Context: an optimization exercise on an open-source flow, tuned for small area, a short achievable clock period and few clock cycles. The choices shown serve that exercise and are no tape-out recipe. In this exercise RTL edits were held to simulation tests only and were not proved equivalent to the original. The series may have gaps, and a smaller design here may also do less where the tests do not look.

Figure 1. Clock network drawn from the DEF (run 1).
(2 px per um)
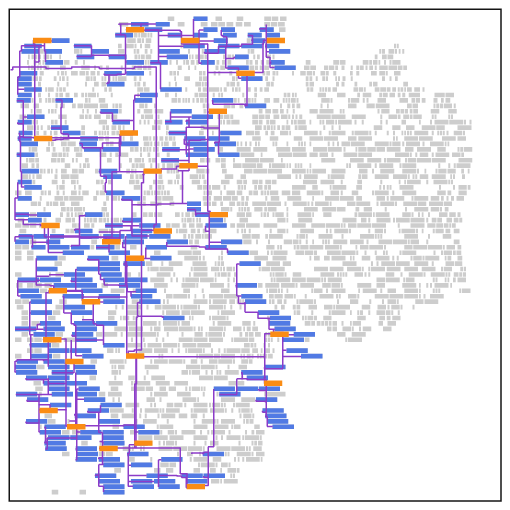
Figure 2. Wiring heat map (run 1).
(1.5 px per um) The die is cut into 25 by 25 equal tiles; white is low, dark blue is high, scaled to the fullest tile. Values are wire area over tile area, all layers added.
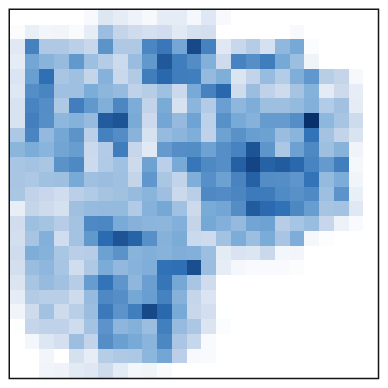
Figure 3. Routing congestion (run 1).
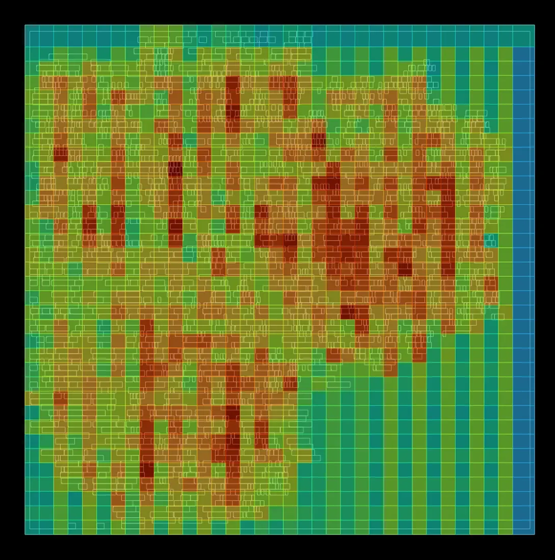
## flow/design.v in outline (module list and top-level ports)
// module M1: 918 lines
module M1 (
		input logic clk,
		input logic reset,
		input logic M1_start,
		input logic [15:0] SRAM_read_data,
		output logic [17:0] M1_SRAM_Address,
		output logic [15:0] M1_SRAM_write_data,
		output logic M1_Status,
		output logic M1_SRAM_we_n
);
  // ...
==> flow/run.sh <==
#!/bin/bash
# synth_recipe.tcl (not shown) runs the flow's synth.tcl, then flattens the netlist and writes it again
# the make line also repeats each setting of config.mk as NAME=value (left out here)
make -C /OpenROAD-flow-scripts/flow DESIGN_CONFIG=/design/flow/config.mk WORK_HOME=/design/flow/orfs CLKGATE_MAP_FILE= SYNTH_SCRIPT=/design/flow/synth_recipe.tcl finish
==> flow/config.mk <==
export PLATFORM = sky130hd
export DESIGN_NAME = M1
export DESIGN_NICKNAME = M1
export VERILOG_FILES = /design/flow/design.v
export SDC_FILE = /design/flow/constraint.sdc
export NUM_CORES = 4
export LEC_CHECK = 0
export CAP_MARGIN = 20
export CORE_MARGIN = 2
export CORE_UTILIZATION = 40
export SLEW_MARGIN = 20
==> flow/constraint.sdc <==
create_clock -name core_clock -period 13.0 [get_ports {clk}]
set_input_delay 2.6000 -clock core_clock [delete_from_list [all_inputs] [get_ports {clk}]]
set_output_delay 2.6000 -clock core_clock [all_outputs]
set_load 0.01 [all_outputs]
==> impl_metrics.csv, run 1 <==
group,metric,value,unit
detailed_routing,dr.pass1.iters,5,
synth,avgSynthCellArea,10.34,sq um
clock_tree,tritoncts,"done",
synth,synth_flop_cell,"edfxtp_1",
synth,synth_area_leaders,"fa_1 25%, edfxtp_1 22%, ha_1 11%",
cells_and_area,area_growth_syn_to_layout,9.943,%
clock_tree,ctsHoldBuffers,0,
cells_and_area,final_common_cell,"inv_1",
floorplanning,core,57590,sq um
sta,fmax,0.1376,GHz
cells_and_area,nets,2810,
critical_path,r2r_cells,21,
critical_path,cp.arrival,7.57,ns
clock_tree,clock-sinks,257,
floorplanning,die_w,245.1,um
sta,hold_slack,0.4329,ns
critical_path,cp.required,13.30,ns
synth,yosysTopAreaCell,"fa_1",
critical_path,crit_family,"adder cells",
sta,finalSetupViolations,0,
floorplanning,rows,88,
critical_path,crit_slowest_cell,"buf_4",
clock_tree,cts.clk_slew.worst_paths,0.07,ns
critical_path,cp-start-kind,"flop",
sta,hold_viol_final,0,
min_path,worstHoldPathType,"reg2reg",
critical_path,cpPeakStageDelay,0.65,ns
critical_path,crit_cells,21,
sta,rsz0062_at_grt,"false",
synth,synth_enable_flop_cells,168,
detailed_routing,vias_per_cell,5.105,
outcome,status,"finished clean",
critical_path,critical_path.max_fanout,48,
placed_design,gp_congestion,0.9194,
sta,setup_ws,5.732,ns
clock_tree,cts_root_buf,"clkbuf_16",
global_route,grt_antenna_before_repair,0,
sta,max-slew-margin-rel,33.04,%
cells_and_area,fill_cells,5441,
cells_and_area,ff_latch_area,7092,sq um
sta,period_needed,7.268,ns
Testbench counts for the RTL of run 1, summed over its fixed seeds: cycles 1,166,424.
## Picture notes: Figure 1
legend:
  orange:
    item: cells driving clock nets
    count: 27
  purple:
    item: clock wires
    length: 3450 um
  blue:
    item: flip-flops
    count: 257
routed clock nets: 28
clk latency of the worst-skew pair: 0.55 ns
clk_skew: 0.01588 ns

## Picture notes: Figure 2
densest ninth of the die: center
mean over tiles: 0.15
nearly empty tiles: 24%
emptiest ninth of the die: south-east
fullest tile: 0.50
WL final: 58760 um
DR vias: 15740
Total GRT Usage: 20.02%

## Picture notes: Figure 3
fin util: 44.40%
Routed WL per cell: 19.06 um
GRT met3 Usage: 2.449%

## run 1: logic make-up after synthesis
kind of cell | share of synthesized area, %
simple gates | 9.039
fa+ha+maj | 35.90
flops | 30.49
xor+xnor | 2.938
buf+inv | 8.926
compound gates | 9.060
mux | 3.653
## run 1: metal layers
| metal | track usage (%) | share of wire [%] | vias to the layer above |
|---|---|---|---|
| met5 | 0 | 0 | - |
| met4 | 5.613 | 2.9 | 0 |
| met3 | 2.449 | 4.6 | 86 |
| met2 | 33.82 | 48 | 375 |
| met1 | 27.09 | 45 | 7858 |
| li1 | - | - | 7416 |
## run 1: cells in the mapped netlist (4+ instances only)
cell type	count
a211oi_1	12
a21o_1	22
a21oi_1	107
a22oi_1	6
a31oi_1	10
and2_1	7
and3_1	24
buf_1	4
clkbuf_1	42
dfrtp_1	44
dfstp_2	7
dfxtp_1	38
edfxtp_1	168
fa_1	289
ha_1	204
inv_1	500
mux2_2	31
mux2i_1	50
nand2_1	135
nand2b_1	11
nand3_1	38
nand4_1	10
nor2_1	136
nor2b_1	15
nor3_1	38
nor3b_1	5
nor4_1	4
o211ai_1	5
o21a_1	21
o21ai_0	74
o21ai_1	11
o22ai_1	13
o31a_1	4
or3_1	13
xnor2_1	37
xor2_1	41
## run 1: stage by stage
stage / std cells / instance area, sq um / utilization, %
4_1_cts: 3082 / 25570 / 44.40
3_3_place_gp: 3034 / 24710 / 42.90
6_report: 3082 / 25570 / 44.40
3_5_place_dp: 3034 / 24710 / 42.90
2_1_floorplan: 2249 / 23260 / -
5_1_grt: 3082 / 25570 / 44.40
## run 1: cell type report
type | instances | share of cell area (%)
Multi-Input combinational cell | 1442 | 55.24
Sequential cell | 257 | 27.74
Inverter | 500 | 7.340
Tap cell | 765 | 3.744
Clock buffer | 36 | 2.975
Timing Repair Buffer | 70 | 2.564
Clock inverter | 12 | 0.3964
## run 1: worst register-to-register path: stages (launching register included)
cell       delay, ns
dfrtp_2         0.34
buf_4           0.65
mux2i_1         0.51
inv_1           0.12
fa_1            0.48
fa_1            0.55
inv_1           0.05
fa_1            0.43
fa_1            0.55
inv_1           0.06
fa_1            0.52
inv_1           0.05
fa_1            0.53
inv_1           0.04
ha_1            0.31
and3_1          0.19
a2111oi_0       0.42
nor3_1          0.19
a41oi_1         0.43
and2b_1         0.24
xnor2_1         0.09
mux2_2          0.26
Figure 4. Port wiring (run 1).
(1.5 px per um)
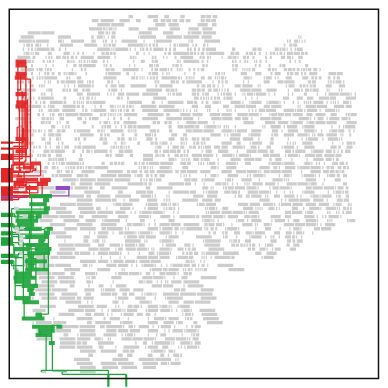

==> run 2, diff against run 1 <==
--- a/flow/config.mk
+++ b/flow/config.mk
@@ -8,4 +8,4 @@
 export CAP_MARGIN = 20
 export CORE_MARGIN = 2
-export CORE_UTILIZATION = 40
+export CORE_UTILIZATION = 60
 export SLEW_MARGIN = 20
Figure 5. Port wiring (run 2).
(2 px per um)
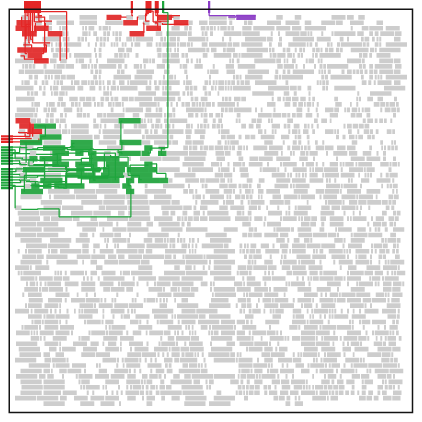
legend:
  green:
    port: `SRAM_read_data`
    bits: 16
    direction: input
    end_cells: 48
    wire: 937 um
  red:
    port: `M1_SRAM_Address`
    bits: 18
    direction: output
    end_cells: 18
    wire: 383 um
  purple:
    port: `M1_SRAM_we_n`
    bits: 1
    direction: output
    end_cells: 1
    wire: 29.8 um
Port Buf Inserts: 54
I/O pin count: 55

Figure 6. Routing congestion (run 2).
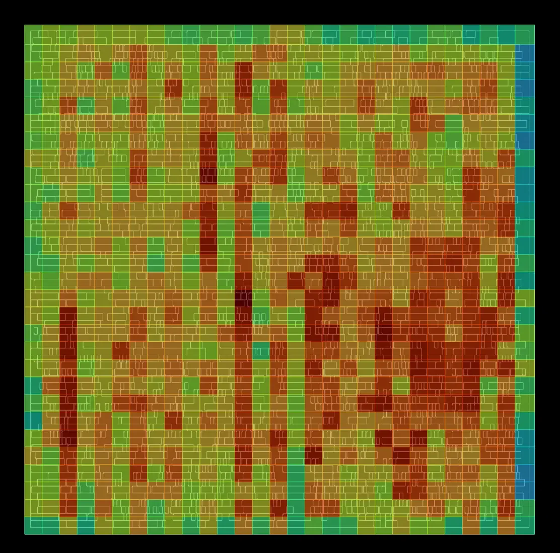
Routed WL per cell: 20.21 um
Total GRT Usage: 29.59%
M1 GR Usage: 39.66%

==> impl_metrics.csv, run 2 <==
group,metric,value,unit
synth,synth_enable_flop_cells,168,
sta,period_share,56.69,%
synth,synth_warnings,1,
sta,skew,0.01599,ns
floorplanning,die_w,200.9,um
synth,synth_most_common_cell,"inv_1",
clock_tree,worstSkewPairLatency,0.56,ns
synth,yosysTopAreaCell,"fa_1",
floorplanning,rows,72,
critical_path,cp-start-kind,"flop",
sta,fmax,0.1357,GHz
detailed_routing,dr.pass1.iters,7,
placed_design,dpl.hpwl,45930,um
synth,synth_area_leaders,"fa_1 25%, edfxtp_1 22%, ha_1 11%",
clock_tree,tritoncts,"done",
critical_path,critical_path.max_fanout,48,
clock_tree,cts_root_buf,"clkbuf_16",
synth,avgSynthCellArea,10.34,sq um
sta,rsz0062_at_grt,"false",
synth,synth_seq_cells,257,
sta,hold_slack,0.4490,ns
detailed_routing,vias_per_cell,5.612,
cells_and_area,largest_reg_flops,24,
clock_tree,cts.clk_slew.worst_paths,0.07,ns
cells_and_area,nets,2812,
global_route,grt_pass1_wl,92160,um
synth,synth_top_area_share,24.88,%
critical_path,cp.required,13.31,ns
min_path,hold_depth,0,
global_route,globalRouteMet3Util,2.987,%
detailed_routing,vias,15930,
synth,syn_inst,2249,
floorplanning,die_h,200.9,um
placed_design,gp_congestion,0.9266,
sta,hold_viol_final,0,
clock_tree,clock-sinks,257,
clock_tree,ctsHoldBuffers,0,
synth,yosys-top-cells-count,"500 x inv_1, 289 x fa_1, 204 x ha_1",
detailed_routing,antenna_left,0,
sta,setup_tns,0,ns
cells_and_area,area_growth_syn_to_layout,9.307,%
cells_and_area,antenna_cells,0,
clock_tree,cts_resized,0,
sta,finalSetupViolations,0,
synth,synth_flop_cell,"edfxtp_1",
min_path,worstHoldPathType,"reg2reg",
floorplanning,start_util,60.46,%
detailed_routing,drt_wl_total,57360,um
cells_and_area,final_common_cell,"inv_1",
critical_path,r2r_cells,21,
critical_path,cp.arrival,7.68,ns
sta,max-slew-margin-rel,39.01,%
synth,synth_area,23260,sq um
global_route,grt-busiest-layer,"met2",
global_route,grt_antenna_before_repair,1,
synth,syn_nets,2761,
global_route,grt_use_met2,50.47,%
sta,period_needed,7.369,ns
outcome,status,"finished clean",
clock_tree,postCtsSetupRepairBufs,0,
floorplanning,core,38470,sq um
## run 2: cell count changes in the layout (fill, tap and decap cells not counted), moves of 2 or more
cell | before | now
clkbuf_1 | 5 | 0
clkinvlp_4 | 0 | 3
bufinv_16 | 1 | 7
clkinv_2 | 4 | 6
buf_4 | 16 | 18
## run 2: layout make-up
class / instances / area, sq um
well taps: 518 / 648.1
clock inverters: 20 / 287.8
repair buffers: 72 / 670.6
multi-input cells: 1442 / 14130
clock buffers: 30 / 716.9
flip-flops and latches: 257 / 7092
inverters: 500 / 1877
fillers: 3128 / 13050
## run 2: metal layers
| metal | routed length, um | part of all wire, % | up-vias |
|---|---|---|---|
| li1 | - | - | 7415 |
| met5 | 13 | 0.023 | - |
| met4 | 2205 | 3.8 | 2 |
| met2 | 28260 | 49 | 420 |
| met1 | 24270 | 42 | 7992 |
| met3 | 2622 | 4.6 | 103 |
## run 2: logic make-up (layout without fill, tap and decap cells)
logic type,Yosys count,in the layout,share of synthesized area (%)
compound gates,336,336,9.060
xor+xnor,78,78,2.938
fa+ha+maj,494,494,35.90
buf+inv,550,622,8.926
flops,257,257,30.49
mux,81,81,3.653
simple gates,453,453,9.039
## run 2: critical path, stage by stage (launching register included)
cell       delay [ns]
dfrtp_2          0.34
buf_4            0.64
mux2i_1          0.49
inv_1            0.12
fa_1             0.50
inv_1            0.06
fa_1             0.49
fa_1             0.47
fa_1             0.55
inv_1            0.06
fa_1             0.52
inv_1            0.06
fa_1             0.53
inv_1            0.04
ha_1             0.31
and3_1           0.18
a2111oi_0        0.11
nor3_1           0.64
a41oi_1          0.31
and2b_1          0.27
xnor2_1          0.14
mux2_2           0.27
## run 2: per-stage QoR
stage	instance area [sq um]	util (%)	setup slack [ns]	std cells
after floorplan	23260	-	5.983	2249
after global placement	24410	63.46	5.765	2789
after detailed placement	24410	63.46	5.665	2789
after CTS	25410	66.07	5.633	2839
after global routing	25420	66.08	5.093	2839
final	25420	66.08	5.631	2839
Figure 7. Wiring heat map (run 2).
(2 px per um) The die is cut into 20 by 20 equal tiles; white is low, dark blue is high, scaled to the fullest tile. Values are wire area over tile area, all layers added.
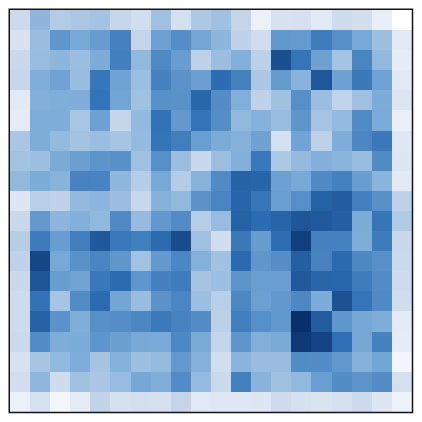

--- run 3 (changed files replaced; the others as in run 2) ---
==> flow/design.v <==
`timescale 1ns/100ps
`default_nettype none
module M1 (
		input logic clk,
		input logic reset,
		input logic M1_start,
		input logic [15:0] SRAM_read_data,
		output logic [17:0] M1_SRAM_Address,
		output logic [15:0] M1_SRAM_write_data,
		output logic M1_Status,
		output logic M1_SRAM_we_n
);
localparam logic [1:0] S_IDLE = 2'd0, S_RUN = 2'd1, S_LEAD = 2'd2, S_DONE = 2'd3;
localparam logic [17:0] U_START_ADDRESS = 18'd38400, V_START_ADDRESS = 18'd57600,
                        RGB_START_ADDRESS = 18'd146944;
logic [1:0]  mode;
logic        dummy;       
logic        first;       
logic [3:0]  ph;          
logic [6:0]  k;           
logic [15:0] yc;          
logic [17:0] ra;          
logic        chv;         
logic [7:0]  wu0, wu1, wu2, wu3, wu4, wu5, bufu;
logic [7:0]  wv0, wv1, wv2, wv3, wv4, wv5, bufv;
logic [15:0] yw;          
logic [22:0] yt;          
logic [8:0]  pu, pv;      
logic        qu, qv;      
logic [8:0]  pa, pb, pc;  
logic [37:0] res;         
logic [7:0]  b0h;
wire run  = (mode == S_RUN);
wire lead = (mode == S_LEAD);
wire p0 = ph == 4'd0, p1 = ph == 4'd1, p2 = ph == 4'd2, p3 = ph == 4'd3, p4 = ph == 4'd4;
wire p5 = ph == 4'd5, p6 = ph == 4'd6, p7 = ph == 4'd7, p8 = ph == 4'd8, p9 = ph == 4'd9;
wire inrow = (k <= 7'd77);      
wire last_grp = (k == 7'd79);
wire tail = (k == 7'd80);
wire last_row = (yc >= 16'd38400);
wire to_lead = dummy | (last_grp & ~last_row);
wire ys_1 = ysel[7] ^ ysel[5];
wire ys_2 = ysel[7] & ysel[5];
wire ys_3 = ysel[6] ^ ysel[4];
wire ys_4 = ysel[6] & ysel[4];
wire ys_5 = ysel[7] ^ ysel[5];
wire ys_6 = ysel[7] & ysel[5];
wire ys_7 = ysel[4] ^ ysel[2];
wire ys_8 = ysel[4] & ysel[2];
wire ys_9 = ysel[5] ^ ysel[3] ^ ysel[1];
wire ys_10 = (ysel[5] & ysel[3]) | (ysel[5] & ysel[1]) | (ysel[3] & ysel[1]);
wire ys_11 = ysel[6] ^ ysel[4] ^ ysel[2];
wire ys_12 = (ysel[6] & ysel[4]) | (ysel[6] & ysel[2]) | (ysel[4] & ysel[2]);
wire ys_13 = ~(ysel[3] ^ ysel[0]);
wire ys_14 = ysel[3] | ysel[0];
wire ys_15 = ~(ysel[1] ^ ys_2);
wire ys_16 = ysel[1] | ys_2;
wire ys_17 = ~(ysel[2] ^ ys_4);
wire ys_18 = ysel[2] | ys_4;
wire ys_19 = ~(ysel[6] ^ ysel[3]);
wire ys_20 = ysel[6] | ysel[3];
wire ys_21 = ysel[7] ^ ysel[4];
wire ys_22 = ysel[7] & ysel[4];
wire ys_23 = ysel[2] ^ ysel[0];
wire ys_24 = ysel[2] & ysel[0];
wire ys_25 = ~(ysel[3] ^ ysel[1]);
wire ys_26 = ysel[3] | ysel[1];
wire ys_27 = ~(ysel[0] ^ ys_7);
wire ys_28 = ysel[0] | ys_7;
wire ys_29 = ~(ys_8 ^ ys_9);
wire ys_30 = ys_8 | ys_9;
wire ys_31 = ~(ys_10 ^ ys_11);
wire ys_32 = ys_10 | ys_11;
wire ys_33 = ys_1 ^ ys_12 ^ ys_13;
wire ys_34 = (ys_1 & ys_12) | (ys_1 & ys_13) | (ys_12 & ys_13);
wire ys_35 = ys_3 ^ ys_14 ^ ys_15;
wire ys_36 = (ys_3 & ys_14) | (ys_3 & ys_15) | (ys_14 & ys_15);
wire ys_37 = ys_5 ^ ys_16 ^ ys_17;
wire ys_38 = (ys_5 & ys_16) | (ys_5 & ys_17) | (ys_16 & ys_17);
wire ys_39 = ys_6 ^ ys_18 ^ ys_19;
wire ys_40 = (ys_6 & ys_18) | (ys_6 & ys_19) | (ys_18 & ys_19);
wire ys_41 = ~(ys_20 ^ ys_21);
wire ys_42 = ys_20 | ys_21;
wire ys_43 = ~(ysel[5] ^ ys_22);
wire ys_44 = ysel[5] | ys_22;
wire ys_45 = ~(ysel[6]);
wire ys_46 = ysel[6];
wire ys_47 = ~(ysel[7]);
wire ys_48 = ysel[7];
wire [24:0] ys_ra = {1'b1, ys_46, ys_44, ys_42, ys_40, ys_38, ys_36, ys_34, ys_32, ys_30, ys_28, ys_26, ys_24, 1'b1, ysel[1], ~ysel[7], ~ysel[6], ~ysel[5], ~ysel[4], ~ysel[3], ~ysel[2], ~ysel[1], ~ysel[0], 1'b0, 1'b0};
wire [24:0] ys_rb = {ys_48, ys_47, ys_45, ys_43, ys_41, ys_39, ys_37, ys_35, ys_33, ys_31, ys_29, ys_27, ys_25, ys_23, 1'b1, ysel[0], 1'b0, 1'b0, 1'b0, 1'b0, 1'b0, 1'b0, 1'b1, 1'b0, 1'b0};
wire [24:0] yt_s = ys_ra + ys_rb;
wire sr_1 = yt[4] ^ ~pv[6];
wire sr_2 = yt[4] & ~pv[6];
wire sr_3 = yt[5] ^ ~pv[7] ^ pv[5];
wire sr_4 = (yt[5] & ~pv[7]) | (yt[5] & pv[5]) | (~pv[7] & pv[5]);
wire sr_5 = pv[3] ^ pv[0];
wire sr_6 = pv[3] & pv[0];
wire sr_7 = yt[6] ^ ~pv[8] ^ pv[6];
wire sr_8 = (yt[6] & ~pv[8]) | (yt[6] & pv[6]) | (~pv[8] & pv[6]);
wire sr_9 = pv[4] ^ pv[1];
wire sr_10 = pv[4] & pv[1];
wire sr_11 = yt[7] ^ pv[7] ^ pv[5];
wire sr_12 = (yt[7] & pv[7]) | (yt[7] & pv[5]) | (pv[7] & pv[5]);
wire sr_13 = yt[8] ^ pv[8] ^ pv[6];
wire sr_14 = (yt[8] & pv[8]) | (yt[8] & pv[6]) | (pv[8] & pv[6]);
wire sr_15 = yt[9] ^ pv[7] ^ pv[4];
wire sr_16 = (yt[9] & pv[7]) | (yt[9] & pv[4]) | (pv[7] & pv[4]);
wire sr_17 = yt[10] ^ pv[8] ^ pv[5];
wire sr_18 = (yt[10] & pv[8]) | (yt[10] & pv[5]) | (pv[8] & pv[5]);
wire sr_19 = yt[11] ^ pv[6];
wire sr_20 = yt[11] & pv[6];
wire sr_21 = yt[12] ^ pv[7];
wire sr_22 = yt[12] & pv[7];
wire sr_23 = yt[13] ^ pv[8] ^ ~pv[4];
wire sr_24 = (yt[13] & pv[8]) | (yt[13] & ~pv[4]) | (pv[8] & ~pv[4]);
wire sr_25 = pv[2] ^ ~pv[0];
wire sr_26 = pv[2] & ~pv[0];
wire sr_27 = yt[14] ^ ~pv[5] ^ pv[3];
wire sr_28 = (yt[14] & ~pv[5]) | (yt[14] & pv[3]) | (~pv[5] & pv[3]);
wire sr_29 = ~(~pv[1]);
wire sr_30 = ~pv[1];
wire sr_31 = yt[15] ^ ~pv[6] ^ pv[4];
wire sr_32 = (yt[15] & ~pv[6]) | (yt[15] & pv[4]) | (~pv[6] & pv[4]);
wire sr_33 = ~pv[2] ^ pv[0];
wire sr_34 = ~pv[2] & pv[0];
wire sr_35 = yt[16] ^ ~pv[7] ^ pv[5];
wire sr_36 = (yt[16] & ~pv[7]) | (yt[16] & pv[5]) | (~pv[7] & pv[5]);
wire sr_37 = ~pv[3] ^ pv[1];
wire sr_38 = ~pv[3] & pv[1];
wire sr_39 = yt[17] ^ ~pv[8] ^ pv[6];
wire sr_40 = (yt[17] & ~pv[8]) | (yt[17] & pv[6]) | (~pv[8] & pv[6]);
wire sr_41 = ~pv[4] ^ pv[2];
wire sr_42 = ~pv[4] & pv[2];
wire sr_43 = yt[18] ^ pv[7] ^ ~pv[5];
wire sr_44 = (yt[18] & pv[7]) | (yt[18] & ~pv[5]) | (pv[7] & ~pv[5]);
wire sr_45 = ~(pv[3]);
wire sr_46 = pv[3];
wire sr_47 = yt[19] ^ pv[8] ^ ~pv[6];
wire sr_48 = (yt[19] & pv[8]) | (yt[19] & ~pv[6]) | (pv[8] & ~pv[6]);
wire sr_49 = yt[2] ^ ~pv[4];
wire sr_50 = yt[2] & ~pv[4];
wire sr_51 = yt[3] ^ ~pv[5] ^ pv[3];
wire sr_52 = (yt[3] & ~pv[5]) | (yt[3] & pv[3]) | (~pv[5] & pv[3]);
wire sr_53 = ~(pv[4] ^ pv[2]);
wire sr_54 = pv[4] | pv[2];
wire sr_55 = ~(sr_2 ^ sr_3);
wire sr_56 = sr_2 | sr_3;
wire sr_57 = sr_4 ^ sr_6 ^ sr_7;
wire sr_58 = (sr_4 & sr_6) | (sr_4 & sr_7) | (sr_6 & sr_7);
wire sr_59 = pv[2] ^ sr_8 ^ sr_10;
wire sr_60 = (pv[2] & sr_8) | (pv[2] & sr_10) | (sr_8 & sr_10);
wire sr_61 = ~(pv[3] ^ sr_12);
wire sr_62 = pv[3] | sr_12;
wire sr_63 = ~(~pv[0] ^ sr_14);
wire sr_64 = ~pv[0] | sr_14;
wire sr_65 = ~(~pv[1] ^ sr_16);
wire sr_66 = ~pv[1] | sr_16;
wire sr_67 = ~pv[2] ^ pv[0] ^ sr_18;
wire sr_68 = (~pv[2] & pv[0]) | (~pv[2] & sr_18) | (pv[0] & sr_18);
wire sr_69 = ~pv[3] ^ pv[1] ^ sr_20;
wire sr_70 = (~pv[3] & pv[1]) | (~pv[3] & sr_20) | (pv[1] & sr_20);
wire sr_71 = ~(sr_22 ^ sr_23);
wire sr_72 = sr_22 | sr_23;
wire sr_73 = sr_24 ^ sr_26 ^ sr_27;
wire sr_74 = (sr_24 & sr_26) | (sr_24 & sr_27) | (sr_26 & sr_27);
wire sr_75 = sr_28 ^ sr_30 ^ sr_31;
wire sr_76 = (sr_28 & sr_30) | (sr_28 & sr_31) | (sr_30 & sr_31);
wire sr_77 = sr_32 ^ sr_34 ^ sr_35;
wire sr_78 = (sr_32 & sr_34) | (sr_32 & sr_35) | (sr_34 & sr_35);
wire sr_79 = sr_36 ^ sr_38 ^ sr_39;
wire sr_80 = (sr_36 & sr_38) | (sr_36 & sr_39) | (sr_38 & sr_39);
wire sr_81 = sr_40 ^ sr_42 ^ sr_43;
wire sr_82 = (sr_40 & sr_42) | (sr_40 & sr_43) | (sr_42 & sr_43);
wire sr_83 = pv[4] ^ sr_44 ^ sr_46;
wire sr_84 = (pv[4] & sr_44) | (pv[4] & sr_46) | (sr_44 & sr_46);
wire sr_85 = yt[20] ^ ~pv[7] ^ pv[5];
wire sr_86 = (yt[20] & ~pv[7]) | (yt[20] & pv[5]) | (~pv[7] & pv[5]);
wire sr_87 = yt[21] ^ ~pv[8];
wire sr_88 = yt[21] & ~pv[8];
wire sr_89 = yt[0] ^ ~pv[2];
wire sr_90 = yt[0] & ~pv[2];
wire sr_91 = yt[1] ^ ~pv[3] ^ pv[1];
wire sr_92 = (yt[1] & ~pv[3]) | (yt[1] & pv[1]) | (~pv[3] & pv[1]);
wire sr_93 = pv[2] ^ pv[0] ^ sr_49;
wire sr_94 = (pv[2] & pv[0]) | (pv[2] & sr_49) | (pv[0] & sr_49);
wire sr_95 = pv[1] ^ sr_50 ^ sr_51;
wire sr_96 = (pv[1] & sr_50) | (pv[1] & sr_51) | (sr_50 & sr_51);
wire sr_97 = sr_1 ^ sr_52 ^ sr_53;
wire sr_98 = (sr_1 & sr_52) | (sr_1 & sr_53) | (sr_52 & sr_53);
wire sr_99 = sr_5 ^ sr_54 ^ sr_55;
wire sr_100 = (sr_5 & sr_54) | (sr_5 & sr_55) | (sr_54 & sr_55);
wire sr_101 = sr_9 ^ sr_56 ^ sr_57;
wire sr_102 = (sr_9 & sr_56) | (sr_9 & sr_57) | (sr_56 & sr_57);
wire sr_103 = sr_11 ^ sr_58 ^ sr_59;
wire sr_104 = (sr_11 & sr_58) | (sr_11 & sr_59) | (sr_58 & sr_59);
wire sr_105 = sr_13 ^ sr_60 ^ sr_61;
wire sr_106 = (sr_13 & sr_60) | (sr_13 & sr_61) | (sr_60 & sr_61);
wire sr_107 = sr_15 ^ sr_62 ^ sr_63;
wire sr_108 = (sr_15 & sr_62) | (sr_15 & sr_63) | (sr_62 & sr_63);
wire sr_109 = sr_17 ^ sr_64 ^ sr_65;
wire sr_110 = (sr_17 & sr_64) | (sr_17 & sr_65) | (sr_64 & sr_65);
wire sr_111 = sr_19 ^ sr_66 ^ sr_67;
wire sr_112 = (sr_19 & sr_66) | (sr_19 & sr_67) | (sr_66 & sr_67);
wire sr_113 = sr_21 ^ sr_68 ^ sr_69;
wire sr_114 = (sr_21 & sr_68) | (sr_21 & sr_69) | (sr_68 & sr_69);
wire sr_115 = sr_25 ^ sr_70 ^ sr_71;
wire sr_116 = (sr_25 & sr_70) | (sr_25 & sr_71) | (sr_70 & sr_71);
wire sr_117 = sr_29 ^ sr_72 ^ sr_73;
wire sr_118 = (sr_29 & sr_72) | (sr_29 & sr_73) | (sr_72 & sr_73);
wire sr_119 = sr_33 ^ sr_74 ^ sr_75;
wire sr_120 = (sr_33 & sr_74) | (sr_33 & sr_75) | (sr_74 & sr_75);
wire sr_121 = sr_37 ^ sr_76 ^ sr_77;
wire sr_122 = (sr_37 & sr_76) | (sr_37 & sr_77) | (sr_76 & sr_77);
wire sr_123 = sr_41 ^ sr_78 ^ sr_79;
wire sr_124 = (sr_41 & sr_78) | (sr_41 & sr_79) | (sr_78 & sr_79);
wire sr_125 = sr_45 ^ sr_80 ^ sr_81;
wire sr_126 = (sr_45 & sr_80) | (sr_45 & sr_81) | (sr_80 & sr_81);
wire sr_127 = sr_47 ^ sr_82 ^ sr_83;
wire sr_128 = (sr_47 & sr_82) | (sr_47 & sr_83) | (sr_82 & sr_83);
wire sr_129 = sr_48 ^ sr_84 ^ sr_85;
wire sr_130 = (sr_48 & sr_84) | (sr_48 & sr_85) | (sr_84 & sr_85);
wire sr_131 = pv[6] ^ sr_86 ^ sr_87;
wire sr_132 = (pv[6] & sr_86) | (pv[6] & sr_87) | (sr_86 & sr_87);
wire sr_133 = yt[22] ^ pv[7] ^ sr_88;
wire sr_134 = (yt[22] & pv[7]) | (yt[22] & sr_88) | (pv[7] & sr_88);
wire sr_135 = ~(pv[8]);
wire sr_136 = pv[8];
wire [27:0] sr_ra = {1'b1, 1'b1, sr_134, sr_132, sr_130, sr_128, sr_126, sr_124, sr_122, sr_120, sr_118, sr_116, sr_114, sr_112, sr_110, sr_108, sr_106, sr_104, sr_102, sr_100, sr_98, sr_96, sr_94, sr_92, sr_90, pv[0], ~pv[1], ~pv[0]};
wire [27:0] sr_rb = {1'b0, sr_136, sr_135, sr_133, sr_131, sr_129, sr_127, sr_125, sr_123, sr_121, sr_119, sr_117, sr_115, sr_113, sr_111, sr_109, sr_107, sr_105, sr_103, sr_101, sr_99, sr_97, sr_95, sr_93, sr_91, sr_89, 1'b0, 1'b1};
wire [27:0] sum_r = sr_ra + sr_rb;
wire sg_1 = yt[13] ^ ~pu[5];
wire sg_2 = yt[13] & ~pu[5];
wire sg_3 = yt[14] ^ ~pu[6] ^ pu[3];
wire sg_4 = (yt[14] & ~pu[6]) | (yt[14] & pu[3]) | (~pu[6] & pu[3]);
wire sg_5 = yt[15] ^ ~pu[7] ^ pu[4];
wire sg_6 = (yt[15] & ~pu[7]) | (yt[15] & pu[4]) | (~pu[7] & pu[4]);
wire sg_7 = yt[16] ^ ~pu[8] ^ pu[5];
wire sg_8 = (yt[16] & ~pu[8]) | (yt[16] & pu[5]) | (~pu[8] & pu[5]);
wire sg_9 = yt[17] ^ pu[6];
wire sg_10 = yt[17] & pu[6];
wire sg_11 = yt[18] ^ pu[7];
wire sg_12 = yt[18] & pu[7];
wire sg_13 = yt[19] ^ pu[8];
wire sg_14 = yt[19] & pu[8];
wire sg_15 = yt[3] ^ pu[2];
wire sg_16 = yt[3] & pu[2];
wire sg_17 = yt[4] ^ pu[3] ^ ~pu[1];
wire sg_18 = (yt[4] & pu[3]) | (yt[4] & ~pu[1]) | (pu[3] & ~pu[1]);
wire sg_19 = yt[5] ^ pu[4] ^ ~pu[2];
wire sg_20 = (yt[5] & pu[4]) | (yt[5] & ~pu[2]) | (pu[4] & ~pu[2]);
wire sg_21 = yt[6] ^ pu[5] ^ ~pu[3];
wire sg_22 = (yt[6] & pu[5]) | (yt[6] & ~pu[3]) | (pu[5] & ~pu[3]);
wire sg_23 = ~pv[8] ^ ~pv[3];
wire sg_24 = ~pv[8] & ~pv[3];
wire sg_25 = yt[7] ^ pu[6] ^ ~pu[4];
wire sg_26 = (yt[7] & pu[6]) | (yt[7] & ~pu[4]) | (pu[6] & ~pu[4]);
wire sg_27 = ~(~pv[4]);
wire sg_28 = ~pv[4];
wire sg_29 = yt[8] ^ pu[7] ^ ~pu[5];
wire sg_30 = (yt[8] & pu[7]) | (yt[8] & ~pu[5]) | (pu[7] & ~pu[5]);
wire sg_31 = ~(~pu[0] ^ ~pv[5]);
wire sg_32 = ~pu[0] | ~pv[5];
wire sg_33 = yt[9] ^ pu[8] ^ ~pu[6];
wire sg_34 = (yt[9] & pu[8]) | (yt[9] & ~pu[6]) | (pu[8] & ~pu[6]);
wire sg_35 = ~(~pu[1] ^ ~pv[6]);
wire sg_36 = ~pu[1] | ~pv[6];
wire sg_37 = yt[10] ^ ~pu[7] ^ ~pu[2];
wire sg_38 = (yt[10] & ~pu[7]) | (yt[10] & ~pu[2]) | (~pu[7] & ~pu[2]);
wire sg_39 = ~pv[7] ^ ~pv[0];
wire sg_40 = ~pv[7] & ~pv[0];
wire sg_41 = yt[11] ^ ~pu[8] ^ ~pu[3];
wire sg_42 = (yt[11] & ~pu[8]) | (yt[11] & ~pu[3]) | (~pu[8] & ~pu[3]);
wire sg_43 = pu[0] ^ ~pv[8] ^ ~pv[1];
wire sg_44 = (pu[0] & ~pv[8]) | (pu[0] & ~pv[1]) | (~pv[8] & ~pv[1]);
wire sg_45 = yt[12] ^ ~pu[4] ^ pu[1];
wire sg_46 = (yt[12] & ~pu[4]) | (yt[12] & pu[1]) | (~pu[4] & pu[1]);
wire sg_47 = ~pv[2] ^ pv[0];
wire sg_48 = ~pv[2] & pv[0];
wire sg_49 = pu[2] ^ ~pu[0] ^ ~pv[3];
wire sg_50 = (pu[2] & ~pu[0]) | (pu[2] & ~pv[3]) | (~pu[0] & ~pv[3]);
wire sg_51 = ~(pv[1] ^ sg_1);
wire sg_52 = pv[1] | sg_1;
wire sg_53 = ~pu[1] ^ ~pv[4] ^ pv[2];
wire sg_54 = (~pu[1] & ~pv[4]) | (~pu[1] & pv[2]) | (~pv[4] & pv[2]);
wire sg_55 = ~pv[0] ^ sg_2 ^ sg_3;
wire sg_56 = (~pv[0] & sg_2) | (~pv[0] & sg_3) | (sg_2 & sg_3);
wire sg_57 = ~pu[2] ^ ~pv[5] ^ pv[3];
wire sg_58 = (~pu[2] & ~pv[5]) | (~pu[2] & pv[3]) | (~pv[5] & pv[3]);
wire sg_59 = ~pv[1] ^ sg_4 ^ sg_5;
wire sg_60 = (~pv[1] & sg_4) | (~pv[1] & sg_5) | (sg_4 & sg_5);
wire sg_61 = ~pu[3] ^ ~pv[6] ^ pv[4];
wire sg_62 = (~pu[3] & ~pv[6]) | (~pu[3] & pv[4]) | (~pv[6] & pv[4]);
wire sg_63 = ~pv[2] ^ sg_6 ^ sg_7;
wire sg_64 = (~pv[2] & sg_6) | (~pv[2] & sg_7) | (sg_6 & sg_7);
wire sg_65 = ~pu[4] ^ ~pv[7] ^ pv[5];
wire sg_66 = (~pu[4] & ~pv[7]) | (~pu[4] & pv[5]) | (~pv[7] & pv[5]);
wire sg_67 = ~pv[3] ^ sg_8 ^ sg_9;
wire sg_68 = (~pv[3] & sg_8) | (~pv[3] & sg_9) | (sg_8 & sg_9);
wire sg_69 = ~pu[5] ^ ~pv[8] ^ pv[6];
wire sg_70 = (~pu[5] & ~pv[8]) | (~pu[5] & pv[6]) | (~pv[8] & pv[6]);
wire sg_71 = ~pv[4] ^ sg_10 ^ sg_11;
wire sg_72 = (~pv[4] & sg_10) | (~pv[4] & sg_11) | (sg_10 & sg_11);
wire sg_73 = ~pu[6] ^ pv[7] ^ ~pv[5];
wire sg_74 = (~pu[6] & pv[7]) | (~pu[6] & ~pv[5]) | (pv[7] & ~pv[5]);
wire sg_75 = ~(sg_12 ^ sg_13);
wire sg_76 = sg_12 | sg_13;
wire sg_77 = yt[20] ^ ~pu[7] ^ pv[8];
wire sg_78 = (yt[20] & ~pu[7]) | (yt[20] & pv[8]) | (~pu[7] & pv[8]);
wire sg_79 = ~(~pv[6] ^ sg_14);
wire sg_80 = ~pv[6] | sg_14;
wire sg_81 = yt[21] ^ ~pu[8];
wire sg_82 = yt[21] & ~pu[8];
wire sg_83 = ~pu[0] ^ ~pv[5];
wire sg_84 = ~pu[0] & ~pv[5];
wire sg_85 = ~pv[6] ^ ~pv[1] ^ sg_16;
wire sg_86 = (~pv[6] & ~pv[1]) | (~pv[6] & sg_16) | (~pv[1] & sg_16);
wire sg_87 = ~pv[7] ^ ~pv[2] ^ sg_18;
wire sg_88 = (~pv[7] & ~pv[2]) | (~pv[7] & sg_18) | (~pv[2] & sg_18);
wire sg_89 = ~(sg_20 ^ sg_21);
wire sg_90 = sg_20 | sg_21;
wire sg_91 = sg_22 ^ sg_24 ^ sg_25;
wire sg_92 = (sg_22 & sg_24) | (sg_22 & sg_25) | (sg_24 & sg_25);
wire sg_93 = sg_26 ^ sg_28 ^ sg_29;
wire sg_94 = (sg_26 & sg_28) | (sg_26 & sg_29) | (sg_28 & sg_29);
wire sg_95 = sg_30 ^ sg_32 ^ sg_33;
wire sg_96 = (sg_30 & sg_32) | (sg_30 & sg_33) | (sg_32 & sg_33);
wire sg_97 = sg_34 ^ sg_36 ^ sg_37;
wire sg_98 = (sg_34 & sg_36) | (sg_34 & sg_37) | (sg_36 & sg_37);
wire sg_99 = sg_38 ^ sg_40 ^ sg_41;
wire sg_100 = (sg_38 & sg_40) | (sg_38 & sg_41) | (sg_40 & sg_41);
wire sg_101 = sg_42 ^ sg_44 ^ sg_45;
wire sg_102 = (sg_42 & sg_44) | (sg_42 & sg_45) | (sg_44 & sg_45);
wire sg_103 = sg_46 ^ sg_48 ^ sg_49;
wire sg_104 = (sg_46 & sg_48) | (sg_46 & sg_49) | (sg_48 & sg_49);
wire sg_105 = sg_50 ^ sg_52 ^ sg_53;
wire sg_106 = (sg_50 & sg_52) | (sg_50 & sg_53) | (sg_52 & sg_53);
wire sg_107 = sg_54 ^ sg_56 ^ sg_57;
wire sg_108 = (sg_54 & sg_56) | (sg_54 & sg_57) | (sg_56 & sg_57);
wire sg_109 = sg_58 ^ sg_60 ^ sg_61;
wire sg_110 = (sg_58 & sg_60) | (sg_58 & sg_61) | (sg_60 & sg_61);
wire sg_111 = sg_62 ^ sg_64 ^ sg_65;
wire sg_112 = (sg_62 & sg_64) | (sg_62 & sg_65) | (sg_64 & sg_65);
wire sg_113 = sg_66 ^ sg_68 ^ sg_69;
wire sg_114 = (sg_66 & sg_68) | (sg_66 & sg_69) | (sg_68 & sg_69);
wire sg_115 = sg_70 ^ sg_72 ^ sg_73;
wire sg_116 = (sg_70 & sg_72) | (sg_70 & sg_73) | (sg_72 & sg_73);
wire sg_117 = sg_74 ^ sg_76 ^ sg_77;
wire sg_118 = (sg_74 & sg_76) | (sg_74 & sg_77) | (sg_76 & sg_77);
wire sg_119 = ~pv[7] ^ sg_78 ^ sg_80;
wire sg_120 = (~pv[7] & sg_78) | (~pv[7] & sg_80) | (sg_78 & sg_80);
wire sg_121 = ~(yt[22] ^ ~pv[8]);
wire sg_122 = yt[22] | ~pv[8];
wire sg_123 = yt[1] ^ pu[0];
wire sg_124 = yt[1] & pu[0];
wire sg_125 = yt[2] ^ pu[1] ^ ~pv[4];
wire sg_126 = (yt[2] & pu[1]) | (yt[2] & ~pv[4]) | (pu[1] & ~pv[4]);
wire sg_127 = ~pv[0] ^ sg_15 ^ sg_83;
wire sg_128 = (~pv[0] & sg_15) | (~pv[0] & sg_83) | (sg_15 & sg_83);
wire sg_129 = sg_17 ^ sg_84 ^ sg_85;
wire sg_130 = (sg_17 & sg_84) | (sg_17 & sg_85) | (sg_84 & sg_85);
wire sg_131 = sg_19 ^ sg_86 ^ sg_87;
wire sg_132 = (sg_19 & sg_86) | (sg_19 & sg_87) | (sg_86 & sg_87);
wire sg_133 = sg_23 ^ sg_88 ^ sg_89;
wire sg_134 = (sg_23 & sg_88) | (sg_23 & sg_89) | (sg_88 & sg_89);
wire sg_135 = sg_27 ^ sg_90 ^ sg_91;
wire sg_136 = (sg_27 & sg_90) | (sg_27 & sg_91) | (sg_90 & sg_91);
wire sg_137 = sg_31 ^ sg_92 ^ sg_93;
wire sg_138 = (sg_31 & sg_92) | (sg_31 & sg_93) | (sg_92 & sg_93);
wire sg_139 = sg_35 ^ sg_94 ^ sg_95;
wire sg_140 = (sg_35 & sg_94) | (sg_35 & sg_95) | (sg_94 & sg_95);
wire sg_141 = sg_39 ^ sg_96 ^ sg_97;
wire sg_142 = (sg_39 & sg_96) | (sg_39 & sg_97) | (sg_96 & sg_97);
wire sg_143 = sg_43 ^ sg_98 ^ sg_99;
wire sg_144 = (sg_43 & sg_98) | (sg_43 & sg_99) | (sg_98 & sg_99);
wire sg_145 = sg_47 ^ sg_100 ^ sg_101;
wire sg_146 = (sg_47 & sg_100) | (sg_47 & sg_101) | (sg_100 & sg_101);
wire sg_147 = sg_51 ^ sg_102 ^ sg_103;
wire sg_148 = (sg_51 & sg_102) | (sg_51 & sg_103) | (sg_102 & sg_103);
wire sg_149 = sg_55 ^ sg_104 ^ sg_105;
wire sg_150 = (sg_55 & sg_104) | (sg_55 & sg_105) | (sg_104 & sg_105);
wire sg_151 = sg_59 ^ sg_106 ^ sg_107;
wire sg_152 = (sg_59 & sg_106) | (sg_59 & sg_107) | (sg_106 & sg_107);
wire sg_153 = sg_63 ^ sg_108 ^ sg_109;
wire sg_154 = (sg_63 & sg_108) | (sg_63 & sg_109) | (sg_108 & sg_109);
wire sg_155 = sg_67 ^ sg_110 ^ sg_111;
wire sg_156 = (sg_67 & sg_110) | (sg_67 & sg_111) | (sg_110 & sg_111);
wire sg_157 = sg_71 ^ sg_112 ^ sg_113;
wire sg_158 = (sg_71 & sg_112) | (sg_71 & sg_113) | (sg_112 & sg_113);
wire sg_159 = sg_75 ^ sg_114 ^ sg_115;
wire sg_160 = (sg_75 & sg_114) | (sg_75 & sg_115) | (sg_114 & sg_115);
wire sg_161 = sg_79 ^ sg_116 ^ sg_117;
wire sg_162 = (sg_79 & sg_116) | (sg_79 & sg_117) | (sg_116 & sg_117);
wire sg_163 = sg_81 ^ sg_118 ^ sg_119;
wire sg_164 = (sg_81 & sg_118) | (sg_81 & sg_119) | (sg_118 & sg_119);
wire sg_165 = sg_82 ^ sg_120 ^ sg_121;
wire sg_166 = (sg_82 & sg_120) | (sg_82 & sg_121) | (sg_120 & sg_121);
wire [27:0] sg_ra = {1'b1, 1'b1, sg_122, sg_164, sg_162, sg_160, sg_158, sg_156, sg_154, sg_152, sg_150, sg_148, sg_146, sg_144, sg_142, sg_140, sg_138, sg_136, sg_134, sg_132, sg_130, sg_128, sg_126, sg_124, ~pv[3], yt[0], ~pv[1], ~pv[0]};
wire [27:0] sg_rb = {1'b0, 1'b0, sg_166, sg_165, sg_163, sg_161, sg_159, sg_157, sg_155, sg_153, sg_151, sg_149, sg_147, sg_145, sg_143, sg_141, sg_139, sg_137, sg_135, sg_133, sg_131, sg_129, sg_127, sg_125, sg_123, ~pv[2], 1'b0, 1'b1};
wire [27:0] sum_g = sg_ra + sg_rb;
wire sb_1 = yt[4] ^ ~pu[6];
wire sb_2 = yt[4] & ~pu[6];
wire sb_3 = yt[5] ^ ~pu[7] ^ ~pu[5];
wire sb_4 = (yt[5] & ~pu[7]) | (yt[5] & ~pu[5]) | (~pu[7] & ~pu[5]);
wire sb_5 = pu[2] ^ pu[0];
wire sb_6 = pu[2] & pu[0];
wire sb_7 = yt[6] ^ ~pu[8] ^ ~pu[6];
wire sb_8 = (yt[6] & ~pu[8]) | (yt[6] & ~pu[6]) | (~pu[8] & ~pu[6]);
wire sb_9 = pu[3] ^ pu[1];
wire sb_10 = pu[3] & pu[1];
wire sb_11 = yt[7] ^ ~pu[7] ^ pu[4];
wire sb_12 = (yt[7] & ~pu[7]) | (yt[7] & pu[4]) | (~pu[7] & pu[4]);
wire sb_13 = yt[8] ^ ~pu[8] ^ pu[5];
wire sb_14 = (yt[8] & ~pu[8]) | (yt[8] & pu[5]) | (~pu[8] & pu[5]);
wire sb_15 = yt[9] ^ pu[6] ^ pu[4];
wire sb_16 = (yt[9] & pu[6]) | (yt[9] & pu[4]) | (pu[6] & pu[4]);
wire sb_17 = yt[10] ^ pu[7];
wire sb_18 = yt[10] & pu[7];
wire sb_19 = yt[11] ^ pu[8];
wire sb_20 = yt[11] & pu[8];
wire sb_21 = yt[0] ^ ~pu[2];
wire sb_22 = yt[0] & ~pu[2];
wire sb_23 = yt[1] ^ ~pu[3];
wire sb_24 = yt[1] & ~pu[3];
wire sb_25 = yt[2] ^ ~pu[4];
wire sb_26 = yt[2] & ~pu[4];
wire sb_27 = yt[3] ^ ~pu[5] ^ ~pu[3];
wire sb_28 = (yt[3] & ~pu[5]) | (yt[3] & ~pu[3]) | (~pu[5] & ~pu[3]);
wire sb_29 = ~(~pu[4] ^ pu[1]);
wire sb_30 = ~pu[4] | pu[1];
wire sb_31 = ~(sb_2 ^ sb_3);
wire sb_32 = sb_2 | sb_3;
wire sb_33 = sb_4 ^ sb_6 ^ sb_7;
wire sb_34 = (sb_4 & sb_6) | (sb_4 & sb_7) | (sb_6 & sb_7);
wire sb_35 = pu[2] ^ sb_8 ^ sb_10;
wire sb_36 = (pu[2] & sb_8) | (pu[2] & sb_10) | (sb_8 & sb_10);
wire sb_37 = pu[3] ^ pu[0] ^ sb_12;
wire sb_38 = (pu[3] & pu[0]) | (pu[3] & sb_12) | (pu[0] & sb_12);
wire sb_39 = ~(pu[1] ^ sb_14);
wire sb_40 = pu[1] | sb_14;
wire sb_41 = pu[5] ^ pu[2] ^ sb_16;
wire sb_42 = (pu[5] & pu[2]) | (pu[5] & sb_16) | (pu[2] & sb_16);
wire sb_43 = pu[6] ^ pu[3] ^ sb_18;
wire sb_44 = (pu[6] & pu[3]) | (pu[6] & sb_18) | (pu[3] & sb_18);
wire sb_45 = yt[12] ^ pu[7] ^ pu[4];
wire sb_46 = (yt[12] & pu[7]) | (yt[12] & pu[4]) | (pu[7] & pu[4]);
wire sb_47 = yt[13] ^ pu[8];
wire sb_48 = yt[13] & pu[8];
wire sb_49 = yt[14] ^ pu[6];
wire sb_50 = yt[14] & pu[6];
wire sb_51 = yt[15] ^ pu[7] ^ pu[0];
wire sb_52 = (yt[15] & pu[7]) | (yt[15] & pu[0]) | (pu[7] & pu[0]);
wire sb_53 = yt[16] ^ pu[8];
wire sb_54 = yt[16] & pu[8];
wire sb_55 = yt[17] ^ pu[2];
wire sb_56 = yt[17] & pu[2];
wire sb_57 = ~(~pu[0]);
wire sb_58 = ~pu[0];
wire sb_59 = ~pu[1] ^ sb_22 ^ sb_23;
wire sb_60 = (~pu[1] & sb_22) | (~pu[1] & sb_23) | (sb_22 & sb_23);
wire sb_61 = ~pu[2] ^ sb_24 ^ sb_25;
wire sb_62 = (~pu[2] & sb_24) | (~pu[2] & sb_25) | (sb_24 & sb_25);
wire sb_63 = pu[0] ^ sb_26 ^ sb_27;
wire sb_64 = (pu[0] & sb_26) | (pu[0] & sb_27) | (sb_26 & sb_27);
wire sb_65 = sb_1 ^ sb_28 ^ sb_29;
wire sb_66 = (sb_1 & sb_28) | (sb_1 & sb_29) | (sb_28 & sb_29);
wire sb_67 = sb_5 ^ sb_30 ^ sb_31;
wire sb_68 = (sb_5 & sb_30) | (sb_5 & sb_31) | (sb_30 & sb_31);
wire sb_69 = sb_9 ^ sb_32 ^ sb_33;
wire sb_70 = (sb_9 & sb_32) | (sb_9 & sb_33) | (sb_32 & sb_33);
wire sb_71 = sb_11 ^ sb_34 ^ sb_35;
wire sb_72 = (sb_11 & sb_34) | (sb_11 & sb_35) | (sb_34 & sb_35);
wire sb_73 = sb_13 ^ sb_36 ^ sb_37;
wire sb_74 = (sb_13 & sb_36) | (sb_13 & sb_37) | (sb_36 & sb_37);
wire sb_75 = sb_15 ^ sb_38 ^ sb_39;
wire sb_76 = (sb_15 & sb_38) | (sb_15 & sb_39) | (sb_38 & sb_39);
wire sb_77 = sb_17 ^ sb_40 ^ sb_41;
wire sb_78 = (sb_17 & sb_40) | (sb_17 & sb_41) | (sb_40 & sb_41);
wire sb_79 = sb_19 ^ sb_42 ^ sb_43;
wire sb_80 = (sb_19 & sb_42) | (sb_19 & sb_43) | (sb_42 & sb_43);
wire sb_81 = sb_20 ^ sb_44 ^ sb_45;
wire sb_82 = (sb_20 & sb_44) | (sb_20 & sb_45) | (sb_44 & sb_45);
wire sb_83 = pu[5] ^ sb_46 ^ sb_47;
wire sb_84 = (pu[5] & sb_46) | (pu[5] & sb_47) | (sb_46 & sb_47);
wire sb_85 = ~(sb_48 ^ sb_49);
wire sb_86 = sb_48 | sb_49;
wire sb_87 = ~(sb_50 ^ sb_51);
wire sb_88 = sb_50 | sb_51;
wire sb_89 = pu[1] ^ sb_52 ^ sb_53;
wire sb_90 = (pu[1] & sb_52) | (pu[1] & sb_53) | (sb_52 & sb_53);
wire sb_91 = ~(sb_54 ^ sb_55);
wire sb_92 = sb_54 | sb_55;
wire sb_93 = yt[18] ^ pu[3] ^ sb_56;
wire sb_94 = (yt[18] & pu[3]) | (yt[18] & sb_56) | (pu[3] & sb_56);
wire sb_95 = ~(yt[19] ^ pu[4]);
wire sb_96 = yt[19] | pu[4];
wire sb_97 = ~(yt[20] ^ pu[5]);
wire sb_98 = yt[20] | pu[5];
wire sb_99 = ~(yt[21] ^ pu[6]);
wire sb_100 = yt[21] | pu[6];
wire sb_101 = yt[22] ^ pu[7];
wire sb_102 = yt[22] & pu[7];
wire sb_103 = ~(pu[8]);
wire sb_104 = pu[8];
wire [27:0] sb_ra = {1'b1, 1'b1, sb_102, sb_100, sb_98, sb_96, sb_94, sb_92, sb_90, sb_88, sb_86, sb_84, sb_82, sb_80, sb_78, sb_76, sb_74, sb_72, sb_70, sb_68, sb_66, sb_64, sb_62, sb_60, sb_58, sb_21, ~pu[1], ~pu[0]};
wire [27:0] sb_rb = {1'b0, sb_104, sb_103, sb_101, sb_99, sb_97, sb_95, sb_93, sb_91, sb_89, sb_87, sb_85, sb_83, sb_81, sb_79, sb_77, sb_75, sb_73, sb_71, sb_69, sb_67, sb_65, sb_63, sb_61, sb_59, sb_57, 1'b0, 1'b1};
wire [27:0] sum_b = sb_ra + sb_rb;
wire fs_1 = pa[7] ^ pa[5];
wire fs_2 = pa[7] & pa[5];
wire fs_3 = pa[8] ^ pa[6];
wire fs_4 = pa[8] & pa[6];
wire fs_5 = pa[4] ^ pa[2];
wire fs_6 = pa[4] & pa[2];
wire fs_7 = pa[5] ^ pa[3] ^ pa[1];
wire fs_8 = (pa[5] & pa[3]) | (pa[5] & pa[1]) | (pa[3] & pa[1]);
wire fs_9 = ~pb[3] ^ ~pb[1] ^ ~pb[0];
wire fs_10 = (~pb[3] & ~pb[1]) | (~pb[3] & ~pb[0]) | (~pb[1] & ~pb[0]);
wire fs_11 = pa[6] ^ pa[4] ^ pa[2];
wire fs_12 = (pa[6] & pa[4]) | (pa[6] & pa[2]) | (pa[4] & pa[2]);
wire fs_13 = ~pb[4] ^ ~pb[2] ^ ~pb[1];
wire fs_14 = (~pb[4] & ~pb[2]) | (~pb[4] & ~pb[1]) | (~pb[2] & ~pb[1]);
wire fs_15 = pa[3] ^ ~pb[5] ^ ~pb[3];
wire fs_16 = (pa[3] & ~pb[5]) | (pa[3] & ~pb[3]) | (~pb[5] & ~pb[3]);
wire fs_17 = ~pb[2] ^ ~pc[7] ^ pc[2];
wire fs_18 = (~pb[2] & ~pc[7]) | (~pb[2] & pc[2]) | (~pc[7] & pc[2]);
wire fs_19 = ~(pc[0]);
wire fs_20 = pc[0];
wire fs_21 = pa[4] ^ ~pb[6] ^ ~pb[4];
wire fs_22 = (pa[4] & ~pb[6]) | (pa[4] & ~pb[4]) | (~pb[6] & ~pb[4]);
wire fs_23 = ~pb[3] ^ ~pc[8] ^ pc[3];
wire fs_24 = (~pb[3] & ~pc[8]) | (~pb[3] & pc[3]) | (~pc[8] & pc[3]);
wire fs_25 = pc[1] ^ fs_2 ^ fs_3;
wire fs_26 = (pc[1] & fs_2) | (pc[1] & fs_3) | (fs_2 & fs_3);
wire fs_27 = pa[7] ^ pa[5] ^ ~pb[7];
wire fs_28 = (pa[7] & pa[5]) | (pa[7] & ~pb[7]) | (pa[5] & ~pb[7]);
wire fs_29 = ~pb[5] ^ ~pb[4] ^ pc[4];
wire fs_30 = (~pb[5] & ~pb[4]) | (~pb[5] & pc[4]) | (~pb[4] & pc[4]);
wire fs_31 = ~(pc[2] ^ fs_4);
wire fs_32 = pc[2] | fs_4;
wire fs_33 = pa[8] ^ pa[6] ^ ~pb[8];
wire fs_34 = (pa[8] & pa[6]) | (pa[8] & ~pb[8]) | (pa[6] & ~pb[8]);
wire fs_35 = ~pb[6] ^ ~pb[5] ^ pc[5];
wire fs_36 = (~pb[6] & ~pb[5]) | (~pb[6] & pc[5]) | (~pb[5] & pc[5]);
wire fs_37 = ~(pc[3]);
wire fs_38 = pc[3];
wire fs_39 = pa[7] ^ ~pb[7] ^ ~pb[6];
wire fs_40 = (pa[7] & ~pb[7]) | (pa[7] & ~pb[6]) | (~pb[7] & ~pb[6]);
wire fs_41 = pa[8] ^ ~pb[8];
wire fs_42 = pa[8] & ~pb[8];
wire fs_43 = pa[2] ^ pa[0];
wire fs_44 = pa[2] & pa[0];
wire fs_45 = pa[3] ^ pa[1];
wire fs_46 = pa[3] & pa[1];
wire fs_47 = pa[0] ^ ~pb[2] ^ ~pb[0];
wire fs_48 = (pa[0] & ~pb[2]) | (pa[0] & ~pb[0]) | (~pb[2] & ~pb[0]);
wire fs_49 = ~(~pc[4]);
wire fs_50 = ~pc[4];
wire fs_51 = ~(~pc[5] ^ pc[0]);
wire fs_52 = ~pc[5] | pc[0];
wire fs_53 = fs_6 ^ fs_7 ^ fs_9;
wire fs_54 = (fs_6 & fs_7) | (fs_6 & fs_9) | (fs_7 & fs_9);
wire fs_55 = ~pc[6] ^ pc[1] ^ fs_8;
wire fs_56 = (~pc[6] & pc[1]) | (~pc[6] & fs_8) | (pc[1] & fs_8);
wire fs_57 = fs_10 ^ fs_11 ^ fs_13;
wire fs_58 = (fs_10 & fs_11) | (fs_10 & fs_13) | (fs_11 & fs_13);
wire fs_59 = fs_1 ^ fs_12 ^ fs_14;
wire fs_60 = (fs_1 & fs_12) | (fs_1 & fs_14) | (fs_12 & fs_14);
wire fs_61 = fs_15 ^ fs_17 ^ fs_19;
wire fs_62 = (fs_15 & fs_17) | (fs_15 & fs_19) | (fs_17 & fs_19);
wire fs_63 = fs_16 ^ fs_18 ^ fs_20;
wire fs_64 = (fs_16 & fs_18) | (fs_16 & fs_20) | (fs_18 & fs_20);
wire fs_65 = fs_21 ^ fs_23 ^ fs_25;
wire fs_66 = (fs_21 & fs_23) | (fs_21 & fs_25) | (fs_23 & fs_25);
wire fs_67 = fs_22 ^ fs_24 ^ fs_26;
wire fs_68 = (fs_22 & fs_24) | (fs_22 & fs_26) | (fs_24 & fs_26);
wire fs_69 = fs_27 ^ fs_29 ^ fs_31;
wire fs_70 = (fs_27 & fs_29) | (fs_27 & fs_31) | (fs_29 & fs_31);
wire fs_71 = fs_28 ^ fs_30 ^ fs_32;
wire fs_72 = (fs_28 & fs_30) | (fs_28 & fs_32) | (fs_30 & fs_32);
wire fs_73 = fs_33 ^ fs_35 ^ fs_37;
wire fs_74 = (fs_33 & fs_35) | (fs_33 & fs_37) | (fs_35 & fs_37);
wire fs_75 = pc[6] ^ pc[4] ^ fs_34;
wire fs_76 = (pc[6] & pc[4]) | (pc[6] & fs_34) | (pc[4] & fs_34);
wire fs_77 = fs_36 ^ fs_38 ^ fs_39;
wire fs_78 = (fs_36 & fs_38) | (fs_36 & fs_39) | (fs_38 & fs_39);
wire fs_79 = ~pb[7] ^ pc[7] ^ pc[5];
wire fs_80 = (~pb[7] & pc[7]) | (~pb[7] & pc[5]) | (pc[7] & pc[5]);
wire fs_81 = ~(fs_40 ^ fs_41);
wire fs_82 = fs_40 | fs_41;
wire fs_83 = ~pb[8] ^ pc[8] ^ pc[6];
wire fs_84 = (~pb[8] & pc[8]) | (~pb[8] & pc[6]) | (pc[8] & pc[6]);
wire fs_85 = ~pb[0] ^ ~pc[2];
wire fs_86 = ~pb[0] & ~pc[2];
wire fs_87 = ~pb[1] ^ ~pc[3] ^ fs_44;
wire fs_88 = (~pb[1] & ~pc[3]) | (~pb[1] & fs_44) | (~pc[3] & fs_44);
wire fs_89 = fs_5 ^ fs_46 ^ fs_47;
wire fs_90 = (fs_5 & fs_46) | (fs_5 & fs_47) | (fs_46 & fs_47);
wire fs_91 = fs_48 ^ fs_50 ^ fs_51;
wire fs_92 = (fs_48 & fs_50) | (fs_48 & fs_51) | (fs_50 & fs_51);
wire fs_93 = fs_52 ^ fs_54 ^ fs_55;
wire fs_94 = (fs_52 & fs_54) | (fs_52 & fs_55) | (fs_54 & fs_55);
wire fs_95 = fs_56 ^ fs_58 ^ fs_59;
wire fs_96 = (fs_56 & fs_58) | (fs_56 & fs_59) | (fs_58 & fs_59);
wire fs_97 = fs_60 ^ fs_62 ^ fs_63;
wire fs_98 = (fs_60 & fs_62) | (fs_60 & fs_63) | (fs_62 & fs_63);
wire fs_99 = fs_64 ^ fs_66 ^ fs_67;
wire fs_100 = (fs_64 & fs_66) | (fs_64 & fs_67) | (fs_66 & fs_67);
wire fs_101 = fs_68 ^ fs_70 ^ fs_71;
wire fs_102 = (fs_68 & fs_70) | (fs_68 & fs_71) | (fs_70 & fs_71);
wire fs_103 = fs_72 ^ fs_74 ^ fs_75;
wire fs_104 = (fs_72 & fs_74) | (fs_72 & fs_75) | (fs_74 & fs_75);
wire fs_105 = fs_76 ^ fs_78 ^ fs_79;
wire fs_106 = (fs_76 & fs_78) | (fs_76 & fs_79) | (fs_78 & fs_79);
wire fs_107 = fs_42 ^ fs_80 ^ fs_82;
wire fs_108 = (fs_42 & fs_80) | (fs_42 & fs_82) | (fs_80 & fs_82);
wire fs_109 = pa[0] ^ ~pc[0];
wire fs_110 = pa[0] & ~pc[0];
wire fs_111 = pa[1] ^ ~pc[1];
wire fs_112 = pa[1] & ~pc[1];
wire fs_113 = ~(fs_43 ^ fs_85);
wire fs_114 = fs_43 | fs_85;
wire fs_115 = fs_45 ^ fs_86 ^ fs_87;
wire fs_116 = (fs_45 & fs_86) | (fs_45 & fs_87) | (fs_86 & fs_87);
wire fs_117 = fs_49 ^ fs_88 ^ fs_89;
wire fs_118 = (fs_49 & fs_88) | (fs_49 & fs_89) | (fs_88 & fs_89);
wire fs_119 = fs_53 ^ fs_90 ^ fs_91;
wire fs_120 = (fs_53 & fs_90) | (fs_53 & fs_91) | (fs_90 & fs_91);
wire fs_121 = fs_57 ^ fs_92 ^ fs_93;
wire fs_122 = (fs_57 & fs_92) | (fs_57 & fs_93) | (fs_92 & fs_93);
wire fs_123 = fs_61 ^ fs_94 ^ fs_95;
wire fs_124 = (fs_61 & fs_94) | (fs_61 & fs_95) | (fs_94 & fs_95);
wire fs_125 = fs_65 ^ fs_96 ^ fs_97;
wire fs_126 = (fs_65 & fs_96) | (fs_65 & fs_97) | (fs_96 & fs_97);
wire fs_127 = fs_69 ^ fs_98 ^ fs_99;
wire fs_128 = (fs_69 & fs_98) | (fs_69 & fs_99) | (fs_98 & fs_99);
wire fs_129 = fs_73 ^ fs_100 ^ fs_101;
wire fs_130 = (fs_73 & fs_100) | (fs_73 & fs_101) | (fs_100 & fs_101);
wire fs_131 = fs_77 ^ fs_102 ^ fs_103;
wire fs_132 = (fs_77 & fs_102) | (fs_77 & fs_103) | (fs_102 & fs_103);
wire fs_133 = fs_81 ^ fs_104 ^ fs_105;
wire fs_134 = (fs_81 & fs_104) | (fs_81 & fs_105) | (fs_104 & fs_105);
wire fs_135 = fs_83 ^ fs_106 ^ fs_107;
wire fs_136 = (fs_83 & fs_106) | (fs_83 & fs_107) | (fs_106 & fs_107);
wire fs_137 = pc[7] ^ fs_84 ^ fs_108;
wire fs_138 = (pc[7] & fs_84) | (pc[7] & fs_108) | (fs_84 & fs_108);
wire fs_139 = ~(pc[8]);
wire fs_140 = pc[8];
wire [17:0] fs_ra = {1'b1, 1'b1, fs_138, fs_136, fs_134, fs_132, fs_130, fs_128, fs_126, fs_124, fs_122, fs_120, fs_118, fs_116, fs_114, fs_112, fs_110, 1'b1};
wire [17:0] fs_rb = {1'b0, fs_140, fs_139, fs_137, fs_135, fs_133, fs_131, fs_129, fs_127, fs_125, fs_123, fs_121, fs_119, fs_117, fs_115, fs_113, fs_111, fs_109};
wire [17:0] fir_s = fs_ra + fs_rb;
function automatic [7:0] clip(input [11:0] s);
	clip = s[11] ? 8'd0 : (|s[10:8]) ? 8'd255 : s[7:0];
endfunction
wire rq_u = res[1], rq_v = res[0];
wire [7:0] c_r = rq_v ? 8'd0 : clip(res[37:26]);
wire [7:0] c_g = (rq_u | rq_v) ? 8'd0 : clip(res[25:14]);
wire [7:0] c_b = rq_u ? 8'd0 : clip(res[13:2]);
wire nx_rd_y = run & (p2 | p6);
wire nx_rd_u = (run & (p0 | (p9 & to_lead))) | (lead & p3);
wire nx_rd_v = (run & p1) | (lead & (p0 | p4));
wire nx_wr_cur  = run & ~dummy & ~tail & (p5 | p7 | p8);
wire nx_wr_prev = ~first & ((run & ((p9 & ~to_lead) | p3 | p4)) | (lead & p8));
wire nx_wr   = nx_wr_cur | nx_wr_prev;
wire [1:0] uv_d = lead ? {1'b0, p3 | p4} : (p9 ? 2'd0 : 2'd2);
wire [14:0] uvw = yc[15:1] + {13'd0, uv_d};
wire [17:0] nx_uva = (nx_rd_u ? U_START_ADDRESS : V_START_ADDRESS) + {3'd0, uvw};
always_ff @(posedge clk) begin
	if (nx_rd_y)                  M1_SRAM_Address <= {2'b00, yc};
	else if (nx_rd_u | nx_rd_v)   M1_SRAM_Address <= nx_uva;
	else                          M1_SRAM_Address <= ra;
	if (run & (p3 | p7))      M1_SRAM_write_data <= {b0h, c_r};
	else if (run & (p4 | p8)) M1_SRAM_write_data <= {c_g, c_b};
	else                  M1_SRAM_write_data <= {c_r, c_g};
end
always_ff @(posedge clk or negedge reset) begin
	if (~reset) begin
		mode <= S_IDLE; dummy <= 1'b0; first <= 1'b0; ph <= 4'd0; k <= 7'd0; chv <= 1'b0;
		yc <= 16'd0; ra <= RGB_START_ADDRESS; M1_Status <= 1'b0; M1_SRAM_we_n <= 1'b1;
	end else begin
		M1_SRAM_we_n <= ~nx_wr;
		chv <= run & (p3 | p7);
		case (mode)
		S_IDLE: if (M1_start) begin
			mode <= S_RUN; dummy <= 1'b1; first <= 1'b1; ph <= 4'd6; k <= 7'd0;
			yc <= 16'd0; ra <= RGB_START_ADDRESS; M1_Status <= 1'b0;
		end
		S_RUN: begin
			if (nx_rd_y) yc <= yc + 16'd1;
			if (nx_wr) ra <= ra + 18'd1;
			if (p5 & ~dummy) first <= 1'b0;
			if (p4 & tail) M1_Status <= 1'b1;
			if (p5 & tail) mode <= S_DONE;
			if (p9) begin
				ph <= 4'd0;
				if (to_lead) begin
					mode <= S_LEAD; dummy <= 1'b0; k <= 7'd0;
				end else k <= k + 7'd1;
			end else ph <= ph + 4'd1;
		end
		S_LEAD: begin
			if (nx_wr) ra <= ra + 18'd1;
			if (p8) begin mode <= S_RUN; ph <= 4'd0; end
			else ph <= ph + 4'd1;
		end
		default: ;
		endcase
	end
end
wire shu     = run ? (p3 | p9) : (lead & (p2 | p3 | p4 | p5 | p6 | p7));
wire shu_bus = run ? (p3 & inrow) : (lead & (p2 | p6));
wire shu_buf = run ? (p9 & inrow) : (lead & (p5 | p7));
wire shv     = run ? (p4 | p9) : (lead & (p3 | p4 | p5 | p6 | p7 | p8));
wire shv_bus = run ? (p4 & inrow) : (lead & (p3 | p7));
wire shv_buf = run ? (p9 & inrow) : (lead & (p6 | p8));
wire [7:0] nu = shu_bus ? SRAM_read_data[15:8] : shu_buf ? bufu : wu5;
wire [7:0] nv = shv_bus ? SRAM_read_data[15:8] : shv_buf ? bufv : wv5;
always_ff @(posedge clk) begin
	if (shu) begin wu0 <= wu1; wu1 <= wu2; wu2 <= wu3; wu3 <= wu4; wu4 <= wu5; wu5 <= nu; end
	if (shu_bus) bufu <= SRAM_read_data[7:0];
	if (shv) begin wv0 <= wv1; wv1 <= wv2; wv2 <= wv3; wv3 <= wv4; wv4 <= wv5; wv5 <= nv; end
	if (shv_bus) bufv <= SRAM_read_data[7:0];
end
wire [7:0] fa = chv ? wv0 : wu0;
wire [7:0] fb = chv ? wv1 : wu1;
wire [7:0] fc = chv ? wv2 : wu2;
wire [7:0] fd = chv ? wv3 : wu3;
wire [7:0] fe = chv ? wv4 : wu4;
wire [7:0] ff = chv ? wv5 : wu5;
always_ff @(posedge clk) begin
	pa <= {1'b0, fa} + {1'b0, ff};
	pb <= {1'b0, fb} + {1'b0, fe};
	pc <= {1'b0, fc} + {1'b0, fd};
end
wire ld_even = run & (p0 | p6);
wire [7:0] ysel = (p3 | p7) ? yw[15:8] : yw[7:0];
always_ff @(posedge clk) begin
	if (ld_even)            begin pu <= {1'b0, wu2}; qu <= 1'b0; end
	else if (run & (p4 | p8)) begin pu <= fir_s[16:8]; qu <= fir_s[17]; end
	if (ld_even)            begin pv <= {1'b0, wv2}; qv <= 1'b0; end
	else if (run & (p5 | p9)) begin pv <= fir_s[16:8]; qv <= fir_s[17]; end
	if (run & (p5 | p9)) yw <= SRAM_read_data;
	if (run & (p3 | p5 | p7 | p9)) yt <= yt_s[24:2];
	if (run & (p0 | p4 | p6 | p8)) res <= {sum_r[27:16], sum_g[27:16], sum_b[27:16], qu, qv};
	if (run & (p5 | p9)) b0h <= c_b;
end
endmodule
==> flow/config.mk <==
export PLATFORM = sky130hd
export DESIGN_NAME = M1
export DESIGN_NICKNAME = M1
export VERILOG_FILES = /design/flow/design.v
export SDC_FILE = /design/flow/constraint.sdc
export NUM_CORES = 4
export LEC_CHECK = 0
export CAP_MARGIN = 20
export CORE_MARGIN = 2
export CORE_UTILIZATION = 50
export SLEW_MARGIN = 20
Figure 8. Wiring heat map (run 3).
(1.5 px per um) The die is cut into 23 by 23 equal tiles; white is low, dark blue is high, scaled to the fullest tile. Values are wire area over tile area, all layers added.
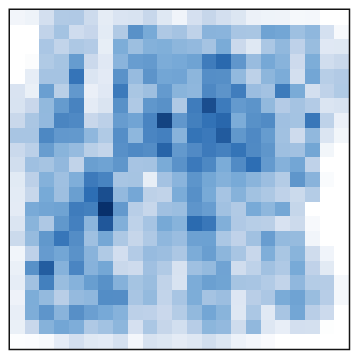
fullest tile: 0.49
tiles over half the peak: 28%
emptiest ninth of the die: south-east
Routed WL per cell: 19.42 um
WL final: 59320 um
DR vias: 16350
Total GRT Usage: 24.19%

Figure 9. Sequential cells colored by netlist name (run 3).
(1.5 px per um) Other sequential cells in the stronger gray, the rest of the logic in the fainter gray.
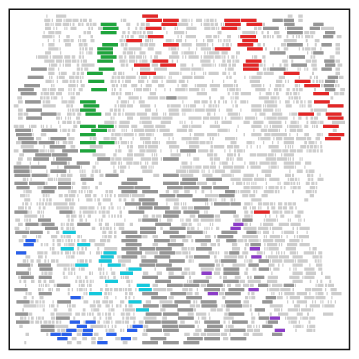
legend:
  cyan:
    netlist_name: `yc`
    flops: 16
  red:
    netlist_name: `res`
    flops: 38
  purple:
    netlist_name: `pc`
    flops: 9
    where: south-east
  blue:
    netlist_name: `M1_SRAM_Address`
    flops: 18
  green:
    netlist_name: `yt`
    flops: 23
    where: north-west
not colored: 226
Seq. cell area: 9009 sq um
Seq area share: 33.21%
fin util: 55.64%

==> impl_metrics.csv, run 3 <==
group,metric,value,unit
placed_design,gp_congestion,0.9277,
floorplanning,start_util,50.46,%
min_path,hold_depth,0,
synth,syn_nets,2767,
synth,synth_area,24600,sq um
clock_tree,cts.clk_slew.worst_paths,0.06,ns
synth,synth_warnings,1,
floorplanning,die_w,225.8,um
clock_tree,cts_resized,0,
critical_path,cp.required,13.36,ns
synth,synth_top_area_share,26.00,%
cells_and_area,antenna_cells,0,
critical_path,cp-start-kind,"flop",
floorplanning,rows,81,
critical_path,r2r_cells,14,
synth,syn_inst,2304,
placed_design,dpl.hpwl,46980,um
floorplanning,die_h,225.8,um
sta,finalSetupViolations,0,
synth,yosysTopAreaCell,"edfxtp_1",
synth,synth_mux_area_share,4.298,%
sta,period_needed,5.097,ns
clock_tree,ctsHoldBuffers,0,
detailed_routing,vias_per_cell,5.353,
clock_tree,clock-sinks,330,
synth,synth_seq_cells,330,
detailed_routing,antenna_left,0,
synth,synth_most_common_cell,"inv_1",
outcome,status,"finished clean",
critical_path,critPathBufInv,2,
sta,hold_viol_final,0,
critical_path,cp.arrival,5.46,ns
sta,max-slew-margin-rel,27.89,%
sta,skew,0.02947,ns
critical_path,critical_path.max_fanout,10,
clock_tree,worstSkewPairLatency,0.57,ns
critical_path,crit_cells,14,
cells_and_area,fill_cells,4263,
synth,synth_enable_flop_cells,213,
clock_tree,postCtsSetupRepairBufs,0,
cells_and_area,nets,2823,
critical_path,crit_slowest_cell,"edfxtp_1",
cells_and_area,largest_reg_flops,38,
clock_tree,tritoncts,"done",
critical_path,path_cells,"inv_1 -> fa_1 -> fa_1 -> fa_1 -> inv_1 -> ha_1 -> a21oi_1 -> o21ai_0 -> a2111oi_0 -> o211ai_1 -> a31oi_1 -> o21a_1 -> or4b_1 -> o311ai_1",
min_path,worstHoldPathType,"reg2reg",
synth,synth_area_leaders,"edfxtp_1 26%, fa_1 17%, ha_1 12%",
synth,synth_flop_cell,"edfxtp_1",
sta,period_share,39.21,%
synth,avgSynthCellArea,10.68,sq um
Testbench counts for the RTL of run 3, summed over its fixed seeds: cycles 1,165,020.
-- run 3: cell types whose count changed in the layout (fill, tap and decap cells not counted), moves of 26 or more --
cell / before / now
dfxtp_1: 38 / 65
edfxtp_1: 168 / 213
fa_1: 289 / 203
ha_1: 204 / 241
inv_1: 500 / 445
mux2_2: 31 / 69
nor2_1: 136 / 96
o21ai_1: 11 / 40
xnor2_1: 37 / 63
-- run 3: metrics by stage --
step	setup WS, ns	area (sq um)	instances	hold slack [ns]
finish	7.903	27120	3055	0.4408
global route	7.581	27120	3055	0.4524
CTS	7.872	27110	3054	0.4402
detailed placement	7.868	25870	2982	0.4299
global placement	7.973	25870	2982	0.4216
floorplan	8.508	24600	2304	0.4081
-- run 3: area by class of cell --
class | instances | area, sq um | share of cell area, %
flip-flops and latches | 330 | 9009 | 33.21
well taps | 664 | 830.8 | 3.063
repair buffers | 66 | 623.1 | 2.297
clock inverters | 27 | 237.7 | 0.8764
inverters | 447 | 1678 | 6.186
clock buffers | 45 | 998.5 | 3.681
multi-input cells | 1476 | 13750 | 50.68
-- run 3: per-layer routing --
metal  up-vias  part of all wire (%)  track usage, %
li1       7868                     -               -
met5         -                     0               0
met1      8097                    48           34.93
met2       319                    46           39.16
met4         0                   1.8           5.512
met3        70                   3.6           2.875
-- run 3: cell families (layout without fill, tap and decap cells) --
group | count (synthesis) | count (layout)
fa+ha+maj | 444 | 444
xor+xnor | 98 | 98
simple gates | 445 | 445
mux | 97 | 97
compound gates | 392 | 392
buf+inv | 498 | 585
flops | 330 | 330
Figure 10. Clock network drawn from the DEF (run 3).
(2 px per um)
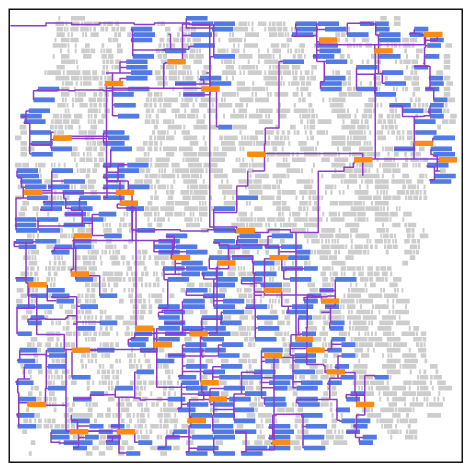

==> run 4, diff against run 3 <==
--- a/flow/design.v
+++ b/flow/design.v
@@ -26,8 +26,11 @@
 logic [15:0] yw;          
 logic [22:0] yt;          
+logic        start_r;
 logic [8:0]  pu, pv;      
+logic [20:0] ft;          
+logic [7:0]  yb;          
 logic        qu, qv;      
 logic [8:0]  pa, pb, pc;  
-logic [37:0] res;         
+logic [76:0] res;         
 logic [7:0]  b0h;
 wire run  = (mode == S_RUN);
@@ -40,32 +43,32 @@
 wire last_row = (yc >= 16'd38400);
 wire to_lead = dummy | (last_grp & ~last_row);
-wire ys_1 = ysel[7] ^ ysel[5];
-wire ys_2 = ysel[7] & ysel[5];
-wire ys_3 = ysel[6] ^ ysel[4];
-wire ys_4 = ysel[6] & ysel[4];
-wire ys_5 = ysel[7] ^ ysel[5];
-wire ys_6 = ysel[7] & ysel[5];
-wire ys_7 = ysel[4] ^ ysel[2];
-wire ys_8 = ysel[4] & ysel[2];
-wire ys_9 = ysel[5] ^ ysel[3] ^ ysel[1];
-wire ys_10 = (ysel[5] & ysel[3]) | (ysel[5] & ysel[1]) | (ysel[3] & ysel[1]);
-wire ys_11 = ysel[6] ^ ysel[4] ^ ysel[2];
-wire ys_12 = (ysel[6] & ysel[4]) | (ysel[6] & ysel[2]) | (ysel[4] & ysel[2]);
-wire ys_13 = ~(ysel[3] ^ ysel[0]);
-wire ys_14 = ysel[3] | ysel[0];
-wire ys_15 = ~(ysel[1] ^ ys_2);
-wire ys_16 = ysel[1] | ys_2;
-wire ys_17 = ~(ysel[2] ^ ys_4);
-wire ys_18 = ysel[2] | ys_4;
-wire ys_19 = ~(ysel[6] ^ ysel[3]);
-wire ys_20 = ysel[6] | ysel[3];
-wire ys_21 = ysel[7] ^ ysel[4];
-wire ys_22 = ysel[7] & ysel[4];
-wire ys_23 = ysel[2] ^ ysel[0];
-wire ys_24 = ysel[2] & ysel[0];
-wire ys_25 = ~(ysel[3] ^ ysel[1]);
-wire ys_26 = ysel[3] | ysel[1];
-wire ys_27 = ~(ysel[0] ^ ys_7);
-wire ys_28 = ysel[0] | ys_7;
+wire ys_1 = yb[7] ^ yb[5];
+wire ys_2 = yb[7] & yb[5];
+wire ys_3 = yb[6] ^ yb[4];
+wire ys_4 = yb[6] & yb[4];
+wire ys_5 = yb[7] ^ yb[5];
+wire ys_6 = yb[7] & yb[5];
+wire ys_7 = yb[4] ^ yb[2];
+wire ys_8 = yb[4] & yb[2];
+wire ys_9 = yb[5] ^ yb[3] ^ yb[1];
+wire ys_10 = (yb[5] & yb[3]) | (yb[5] & yb[1]) | (yb[3] & yb[1]);
+wire ys_11 = yb[6] ^ yb[4] ^ yb[2];
+wire ys_12 = (yb[6] & yb[4]) | (yb[6] & yb[2]) | (yb[4] & yb[2]);
+wire ys_13 = ~(yb[3] ^ yb[0]);
+wire ys_14 = yb[3] | yb[0];
+wire ys_15 = ~(yb[1] ^ ys_2);
+wire ys_16 = yb[1] | ys_2;
+wire ys_17 = ~(yb[2] ^ ys_4);
+wire ys_18 = yb[2] | ys_4;
+wire ys_19 = ~(yb[6] ^ yb[3]);
+wire ys_20 = yb[6] | yb[3];
+wire ys_21 = yb[7] ^ yb[4];
+wire ys_22 = yb[7] & yb[4];
+wire ys_23 = yb[2] ^ yb[0];
+wire ys_24 = yb[2] & yb[0];
+wire ys_25 = ~(yb[3] ^ yb[1]);
+wire ys_26 = yb[3] | yb[1];
+wire ys_27 = ~(yb[0] ^ ys_7);
+wire ys_28 = yb[0] | ys_7;
 wire ys_29 = ~(ys_8 ^ ys_9);
 wire ys_30 = ys_8 | ys_9;
@@ -82,12 +85,12 @@
 wire ys_41 = ~(ys_20 ^ ys_21);
 wire ys_42 = ys_20 | ys_21;
-wire ys_43 = ~(ysel[5] ^ ys_22);
-wire ys_44 = ysel[5] | ys_22;
-wire ys_45 = ~(ysel[6]);
-wire ys_46 = ysel[6];
-wire ys_47 = ~(ysel[7]);
-wire ys_48 = ysel[7];
-wire [24:0] ys_ra = {1'b1, ys_46, ys_44, ys_42, ys_40, ys_38, ys_36, ys_34, ys_32, ys_30, ys_28, ys_26, ys_24, 1'b1, ysel[1], ~ysel[7], ~ysel[6], ~ysel[5], ~ysel[4], ~ysel[3], ~ysel[2], ~ysel[1], ~ysel[0], 1'b0, 1'b0};
-wire [24:0] ys_rb = {ys_48, ys_47, ys_45, ys_43, ys_41, ys_39, ys_37, ys_35, ys_33, ys_31, ys_29, ys_27, ys_25, ys_23, 1'b1, ysel[0], 1'b0, 1'b0, 1'b0, 1'b0, 1'b0, 1'b0, 1'b1, 1'b0, 1'b0};
+wire ys_43 = ~(yb[5] ^ ys_22);
+wire ys_44 = yb[5] | ys_22;
+wire ys_45 = ~(yb[6]);
+wire ys_46 = yb[6];
+wire ys_47 = ~(yb[7]);
+wire ys_48 = yb[7];
+wire [24:0] ys_ra = {1'b1, ys_46, ys_44, ys_42, ys_40, ys_38, ys_36, ys_34, ys_32, ys_30, ys_28, ys_26, ys_24, 1'b1, yb[1], ~yb[7], ~yb[6], ~yb[5], ~yb[4], ~yb[3], ~yb[2], ~yb[1], ~yb[0], 1'b0, 1'b0};
+wire [24:0] ys_rb = {ys_48, ys_47, ys_45, ys_43, ys_41, ys_39, ys_37, ys_35, ys_33, ys_31, ys_29, ys_27, ys_25, ys_23, 1'b1, yb[0], 1'b0, 1'b0, 1'b0, 1'b0, 1'b0, 1'b0, 1'b1, 1'b0, 1'b0};
 wire [24:0] yt_s = ys_ra + ys_rb;
 wire sr_1 = yt[4] ^ ~pv[6];
@@ -229,5 +232,4 @@
 wire [27:0] sr_ra = {1'b1, 1'b1, sr_134, sr_132, sr_130, sr_128, sr_126, sr_124, sr_122, sr_120, sr_118, sr_116, sr_114, sr_112, sr_110, sr_108, sr_106, sr_104, sr_102, sr_100, sr_98, sr_96, sr_94, sr_92, sr_90, pv[0], ~pv[1], ~pv[0]};
 wire [27:0] sr_rb = {1'b0, sr_136, sr_135, sr_133, sr_131, sr_129, sr_127, sr_125, sr_123, sr_121, sr_119, sr_117, sr_115, sr_113, sr_111, sr_109, sr_107, sr_105, sr_103, sr_101, sr_99, sr_97, sr_95, sr_93, sr_91, sr_89, 1'b0, 1'b1};
-wire [27:0] sum_r = sr_ra + sr_rb;
 wire sg_1 = yt[13] ^ ~pu[5];
 wire sg_2 = yt[13] & ~pu[5];
@@ -398,5 +400,4 @@
 wire [27:0] sg_ra = {1'b1, 1'b1, sg_122, sg_164, sg_162, sg_160, sg_158, sg_156, sg_154, sg_152, sg_150, sg_148, sg_146, sg_144, sg_142, sg_140, sg_138, sg_136, sg_134, sg_132, sg_130, sg_128, sg_126, sg_124, ~pv[3], yt[0], ~pv[1], ~pv[0]};
 wire [27:0] sg_rb = {1'b0, 1'b0, sg_166, sg_165, sg_163, sg_161, sg_159, sg_157, sg_155, sg_153, sg_151, sg_149, sg_147, sg_145, sg_143, sg_141, sg_139, sg_137, sg_135, sg_133, sg_131, sg_129, sg_127, sg_125, sg_123, ~pv[2], 1'b0, 1'b1};
-wire [27:0] sum_g = sg_ra + sg_rb;
 wire sb_1 = yt[4] ^ ~pu[6];
 wire sb_2 = yt[4] & ~pu[6];
@@ -505,5 +506,4 @@
 wire [27:0] sb_ra = {1'b1, 1'b1, sb_102, sb_100, sb_98, sb_96, sb_94, sb_92, sb_90, sb_88, sb_86, sb_84, sb_82, sb_80, sb_78, sb_76, sb_74, sb_72, sb_70, sb_68, sb_66, sb_64, sb_62, sb_60, sb_58, sb_21, ~pu[1], ~pu[0]};
 wire [27:0] sb_rb = {1'b0, sb_104, sb_103, sb_101, sb_99, sb_97, sb_95, sb_93, sb_91, sb_89, sb_87, sb_85, sb_83, sb_81, sb_79, sb_77, sb_75, sb_73, sb_71, sb_69, sb_67, sb_65, sb_63, sb_61, sb_59, sb_57, 1'b0, 1'b1};
-wire [27:0] sum_b = sb_ra + sb_rb;
 wire fs_1 = pa[7] ^ pa[5];
 wire fs_2 = pa[7] & pa[5];
@@ -648,12 +648,14 @@
 wire [17:0] fs_ra = {1'b1, 1'b1, fs_138, fs_136, fs_134, fs_132, fs_130, fs_128, fs_126, fs_124, fs_122, fs_120, fs_118, fs_116, fs_114, fs_112, fs_110, 1'b1};
 wire [17:0] fs_rb = {1'b0, fs_140, fs_139, fs_137, fs_135, fs_133, fs_131, fs_129, fs_127, fs_125, fs_123, fs_121, fs_119, fs_117, fs_115, fs_113, fs_111, fs_109};
-wire [17:0] fir_s = fs_ra + fs_rb;
 function automatic [7:0] clip(input [11:0] s);
 	clip = s[11] ? 8'd0 : (|s[10:8]) ? 8'd255 : s[7:0];
 endfunction
 wire rq_u = res[1], rq_v = res[0];
-wire [7:0] c_r = rq_v ? 8'd0 : clip(res[37:26]);
-wire [7:0] c_g = (rq_u | rq_v) ? 8'd0 : clip(res[25:14]);
-wire [7:0] c_b = rq_u ? 8'd0 : clip(res[13:2]);
+wire [11:0] s_r = res[76:65] + res[64:53] + {11'd0, res[52]};
+wire [11:0] s_g = res[51:40] + res[39:28] + {11'd0, res[27]};
+wire [11:0] s_b = res[26:15] + res[14:3] + {11'd0, res[2]};
+wire [7:0] c_r = rq_v ? 8'd0 : clip(s_r);
+wire [7:0] c_g = (rq_u | rq_v) ? 8'd0 : clip(s_g);
+wire [7:0] c_b = rq_u ? 8'd0 : clip(s_b);
 wire nx_rd_y = run & (p2 | p6);
 wire nx_rd_u = (run & (p0 | (p9 & to_lead))) | (lead & p3);
@@ -663,6 +665,6 @@
 wire nx_wr   = nx_wr_cur | nx_wr_prev;
 wire [1:0] uv_d = lead ? {1'b0, p3 | p4} : (p9 ? 2'd0 : 2'd2);
-wire [14:0] uvw = yc[15:1] + {13'd0, uv_d};
-wire [17:0] nx_uva = (nx_rd_u ? U_START_ADDRESS : V_START_ADDRESS) + {3'd0, uvw};
+wire [17:0] uv_base = (nx_rd_u ? U_START_ADDRESS : V_START_ADDRESS) + {16'd0, uv_d};
+wire [17:0] nx_uva = uv_base + {3'd0, yc[15:1]};
 always_ff @(posedge clk) begin
 	if (nx_rd_y)                  M1_SRAM_Address <= {2'b00, yc};
@@ -675,11 +677,13 @@
 always_ff @(posedge clk or negedge reset) begin
 	if (~reset) begin
+		start_r <= 1'b0;
 		mode <= S_IDLE; dummy <= 1'b0; first <= 1'b0; ph <= 4'd0; k <= 7'd0; chv <= 1'b0;
 		yc <= 16'd0; ra <= RGB_START_ADDRESS; M1_Status <= 1'b0; M1_SRAM_we_n <= 1'b1;
 	end else begin
 		M1_SRAM_we_n <= ~nx_wr;
-		chv <= run & (p3 | p7);
+		start_r <= M1_start;
+		chv <= run & (p2 | p6);
 		case (mode)
-		S_IDLE: if (M1_start) begin
+		S_IDLE: if (start_r) begin
 			mode <= S_RUN; dummy <= 1'b1; first <= 1'b1; ph <= 4'd6; k <= 7'd0;
 			yc <= 16'd0; ra <= RGB_START_ADDRESS; M1_Status <= 1'b0;
@@ -733,13 +737,21 @@
 end
 wire ld_even = run & (p0 | p6);
-wire [7:0] ysel = (p3 | p7) ? yw[15:8] : yw[7:0];
+wire [8:0] nu9 = ld_even ? {1'b0, wu2} : fir_t[8:0];
+wire [8:0] nv9 = ld_even ? {1'b0, wv2} : fir_t[8:0];
+wire [8:0]  fs_lo = {1'b0, fs_ra[7:0]} + {1'b0, fs_rb[7:0]};
+wire [16:0] sr_lo = {1'b0, sr_ra[15:0]} + {1'b0, sr_rb[15:0]};
+wire [16:0] sg_lo = {1'b0, sg_ra[15:0]} + {1'b0, sg_rb[15:0]};
+wire [16:0] sb_lo = {1'b0, sb_ra[15:0]} + {1'b0, sb_rb[15:0]};
+wire [9:0]  fir_t = ft[20:11] + ft[10:1] + {9'd0, ft[0]};
 always_ff @(posedge clk) begin
-	if (ld_even)            begin pu <= {1'b0, wu2}; qu <= 1'b0; end
-	else if (run & (p4 | p8)) begin pu <= fir_s[16:8]; qu <= fir_s[17]; end
-	if (ld_even)            begin pv <= {1'b0, wv2}; qv <= 1'b0; end
-	else if (run & (p5 | p9)) begin pv <= fir_s[16:8]; qv <= fir_s[17]; end
+	ft <= {fs_ra[17:8], fs_rb[17:8], fs_lo[8]};
+	if (ld_even | (run & (p4 | p8))) begin pu <= nu9; qu <= ~ld_even & fir_t[9]; end
+	if (ld_even | (run & (p5 | p9))) begin pv <= nv9; qv <= ~ld_even & fir_t[9]; end
+	if (run & (p2 | p6)) yb <= yw[15:8];
+	else if (run & (p4 | p8)) yb <= yw[7:0];
 	if (run & (p5 | p9)) yw <= SRAM_read_data;
 	if (run & (p3 | p5 | p7 | p9)) yt <= yt_s[24:2];
-	if (run & (p0 | p4 | p6 | p8)) res <= {sum_r[27:16], sum_g[27:16], sum_b[27:16], qu, qv};
+	if (run & (p0 | p4 | p6 | p8)) res <= {sr_ra[27:16], sr_rb[27:16], sr_lo[16], sg_ra[27:16], sg_rb[27:16], sg_lo[16],
+	                                          sb_ra[27:16], sb_rb[27:16], sb_lo[16], qu, qv};
 	if (run & (p5 | p9)) b0h <= c_b;
 end
Figure 11. Clock network drawn from the DEF (run 4).
(2 px per um)
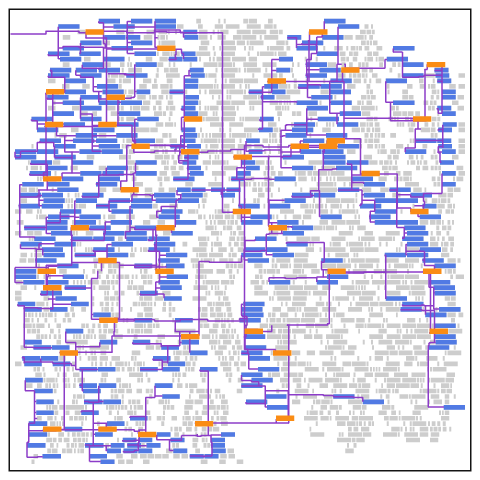
legend:
  orange:
    item: cells driving clock nets
    count: 43
  purple:
    item: clock wires
    length: 5150 um
  blue:
    item: flip-flops
    count: 386
routed clock nets: 44
clk_skew: 0.02538 ns

Figure 12. Sequential cells colored by netlist name (run 4).
(1.5 px per um) Other sequential cells in the stronger gray, the rest of the logic in the fainter gray.
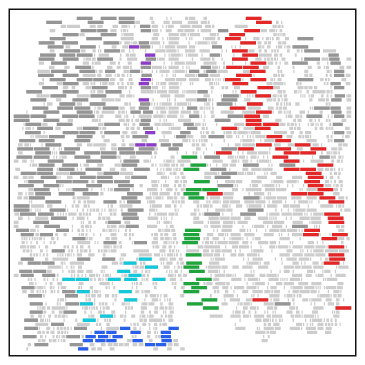
legend:
  blue:
    netlist_name: `M1_SRAM_Address`
    flops: 18
  green:
    netlist_name: `yt`
    flops: 23
  purple:
    netlist_name: `pc`
    flops: 9
    where: north
  red:
    netlist_name: `res`
    flops: 67
  cyan:
    netlist_name: `yc`
    flops: 16
Seq area share: 37.32%
fin util: 56.20%
Seq. cell area: 10550 sq um

==> impl_metrics.csv, run 4 <==
group,metric,value,unit
detailed_routing,drt_wl_total,57590,um
global_route,grt_overflow,0,
cells_and_area,fill_cells,4353,
synth,avgSynthCellArea,11.14,sq um
critical_path,cp.arrival,1.62,ns
sta,fmax,0.2370,GHz
synth,synth_area,25530,sq um
synth,synth_warnings,1,
critical_path,critical_path.max_fanout,1,
synth,ys_seq_area_share,41.30,%
sta,max-slew-margin-rel,38.63,%
sta,setup_ws,8.781,ns
critical_path,crit_cells,1,
cells_and_area,nets,2818,
critical_path,cpPeakStageDelay,0.53,ns
synth,synth_top_area_share,29.88,%
critical_path,crit_slowest_cell,"clkdlybuf4s50_1",
cells_and_area,drive_above_1_share,6.656,%
synth,yosysTopAreaCell,"edfxtp_1",
clock_tree,ctsHoldBuffers,0,
sta,hold_viol_final,0,
sta,period_share,32.46,%
clock_tree,tritoncts,"done",
clock_tree,numCtsBuffers,43,
clock_tree,worstSkewPairLatency,0.58,ns
sta,period_needed,4.219,ns
detailed_routing,antenna_left,0,
detailed_routing,vias_per_cell,5.250,
clock_tree,cts_max_level,2,
synth,synth_area_leaders,"edfxtp_1 30%, fa_1 16%, ha_1 11%",
critical_path,cp-start-kind,"flop",
clock_tree,cts_resized,0,
floorplanning,rows,82,
cells_and_area,largest_reg_flops,67,
detailed_routing,wl_per_cell,18.82,um
synth,synth_most_common_cell,"inv_1",
placed_design,dpl.hpwl,45650,um
critical_path,path_cells,"clkdlybuf4s50_1",
sta,finalSetupViolations,0,
global_route,grt_max_degree,68,
sta,rsz0062_at_grt,"false",
placed_design,gp_congestion,0.8946,
critical_path,cp.required,10.40,ns
cells_and_area,antenna_cells,0,
synth,syn_inst,2291,
min_path,hold_depth,0,
outcome,status,"finished clean",
synth,synth_enable_flop_cells,254,
synth,ys_async_sr_fraction,13.73,%
cells_and_area,multi_input_area,13150,sq um
critical_path,r2r_cells,15,
synth,synth_flop_cell,"edfxtp_1",
placed_design,place_ws,9.055,ns
synth,synth_seq_cells,386,
detailed_routing,vias,16070,
min_path,worstHoldPathType,"reg2reg",
clock_tree,cts.clk_slew.worst_paths,0.06,ns
cells_and_area,final_cell_mix,"443 x inv_1, 254 x edfxtp_1, 233 x ha_1",
clock_tree,clock-sinks,386,
clock_tree,postCtsSetupRepairBufs,0,
floorplanning,die_w,230.0,um
global_route,grt_use_total,22.59,%
floorplanning,pin_count,55,
synth,syn_nets,2753,
floorplanning,start_util,50.78,%
floorplanning,die_h,230.0,um
critical_path,critPathBufInv,1,
Testbench counts for the RTL of run 4, summed over its fixed seeds: cycles 1,165,026.
## run 4: logic make-up after synthesis
| group | share of synthesized area, % |
|---|---|
| buffers and inverters | 7.288 |
| muxes | 2.833 |
| and+or+nand+nor | 8.744 |
| AOI/OAI and AO/OA | 8.887 |
| DFF | 41.30 |
| adders and majority gates | 27.89 |
| xor gates and xnor gates | 3.054 |
## run 4: through the flow
step / std cells / hold WS (ns) / cell area, sq um
2_1_floorplan: 2291 / 0.3640 / 25530
4_1_cts: 3060 / 0.3971 / 28250
5_1_grt: 3061 / 0.4012 / 28260
3_3_place_gp: 2982 / 0.3798 / 26820
6_report: 3061 / 0.4018 / 28260
3_5_place_dp: 2982 / 0.3937 / 26820
## run 4: cell type report
| class | count | share of cell area [%] |
|---|---|---|
| Clock inverter | 23 | 0.8015 |
| Multi-Input combinational cell | 1414 | 46.53 |
| Clock buffer | 55 | 4.260 |
| Inverter | 446 | 5.925 |
| Timing Repair Buffer | 65 | 2.187 |
| Tap cell | 672 | 2.976 |
| Sequential cell | 386 | 37.32 |
## run 4: per-layer routing
layer  vias up  GRT usage, %  share of wire, %
met5         -             0                 0
met4         0         7.157               3.2
met3        85         3.199               3.6
met2       282         39.02                49
met1      7942         29.41                44
li1       7762             -                 -
Figure 13. Wiring heat map (run 4).
(1.5 px per um) The die is cut into 23 by 23 equal tiles; white is low, dark blue is high, scaled to the fullest tile. Values are wire area over tile area, all layers added.
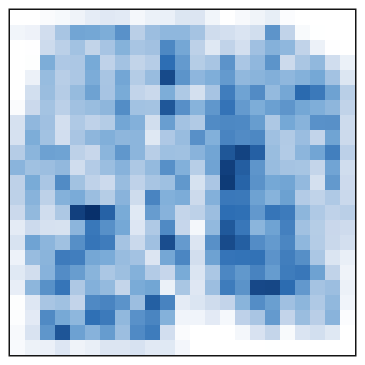

==> run 5, diff against run 4 <==
--- a/flow/design.v
+++ b/flow/design.v
@@ -11,31 +11,29 @@
 		output logic M1_SRAM_we_n
 );
-localparam logic [1:0] S_IDLE = 2'd0, S_RUN = 2'd1, S_LEAD = 2'd2, S_DONE = 2'd3;
 localparam logic [17:0] U_START_ADDRESS = 18'd38400, V_START_ADDRESS = 18'd57600,
                         RGB_START_ADDRESS = 18'd146944;
-logic [1:0]  mode;
+logic        run, lead, done;    
+logic [9:0]  pq;          
 logic        dummy;       
 logic        first;       
-logic [3:0]  ph;          
 logic [6:0]  k;           
 logic [15:0] yc;          
 logic [17:0] ra;          
 logic        chv;         
+logic        start_r;
 logic [7:0]  wu0, wu1, wu2, wu3, wu4, wu5, bufu;
 logic [7:0]  wv0, wv1, wv2, wv3, wv4, wv5, bufv;
-logic [15:0] yw;          
+logic [7:0]  yb;          
+logic [7:0]  yl;          
 logic [22:0] yt;          
-logic        start_r;
 logic [8:0]  pu, pv;      
-logic [20:0] ft;          
-logic [7:0]  yb;          
 logic        qu, qv;      
 logic [8:0]  pa, pb, pc;  
-logic [76:0] res;         
+logic [20:0] ft;          
+logic [70:0] res;         
 logic [7:0]  b0h;
-wire run  = (mode == S_RUN);
-wire lead = (mode == S_LEAD);
-wire p0 = ph == 4'd0, p1 = ph == 4'd1, p2 = ph == 4'd2, p3 = ph == 4'd3, p4 = ph == 4'd4;
-wire p5 = ph == 4'd5, p6 = ph == 4'd6, p7 = ph == 4'd7, p8 = ph == 4'd8, p9 = ph == 4'd9;
+wire idle = ~run & ~lead & ~done;
+wire p0 = pq[0], p1 = pq[1], p2 = pq[2], p3 = pq[3], p4 = pq[4];
+wire p5 = pq[5], p6 = pq[6], p7 = pq[7], p8 = pq[8], p9 = pq[9];
 wire inrow = (k <= 7'd77);      
 wire last_grp = (k == 7'd79);
@@ -230,6 +228,6 @@
 wire sr_135 = ~(pv[8]);
 wire sr_136 = pv[8];
-wire [27:0] sr_ra = {1'b1, 1'b1, sr_134, sr_132, sr_130, sr_128, sr_126, sr_124, sr_122, sr_120, sr_118, sr_116, sr_114, sr_112, sr_110, sr_108, sr_106, sr_104, sr_102, sr_100, sr_98, sr_96, sr_94, sr_92, sr_90, pv[0], ~pv[1], ~pv[0]};
-wire [27:0] sr_rb = {1'b0, sr_136, sr_135, sr_133, sr_131, sr_129, sr_127, sr_125, sr_123, sr_121, sr_119, sr_117, sr_115, sr_113, sr_111, sr_109, sr_107, sr_105, sr_103, sr_101, sr_99, sr_97, sr_95, sr_93, sr_91, sr_89, 1'b0, 1'b1};
+wire [26:0] sr_ra = {1'b1, sr_134, sr_132, sr_130, sr_128, sr_126, sr_124, sr_122, sr_120, sr_118, sr_116, sr_114, sr_112, sr_110, sr_108, sr_106, sr_104, sr_102, sr_100, sr_98, sr_96, sr_94, sr_92, sr_90, pv[0], ~pv[1], ~pv[0]};
+wire [26:0] sr_rb = {sr_136, sr_135, sr_133, sr_131, sr_129, sr_127, sr_125, sr_123, sr_121, sr_119, sr_117, sr_115, sr_113, sr_111, sr_109, sr_107, sr_105, sr_103, sr_101, sr_99, sr_97, sr_95, sr_93, sr_91, sr_89, 1'b0, 1'b1};
 wire sg_1 = yt[13] ^ ~pu[5];
 wire sg_2 = yt[13] & ~pu[5];
@@ -398,6 +396,6 @@
 wire sg_165 = sg_82 ^ sg_120 ^ sg_121;
 wire sg_166 = (sg_82 & sg_120) | (sg_82 & sg_121) | (sg_120 & sg_121);
-wire [27:0] sg_ra = {1'b1, 1'b1, sg_122, sg_164, sg_162, sg_160, sg_158, sg_156, sg_154, sg_152, sg_150, sg_148, sg_146, sg_144, sg_142, sg_140, sg_138, sg_136, sg_134, sg_132, sg_130, sg_128, sg_126, sg_124, ~pv[3], yt[0], ~pv[1], ~pv[0]};
-wire [27:0] sg_rb = {1'b0, 1'b0, sg_166, sg_165, sg_163, sg_161, sg_159, sg_157, sg_155, sg_153, sg_151, sg_149, sg_147, sg_145, sg_143, sg_141, sg_139, sg_137, sg_135, sg_133, sg_131, sg_129, sg_127, sg_125, sg_123, ~pv[2], 1'b0, 1'b1};
+wire [26:0] sg_ra = {1'b1, sg_122, sg_164, sg_162, sg_160, sg_158, sg_156, sg_154, sg_152, sg_150, sg_148, sg_146, sg_144, sg_142, sg_140, sg_138, sg_136, sg_134, sg_132, sg_130, sg_128, sg_126, sg_124, ~pv[3], yt[0], ~pv[1], ~pv[0]};
+wire [26:0] sg_rb = {1'b0, sg_166, sg_165, sg_163, sg_161, sg_159, sg_157, sg_155, sg_153, sg_151, sg_149, sg_147, sg_145, sg_143, sg_141, sg_139, sg_137, sg_135, sg_133, sg_131, sg_129, sg_127, sg_125, sg_123, ~pv[2], 1'b0, 1'b1};
 wire sb_1 = yt[4] ^ ~pu[6];
 wire sb_2 = yt[4] & ~pu[6];
@@ -504,6 +502,6 @@
 wire sb_103 = ~(pu[8]);
 wire sb_104 = pu[8];
-wire [27:0] sb_ra = {1'b1, 1'b1, sb_102, sb_100, sb_98, sb_96, sb_94, sb_92, sb_90, sb_88, sb_86, sb_84, sb_82, sb_80, sb_78, sb_76, sb_74, sb_72, sb_70, sb_68, sb_66, sb_64, sb_62, sb_60, sb_58, sb_21, ~pu[1], ~pu[0]};
-wire [27:0] sb_rb = {1'b0, sb_104, sb_103, sb_101, sb_99, sb_97, sb_95, sb_93, sb_91, sb_89, sb_87, sb_85, sb_83, sb_81, sb_79, sb_77, sb_75, sb_73, sb_71, sb_69, sb_67, sb_65, sb_63, sb_61, sb_59, sb_57, 1'b0, 1'b1};
+wire [26:0] sb_ra = {1'b1, sb_102, sb_100, sb_98, sb_96, sb_94, sb_92, sb_90, sb_88, sb_86, sb_84, sb_82, sb_80, sb_78, sb_76, sb_74, sb_72, sb_70, sb_68, sb_66, sb_64, sb_62, sb_60, sb_58, sb_21, ~pu[1], ~pu[0]};
+wire [26:0] sb_rb = {sb_104, sb_103, sb_101, sb_99, sb_97, sb_95, sb_93, sb_91, sb_89, sb_87, sb_85, sb_83, sb_81, sb_79, sb_77, sb_75, sb_73, sb_71, sb_69, sb_67, sb_65, sb_63, sb_61, sb_59, sb_57, 1'b0, 1'b1};
 wire fs_1 = pa[7] ^ pa[5];
 wire fs_2 = pa[7] & pa[5];
@@ -648,11 +646,11 @@
 wire [17:0] fs_ra = {1'b1, 1'b1, fs_138, fs_136, fs_134, fs_132, fs_130, fs_128, fs_126, fs_124, fs_122, fs_120, fs_118, fs_116, fs_114, fs_112, fs_110, 1'b1};
 wire [17:0] fs_rb = {1'b0, fs_140, fs_139, fs_137, fs_135, fs_133, fs_131, fs_129, fs_127, fs_125, fs_123, fs_121, fs_119, fs_117, fs_115, fs_113, fs_111, fs_109};
-function automatic [7:0] clip(input [11:0] s);
-	clip = s[11] ? 8'd0 : (|s[10:8]) ? 8'd255 : s[7:0];
+function automatic [7:0] clip(input [10:0] s);
+	clip = s[10] ? 8'd0 : (|s[9:8]) ? 8'd255 : s[7:0];
 endfunction
 wire rq_u = res[1], rq_v = res[0];
-wire [11:0] s_r = res[76:65] + res[64:53] + {11'd0, res[52]};
-wire [11:0] s_g = res[51:40] + res[39:28] + {11'd0, res[27]};
-wire [11:0] s_b = res[26:15] + res[14:3] + {11'd0, res[2]};
+wire [10:0] s_r = res[70:60] + res[59:49] + {10'd0, res[48]};
+wire [10:0] s_g = res[47:37] + res[36:26] + {10'd0, res[25]};
+wire [10:0] s_b = res[24:14] + res[13:3] + {10'd0, res[2]};
 wire [7:0] c_r = rq_v ? 8'd0 : clip(s_r);
 wire [7:0] c_g = (rq_u | rq_v) ? 8'd0 : clip(s_g);
@@ -673,40 +671,36 @@
 	if (run & (p3 | p7))      M1_SRAM_write_data <= {b0h, c_r};
 	else if (run & (p4 | p8)) M1_SRAM_write_data <= {c_g, c_b};
-	else                  M1_SRAM_write_data <= {c_r, c_g};
+	else                      M1_SRAM_write_data <= {c_r, c_g};
+	M1_SRAM_we_n <= ~nx_wr;
+	M1_Status <= (run & p4 & tail) | (done & M1_Status);
 end
 always_ff @(posedge clk or negedge reset) begin
 	if (~reset) begin
-		start_r <= 1'b0;
-		mode <= S_IDLE; dummy <= 1'b0; first <= 1'b0; ph <= 4'd0; k <= 7'd0; chv <= 1'b0;
-		yc <= 16'd0; ra <= RGB_START_ADDRESS; M1_Status <= 1'b0; M1_SRAM_we_n <= 1'b1;
+		start_r <= 1'b0; run <= 1'b0; lead <= 1'b0; done <= 1'b0; pq <= 10'd0;
+		dummy <= 1'b0; first <= 1'b0; k <= 7'd0; chv <= 1'b0;
+		yc <= 16'd0; ra <= RGB_START_ADDRESS;
 	end else begin
-		M1_SRAM_we_n <= ~nx_wr;
 		start_r <= M1_start;
 		chv <= run & (p2 | p6);
-		case (mode)
-		S_IDLE: if (start_r) begin
-			mode <= S_RUN; dummy <= 1'b1; first <= 1'b1; ph <= 4'd6; k <= 7'd0;
-			yc <= 16'd0; ra <= RGB_START_ADDRESS; M1_Status <= 1'b0;
-		end
-		S_RUN: begin
-			if (nx_rd_y) yc <= yc + 16'd1;
-			if (nx_wr) ra <= ra + 18'd1;
+		if (nx_rd_y) yc <= yc + 16'd1;
+		if (nx_wr) ra <= ra + 18'd1;
+		if (idle) begin
+			if (start_r) begin
+				run <= 1'b1; dummy <= 1'b1; first <= 1'b1; pq <= 10'b0001000000; k <= 7'd0;
+				yc <= 16'd0; ra <= RGB_START_ADDRESS;
+			end
+		end else if (run) begin
 			if (p5 & ~dummy) first <= 1'b0;
-			if (p4 & tail) M1_Status <= 1'b1;
-			if (p5 & tail) mode <= S_DONE;
+			if (p5 & tail) begin run <= 1'b0; done <= 1'b1; end
 			if (p9) begin
-				ph <= 4'd0;
 				if (to_lead) begin
-					mode <= S_LEAD; dummy <= 1'b0; k <= 7'd0;
+					run <= 1'b0; lead <= 1'b1; dummy <= 1'b0; k <= 7'd0;
 				end else k <= k + 7'd1;
-			end else ph <= ph + 4'd1;
-		end
-		S_LEAD: begin
-			if (nx_wr) ra <= ra + 18'd1;
-			if (p8) begin mode <= S_RUN; ph <= 4'd0; end
-			else ph <= ph + 4'd1;
+			end
+			pq <= {pq[8:0], pq[9]};
+		end else if (lead) begin
+			if (p8) begin lead <= 1'b0; run <= 1'b1; pq <= 10'd1; end
+			else pq <= {pq[8:0], pq[9]};
 		end
-		default: ;
-		endcase
 	end
 end
@@ -748,10 +742,9 @@
 	if (ld_even | (run & (p4 | p8))) begin pu <= nu9; qu <= ~ld_even & fir_t[9]; end
 	if (ld_even | (run & (p5 | p9))) begin pv <= nv9; qv <= ~ld_even & fir_t[9]; end
-	if (run & (p2 | p6)) yb <= yw[15:8];
-	else if (run & (p4 | p8)) yb <= yw[7:0];
-	if (run & (p5 | p9)) yw <= SRAM_read_data;
+	if (run & (p5 | p9)) begin yb <= SRAM_read_data[15:8]; yl <= SRAM_read_data[7:0]; end
+	else if (run & (p4 | p8)) yb <= yl;
 	if (run & (p3 | p5 | p7 | p9)) yt <= yt_s[24:2];
-	if (run & (p0 | p4 | p6 | p8)) res <= {sr_ra[27:16], sr_rb[27:16], sr_lo[16], sg_ra[27:16], sg_rb[27:16], sg_lo[16],
-	                                          sb_ra[27:16], sb_rb[27:16], sb_lo[16], qu, qv};
+	if (run & (p0 | p4 | p6 | p8)) res <= {sr_ra[26:16], sr_rb[26:16], sr_lo[16], sg_ra[26:16], sg_rb[26:16], sg_lo[16],
+	                                          sb_ra[26:16], sb_rb[26:16], sb_lo[16], qu, qv};
 	if (run & (p5 | p9)) b0h <= c_b;
 end
--- a/flow/config.mk
+++ b/flow/config.mk
@@ -8,4 +8,4 @@
 export CAP_MARGIN = 20
 export CORE_MARGIN = 2
-export CORE_UTILIZATION = 50
+export CORE_UTILIZATION = 65
 export SLEW_MARGIN = 20
Figure 14. Wiring heat map (run 5).
(2 px per um) The die is cut into 20 by 20 equal tiles; white is low, dark blue is high, scaled to the fullest tile. Values are wire area over tile area, all layers added.
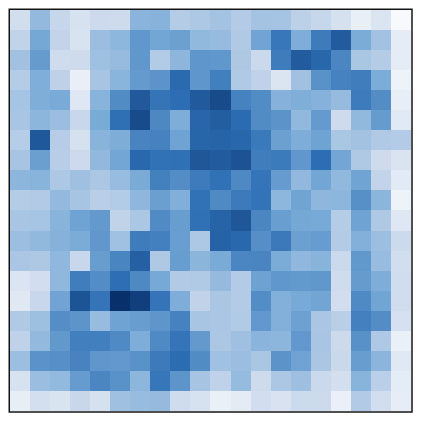
mean over tiles: 0.22
densest ninth of the die: center
tiles over half the peak: 42%
Routed WL per cell: 19.76 um
WL final: 55630 um
DR vias: 15930
Total GRT Usage: 28.80%

==> impl_metrics.csv, run 5 <==
group,metric,value,unit
placed_design,place_ws,9.172,ns
global_route,grt_pass1_vias,16340,
global_route,grt_max_degree,68,
placed_design,gp_congestion,0.9488,
synth,avgSynthCellArea,11.44,sq um
critical_path,cpPeakStageDelay,0.57,ns
synth,synth_area_leaders,"edfxtp_1 29%, fa_1 17%, ha_1 11%",
synth,synth_most_common_cell,"inv_1",
global_route,globalRouteMet3Util,6.201,%
synth,synth_mux_area_share,3.481,%
clock_tree,clock-sinks,385,
min_path,hold_depth,0,
clock_tree,clockBufferDepth,3,
sta,setup_ws,8.871,ns
synth,synth_enable_flop_cells,246,
sta,max-slew-margin-rel,27.06,%
synth,synth_top_family_by_area,"adder cells",
synth,syn_nets,2650,
synth,synth_seq_cells,385,
placed_design,dp_cells,2737,
synth,synthAdderAreaFrac,27.94,%
floorplanning,pin_count,55,
critical_path,r2r_cells,12,
clock_tree,numCtsBuffers,43,
clock_tree,cts_resized,0,
synth,synth_warnings,1,
synth,synth_flop_cell,"edfxtp_1",
floorplanning,die_area,40240,sq um
synth,synth-simple-area-share,6.937,%
cells_and_area,final_cell_mix,"434 x inv_1, 246 x edfxtp_1, 225 x ha_1",
critical_path,critical_path.max_fanout,2,
critical_path,cp.arrival,1.53,ns
floorplanning,rows,72,
floorplanning,core,38380,sq um
min_path,worstHoldPathType,"reg2reg",
synth,syn_inst,2196,
floorplanning,start_util,65.47,%
detailed_routing,drt_iter0_markers,1018,
cells_and_area,final_common_cell,"inv_1",
sta,skew,0.03932,ns
sta,drv_slew,0,
global_route,grt-busiest-layer,"met2",
detailed_routing,antenna_left,0,
detailed_routing,vias_per_cell,5.659,
clock_tree,tritoncts,"done",
sta,hold_slack,0.4234,ns
synth,ys_seq_area_share,41.66,%
cells_and_area,instances_no_fill,2815,
sta,finalSetupViolations,0,
sta,fmax,0.2422,GHz
synth,yosysTopAreaCell,"edfxtp_1",
critical_path,cp-start-kind,"flop",
critical_path,crit_slowest_cell,"clkdlybuf4s50_1",
global_route,grt_overflow,0,
synth,synth_top_area_share,29.40,%
floorplanning,die_h,200.6,um
global_route,met1_usage,41.93,%
synth,ys_async_sr_fraction,15.06,%
sta,hold_viol_final,0,
cells_and_area,drive_above_1_share,7.401,%
sta,period_share,31.76,%
outcome,status,"finished clean",
clock_tree,ctsHoldBuffers,0,
clock_tree,cts.clk_slew.worst_paths,0.06,ns
critical_path,crit_cells,1,
placed_design,dpl.hpwl,43140,um
critical_path,critPathBufInv,1,
cells_and_area,antenna_cells,0,
floorplanning,die_w,200.6,um
synth,synth_compound_area_share,9.303,%
critical_path,path_cells,"clkdlybuf4s50_1",
synth,synth-xor-area-share,3.416,%
clock_tree,postCtsSetupRepairBufs,0,
critical_path,cp.required,10.40,ns
sta,rsz0062_at_grt,"false",
clock_tree,cts_max_level,2,
global_route,grt_use_met2,44.28,%
cells_and_area,largest_reg_flops,67,
synth,synth_area,25120,sq um
sta,tightestPinTransition,1.094,ns
sta,period_needed,4.129,ns
cells_and_area,nets,2718,
Testbench counts for the RTL of run 5, summed over its fixed seeds: cycles 1,165,026.
Figure 15. Clock network drawn from the DEF (run 5).
(3 px per um)
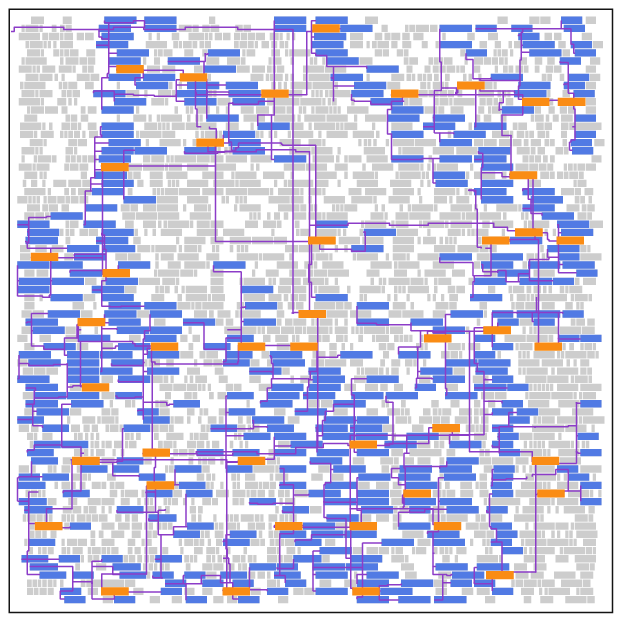
legend:
  purple:
    item: clock wires
    length: 4860 um
  blue:
    item: flip-flops
    count: 385
  orange:
    item: cells driving clock nets
    count: 43
flops lie: widely spread
clk latency of the worst-skew pair: 0.59 ns

[run 5: cell types whose count changed in the layout (fill, tap and decap cells not counted), moves of 17 or more]
cell | previous run | this run
o21ai_0 | 93 | 76
nor2_1 | 97 | 114
a22oi_1 | 20 | 2
nand2_1 | 172 | 98
mux2_2 | 50 | 67
[run 5: per-stage QoR]
stage / util (%) / area, sq um
6_report: 72.15 / 27690
4_1_cts: 72.15 / 27690
5_1_grt: 72.15 / 27690
3_5_place_dp: 68.31 / 26210
2_1_floorplan: - / 25120
3_3_place_gp: 68.31 / 26210
[run 5: routing by layer]
layer	vias up	routed length (um)
met5	-	0
met4	0	1367
met3	76	4028
met2	478	24940
met1	7880	25300
li1	7497	-
[run 5: logic make-up (layout without fill, tap and decap cells)]
family                     after synthesis  count (layout)
AOI/OAI and AO/OA                      351             351
and+or+nand+nor                        371             371
adders and majority gates              435             435
buffers and inverters                  477             578
DFF                                    385             385
muxes                                   79              79
xor gates and xnor gates                98              98
[run 5: final cells by class]
cell class	count	area [sq um]
multi-input cells	1334	12840
clock buffers	52	1120
well taps	518	648.1
inverters	434	1629
flip-flops and latches	385	10470
repair buffers	66	625.6
fillers	2795	10690
clock inverters	26	355.3
Figure 16. Routing congestion (run 5).
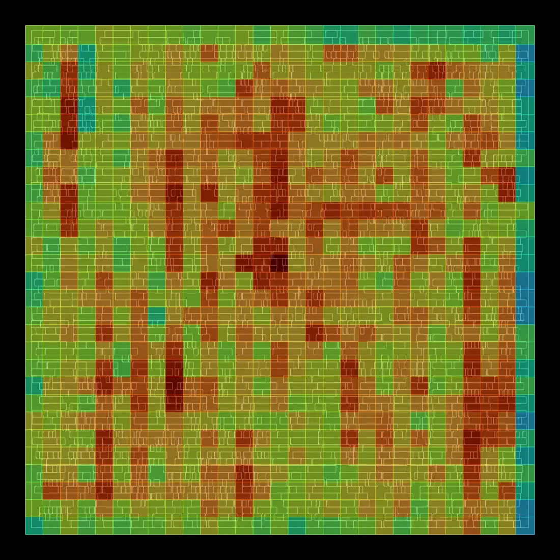

==> run 6, diff against run 5 <==
--- a/flow/config.mk
+++ b/flow/config.mk
@@ -8,4 +8,4 @@
 export CAP_MARGIN = 20
 export CORE_MARGIN = 2
-export CORE_UTILIZATION = 65
+export CORE_UTILIZATION = 50
 export SLEW_MARGIN = 20
Figure 17. Routing congestion (run 6).
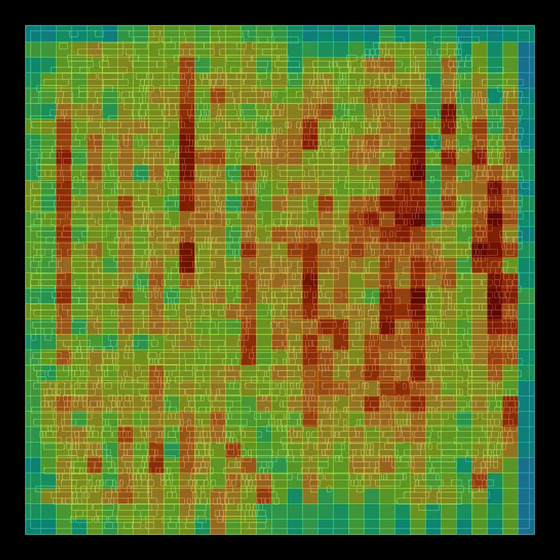
M1 GR Usage: 28.46%
fin util: 56.22%
Routed WL per cell: 19.22 um
GRT Max-Usage Layer: met2
Total GRT Usage: 22.52%

Figure 18. Wiring heat map (run 6).
(1.5 px per um) The die is cut into 23 by 23 equal tiles; white is low, dark blue is high, scaled to the fullest tile. Values are wire area over tile area, all layers added.
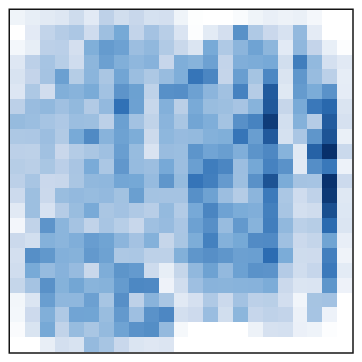
emptiest ninth of the die: south-east
nearly empty tiles: 6.0%
mean over tiles: 0.17
fullest tile: 0.47
tiles over half the peak: 25%
DR vias: 15630
WL final: 57220 um

==> impl_metrics.csv, run 6 <==
group,metric,value,unit
outcome,status,"finished clean",
critical_path,cp.required,10.40,ns
detailed_routing,drc,0,
detailed_routing,dr.pass1.iters,5,
sta,period_needed,4.173,ns
floorplanning,die_w,228.2,um
clock_tree,cts_root_buf,"clkbuf_16",
global_route,grt_overflow,0,
placed_design,dpl.hpwl,44880,um
detailed_routing,vias_per_cell,5.252,
placed_design,gp_congestion,0.8757,
synth,yosysTopAreaCell,"edfxtp_1",
critical_path,cp-start-kind,"flop",
cells_and_area,final_cell_mix,"434 x inv_1, 246 x edfxtp_1, 225 x ha_1",
global_route,grt_antenna_before_repair,0,
sta,setup_ws,8.827,ns
critical_path,critPathKind,"reg2out",
synth,synth_seq_cells,385,
critical_path,rrSetupSlack,9.07,ns
clock_tree,numCtsBuffers,44,
min_path,hold_depth,0,
synth,synth_warnings,1,
critical_path,critPathBufInv,1,
critical_path,cp.arrival,1.57,ns
global_route,grt_pass1_wl,91060,um
synth,yosys-top-cells-count,"434 x inv_1, 246 x edfxtp_1, 225 x ha_1",
sta,tightestPinTransition,1.134,ns
synth,synth_area_leaders,"edfxtp_1 29%, fa_1 17%, ha_1 11%",
placed_design,dpl_cell_area,26430,sq um
critical_path,path_cells,"clkdlybuf4s50_1",
synth,synth_cell_type_count,77,
flow_run,drv_cap,0,
sta,drv_slew,0,
cells_and_area,antenna_cells,0,
sta,period_share,32.10,%
critical_path,crit_cells,1,
floorplanning,die_h,228.2,um
synth,ys_seq_area_share,41.66,%
floorplanning,die_area,52060,sq um
placed_design,dp_cells,2894,
detailed_routing,antenna_left,0,
floorplanning,core,49860,sq um
sta,max-slew-margin-rel,24.43,%
min_path,worstHoldPathType,"reg2reg",
floorplanning,rows,82,
synth,syn_nets,2650,
clock_tree,cts_max_level,2,
critical_path,r2r_cells,12,
sta,rsz0062_at_grt,"false",
cells_and_area,fill_cells,4330,
synth,synth_enable_flop_cells,246,
cells_and_area,design_area,28030,sq um
sta,finalSetupViolations,0,
clock_tree,tritoncts,"done",
synth,synth_area,25120,sq um
clock_tree,postCtsSetupRepairBufs,0,
sta,skew,0.04284,ns
cells_and_area,drive_above_1_share,8.026,%
critical_path,crit_family,"buffers and inverters",
synth,syn_inst,2196,
cells_and_area,nets,2723,
sta,setup_tns,0,ns
clock_tree,clockBufferDepth,3,
synth,synth_flop_cell,"edfxtp_1",
floorplanning,pin_count,55,
clock_tree,worstSkewPairLatency,0.59,ns
placed_design,port_buffers,54,
sta,fmax,0.2397,GHz
clock_tree,ctsHoldBuffers,0,
global_route,grt_pass1_vias,16470,
synth,synth_most_common_cell,"inv_1",
critical_path,crit_slowest_cell,"clkdlybuf4s50_1",
clock_tree,clock-sinks,385,
sta,hold_viol_final,0,
floorplanning,start_util,50.39,%
cells_and_area,instances_no_fill,2977,
global_route,grt_max_degree,68,
critical_path,worst_setup_path_end_kind,"output pin",
clock_tree,cts.clk_slew.worst_paths,0.06,ns
critical_path,cpPeakStageDelay,0.58,ns
cells_and_area,area_growth_syn_to_layout,11.57,%
placed_design,place_ws,9.054,ns
cells_and_area,largest_reg_flops,67,
cells_and_area,final_common_cell,"inv_1",
detailed_routing,drt_iter0_markers,720,
critical_path,critical_path.max_fanout,1,
synth,ys_async_sr_fraction,15.06,%
clock_tree,cts_resized,0,
synth,avgSynthCellArea,11.44,sq um
synth,synth_top_area_share,29.40,%
-- run 6: cell counts after synthesis --
No cell type changed its count.
-- run 6: cell families after synthesis --
kind of cell | share of synthesized area [%]
buffers and inverters | 7.261
adder cells (fa/ha/maj) | 27.94
flip-flops | 41.66
AND/OR/NAND/NOR | 6.937
AO/OA/AOI/OAI | 9.303
XOR/XNOR | 3.416
multiplexers | 3.481
-- run 6: metal layers --
metal,vias to the layer above,global-route usage (%),share of wire [%]
met1,7811,28.46,43
met3,93,2.575,2.7
met5,-,0,0
met2,235,39.68,50
li1,7495,-,-
met4,0,8.742,3.8
-- run 6: area by class of cell --
class	instances	area (sq um)	share of cell area, %
sequential	385	10470	37.35
tap	672	840.8	3.000
clock inverter	30	427.9	1.527
timing repair buffer	70	668.1	2.384
inverter	434	1629	5.812
clock buffer	52	1151	4.107
multi-input combinational	1334	12840	45.82
-- run 6: per-stage QoR --
step	hold slack, ns	utilization [%]
floorplan	0.3640	-
global placement	0.3846	53.01
detailed placement	0.3907	53.01
CTS	0.4061	56.18
global route	0.4219	56.22
finish	0.4013	56.22

==> notes/layouts.md <==
Pictures saved along the way, in no particular order.

Port wiring.
Plate I
(2 px per um)
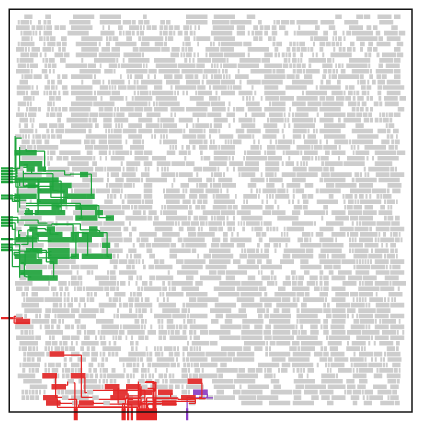
Plate II
(1.5 px per um)
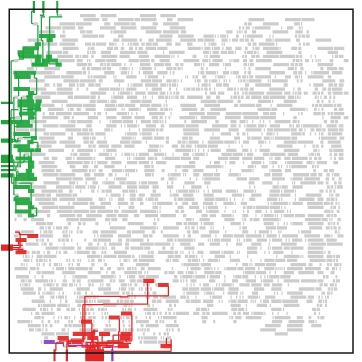
Plate III
(1.5 px per um)
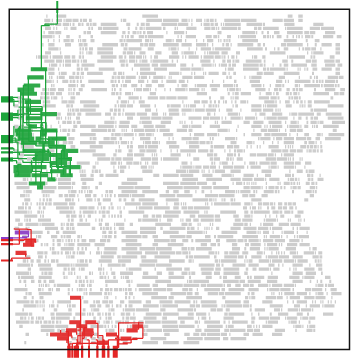
Plate I: run 5
Plate II: run 6
Plate III: run 3

Key to Plate I:
legend:
  green:
    port: `SRAM_read_data`
    bits: 16
    direction: input
    end_cells: 48
    wire: 810 um
  red:
    port: `M1_SRAM_Address`
    bits: 18
    direction: output
    end_cells: 18
    wire: 539 um
  purple:
    port: `M1_SRAM_we_n`
    bits: 1
    direction: output
    end_cells: 1
    wire: 22.0 um


==> notes/layouts.md <==
Pictures saved along the way, in no particular order.

Sequential cells colored by netlist name.
picture 1
(1.5 px per um) Other sequential cells in the stronger gray, the rest of the logic in the fainter gray.
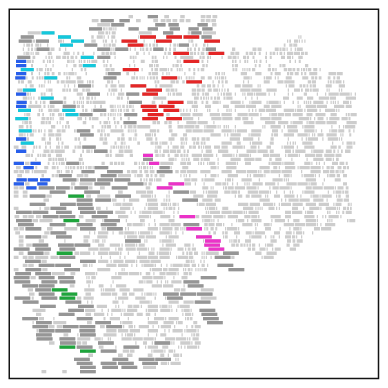
picture 2
(2 px per um) Other sequential cells in the stronger gray, the rest of the logic in the fainter gray.
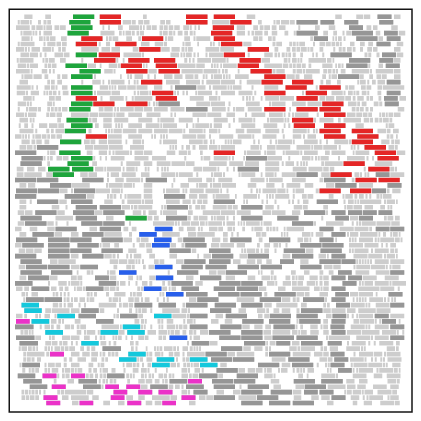
picture 3
(1.5 px per um) Other sequential cells in the stronger gray, the rest of the logic in the fainter gray.
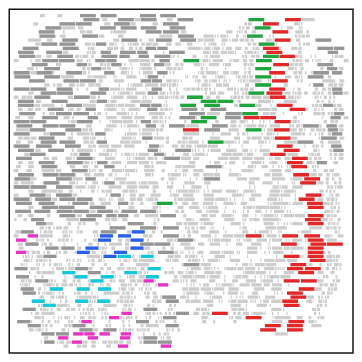
picture 4
(2 px per um) Other sequential cells in the stronger gray, the rest of the logic in the fainter gray.
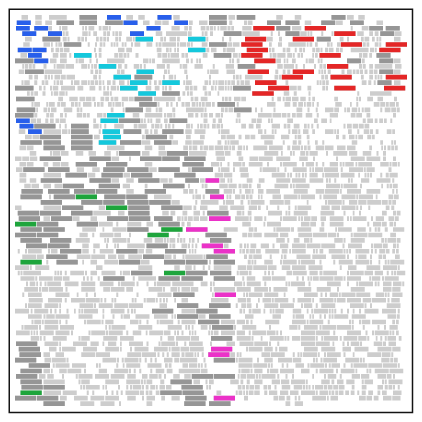
- run 6 = picture 3
- run 2 = picture 4
- run 1 = picture 1
- run 5 = picture 2
Of these, largest die: picture 1

==> what the ideal ports hide <==
How much do the figures lean on ideal ports? The routed layouts below were timed once more, with nothing changed but the port constraints.
Step 1 assumes that a clkbuf_16 drives the clock port and a buf_2 every other input.
Step 2 also shifts input and output timing later by t, the mid clock arrival at the registers, as if the neighbouring blocks saw the same clock.
Three values: no drivers, after step 1, after step 2; two values: the first two.
run | t (ns) | setup WS [ns] | cell pins on the clock port's net
run 1 | 0.598 | 5.732 / 5.732 / 5.732 | 1
run 2 | 0.609 | 5.631 / 5.631 / 5.631 | 1
run 3 | 0.615 | 7.903 / 7.903 / 7.903 | 1
run 4 | 0.619 | 8.781 / 8.724 / 8.990 | 1
run 5 | 0.622 | 8.871 / 8.814 / 9.094 | 1
run 6 | 0.633 | 8.827 / 8.767 / 9.065 | 1
After both steps setup and hold are still met in every run listed.
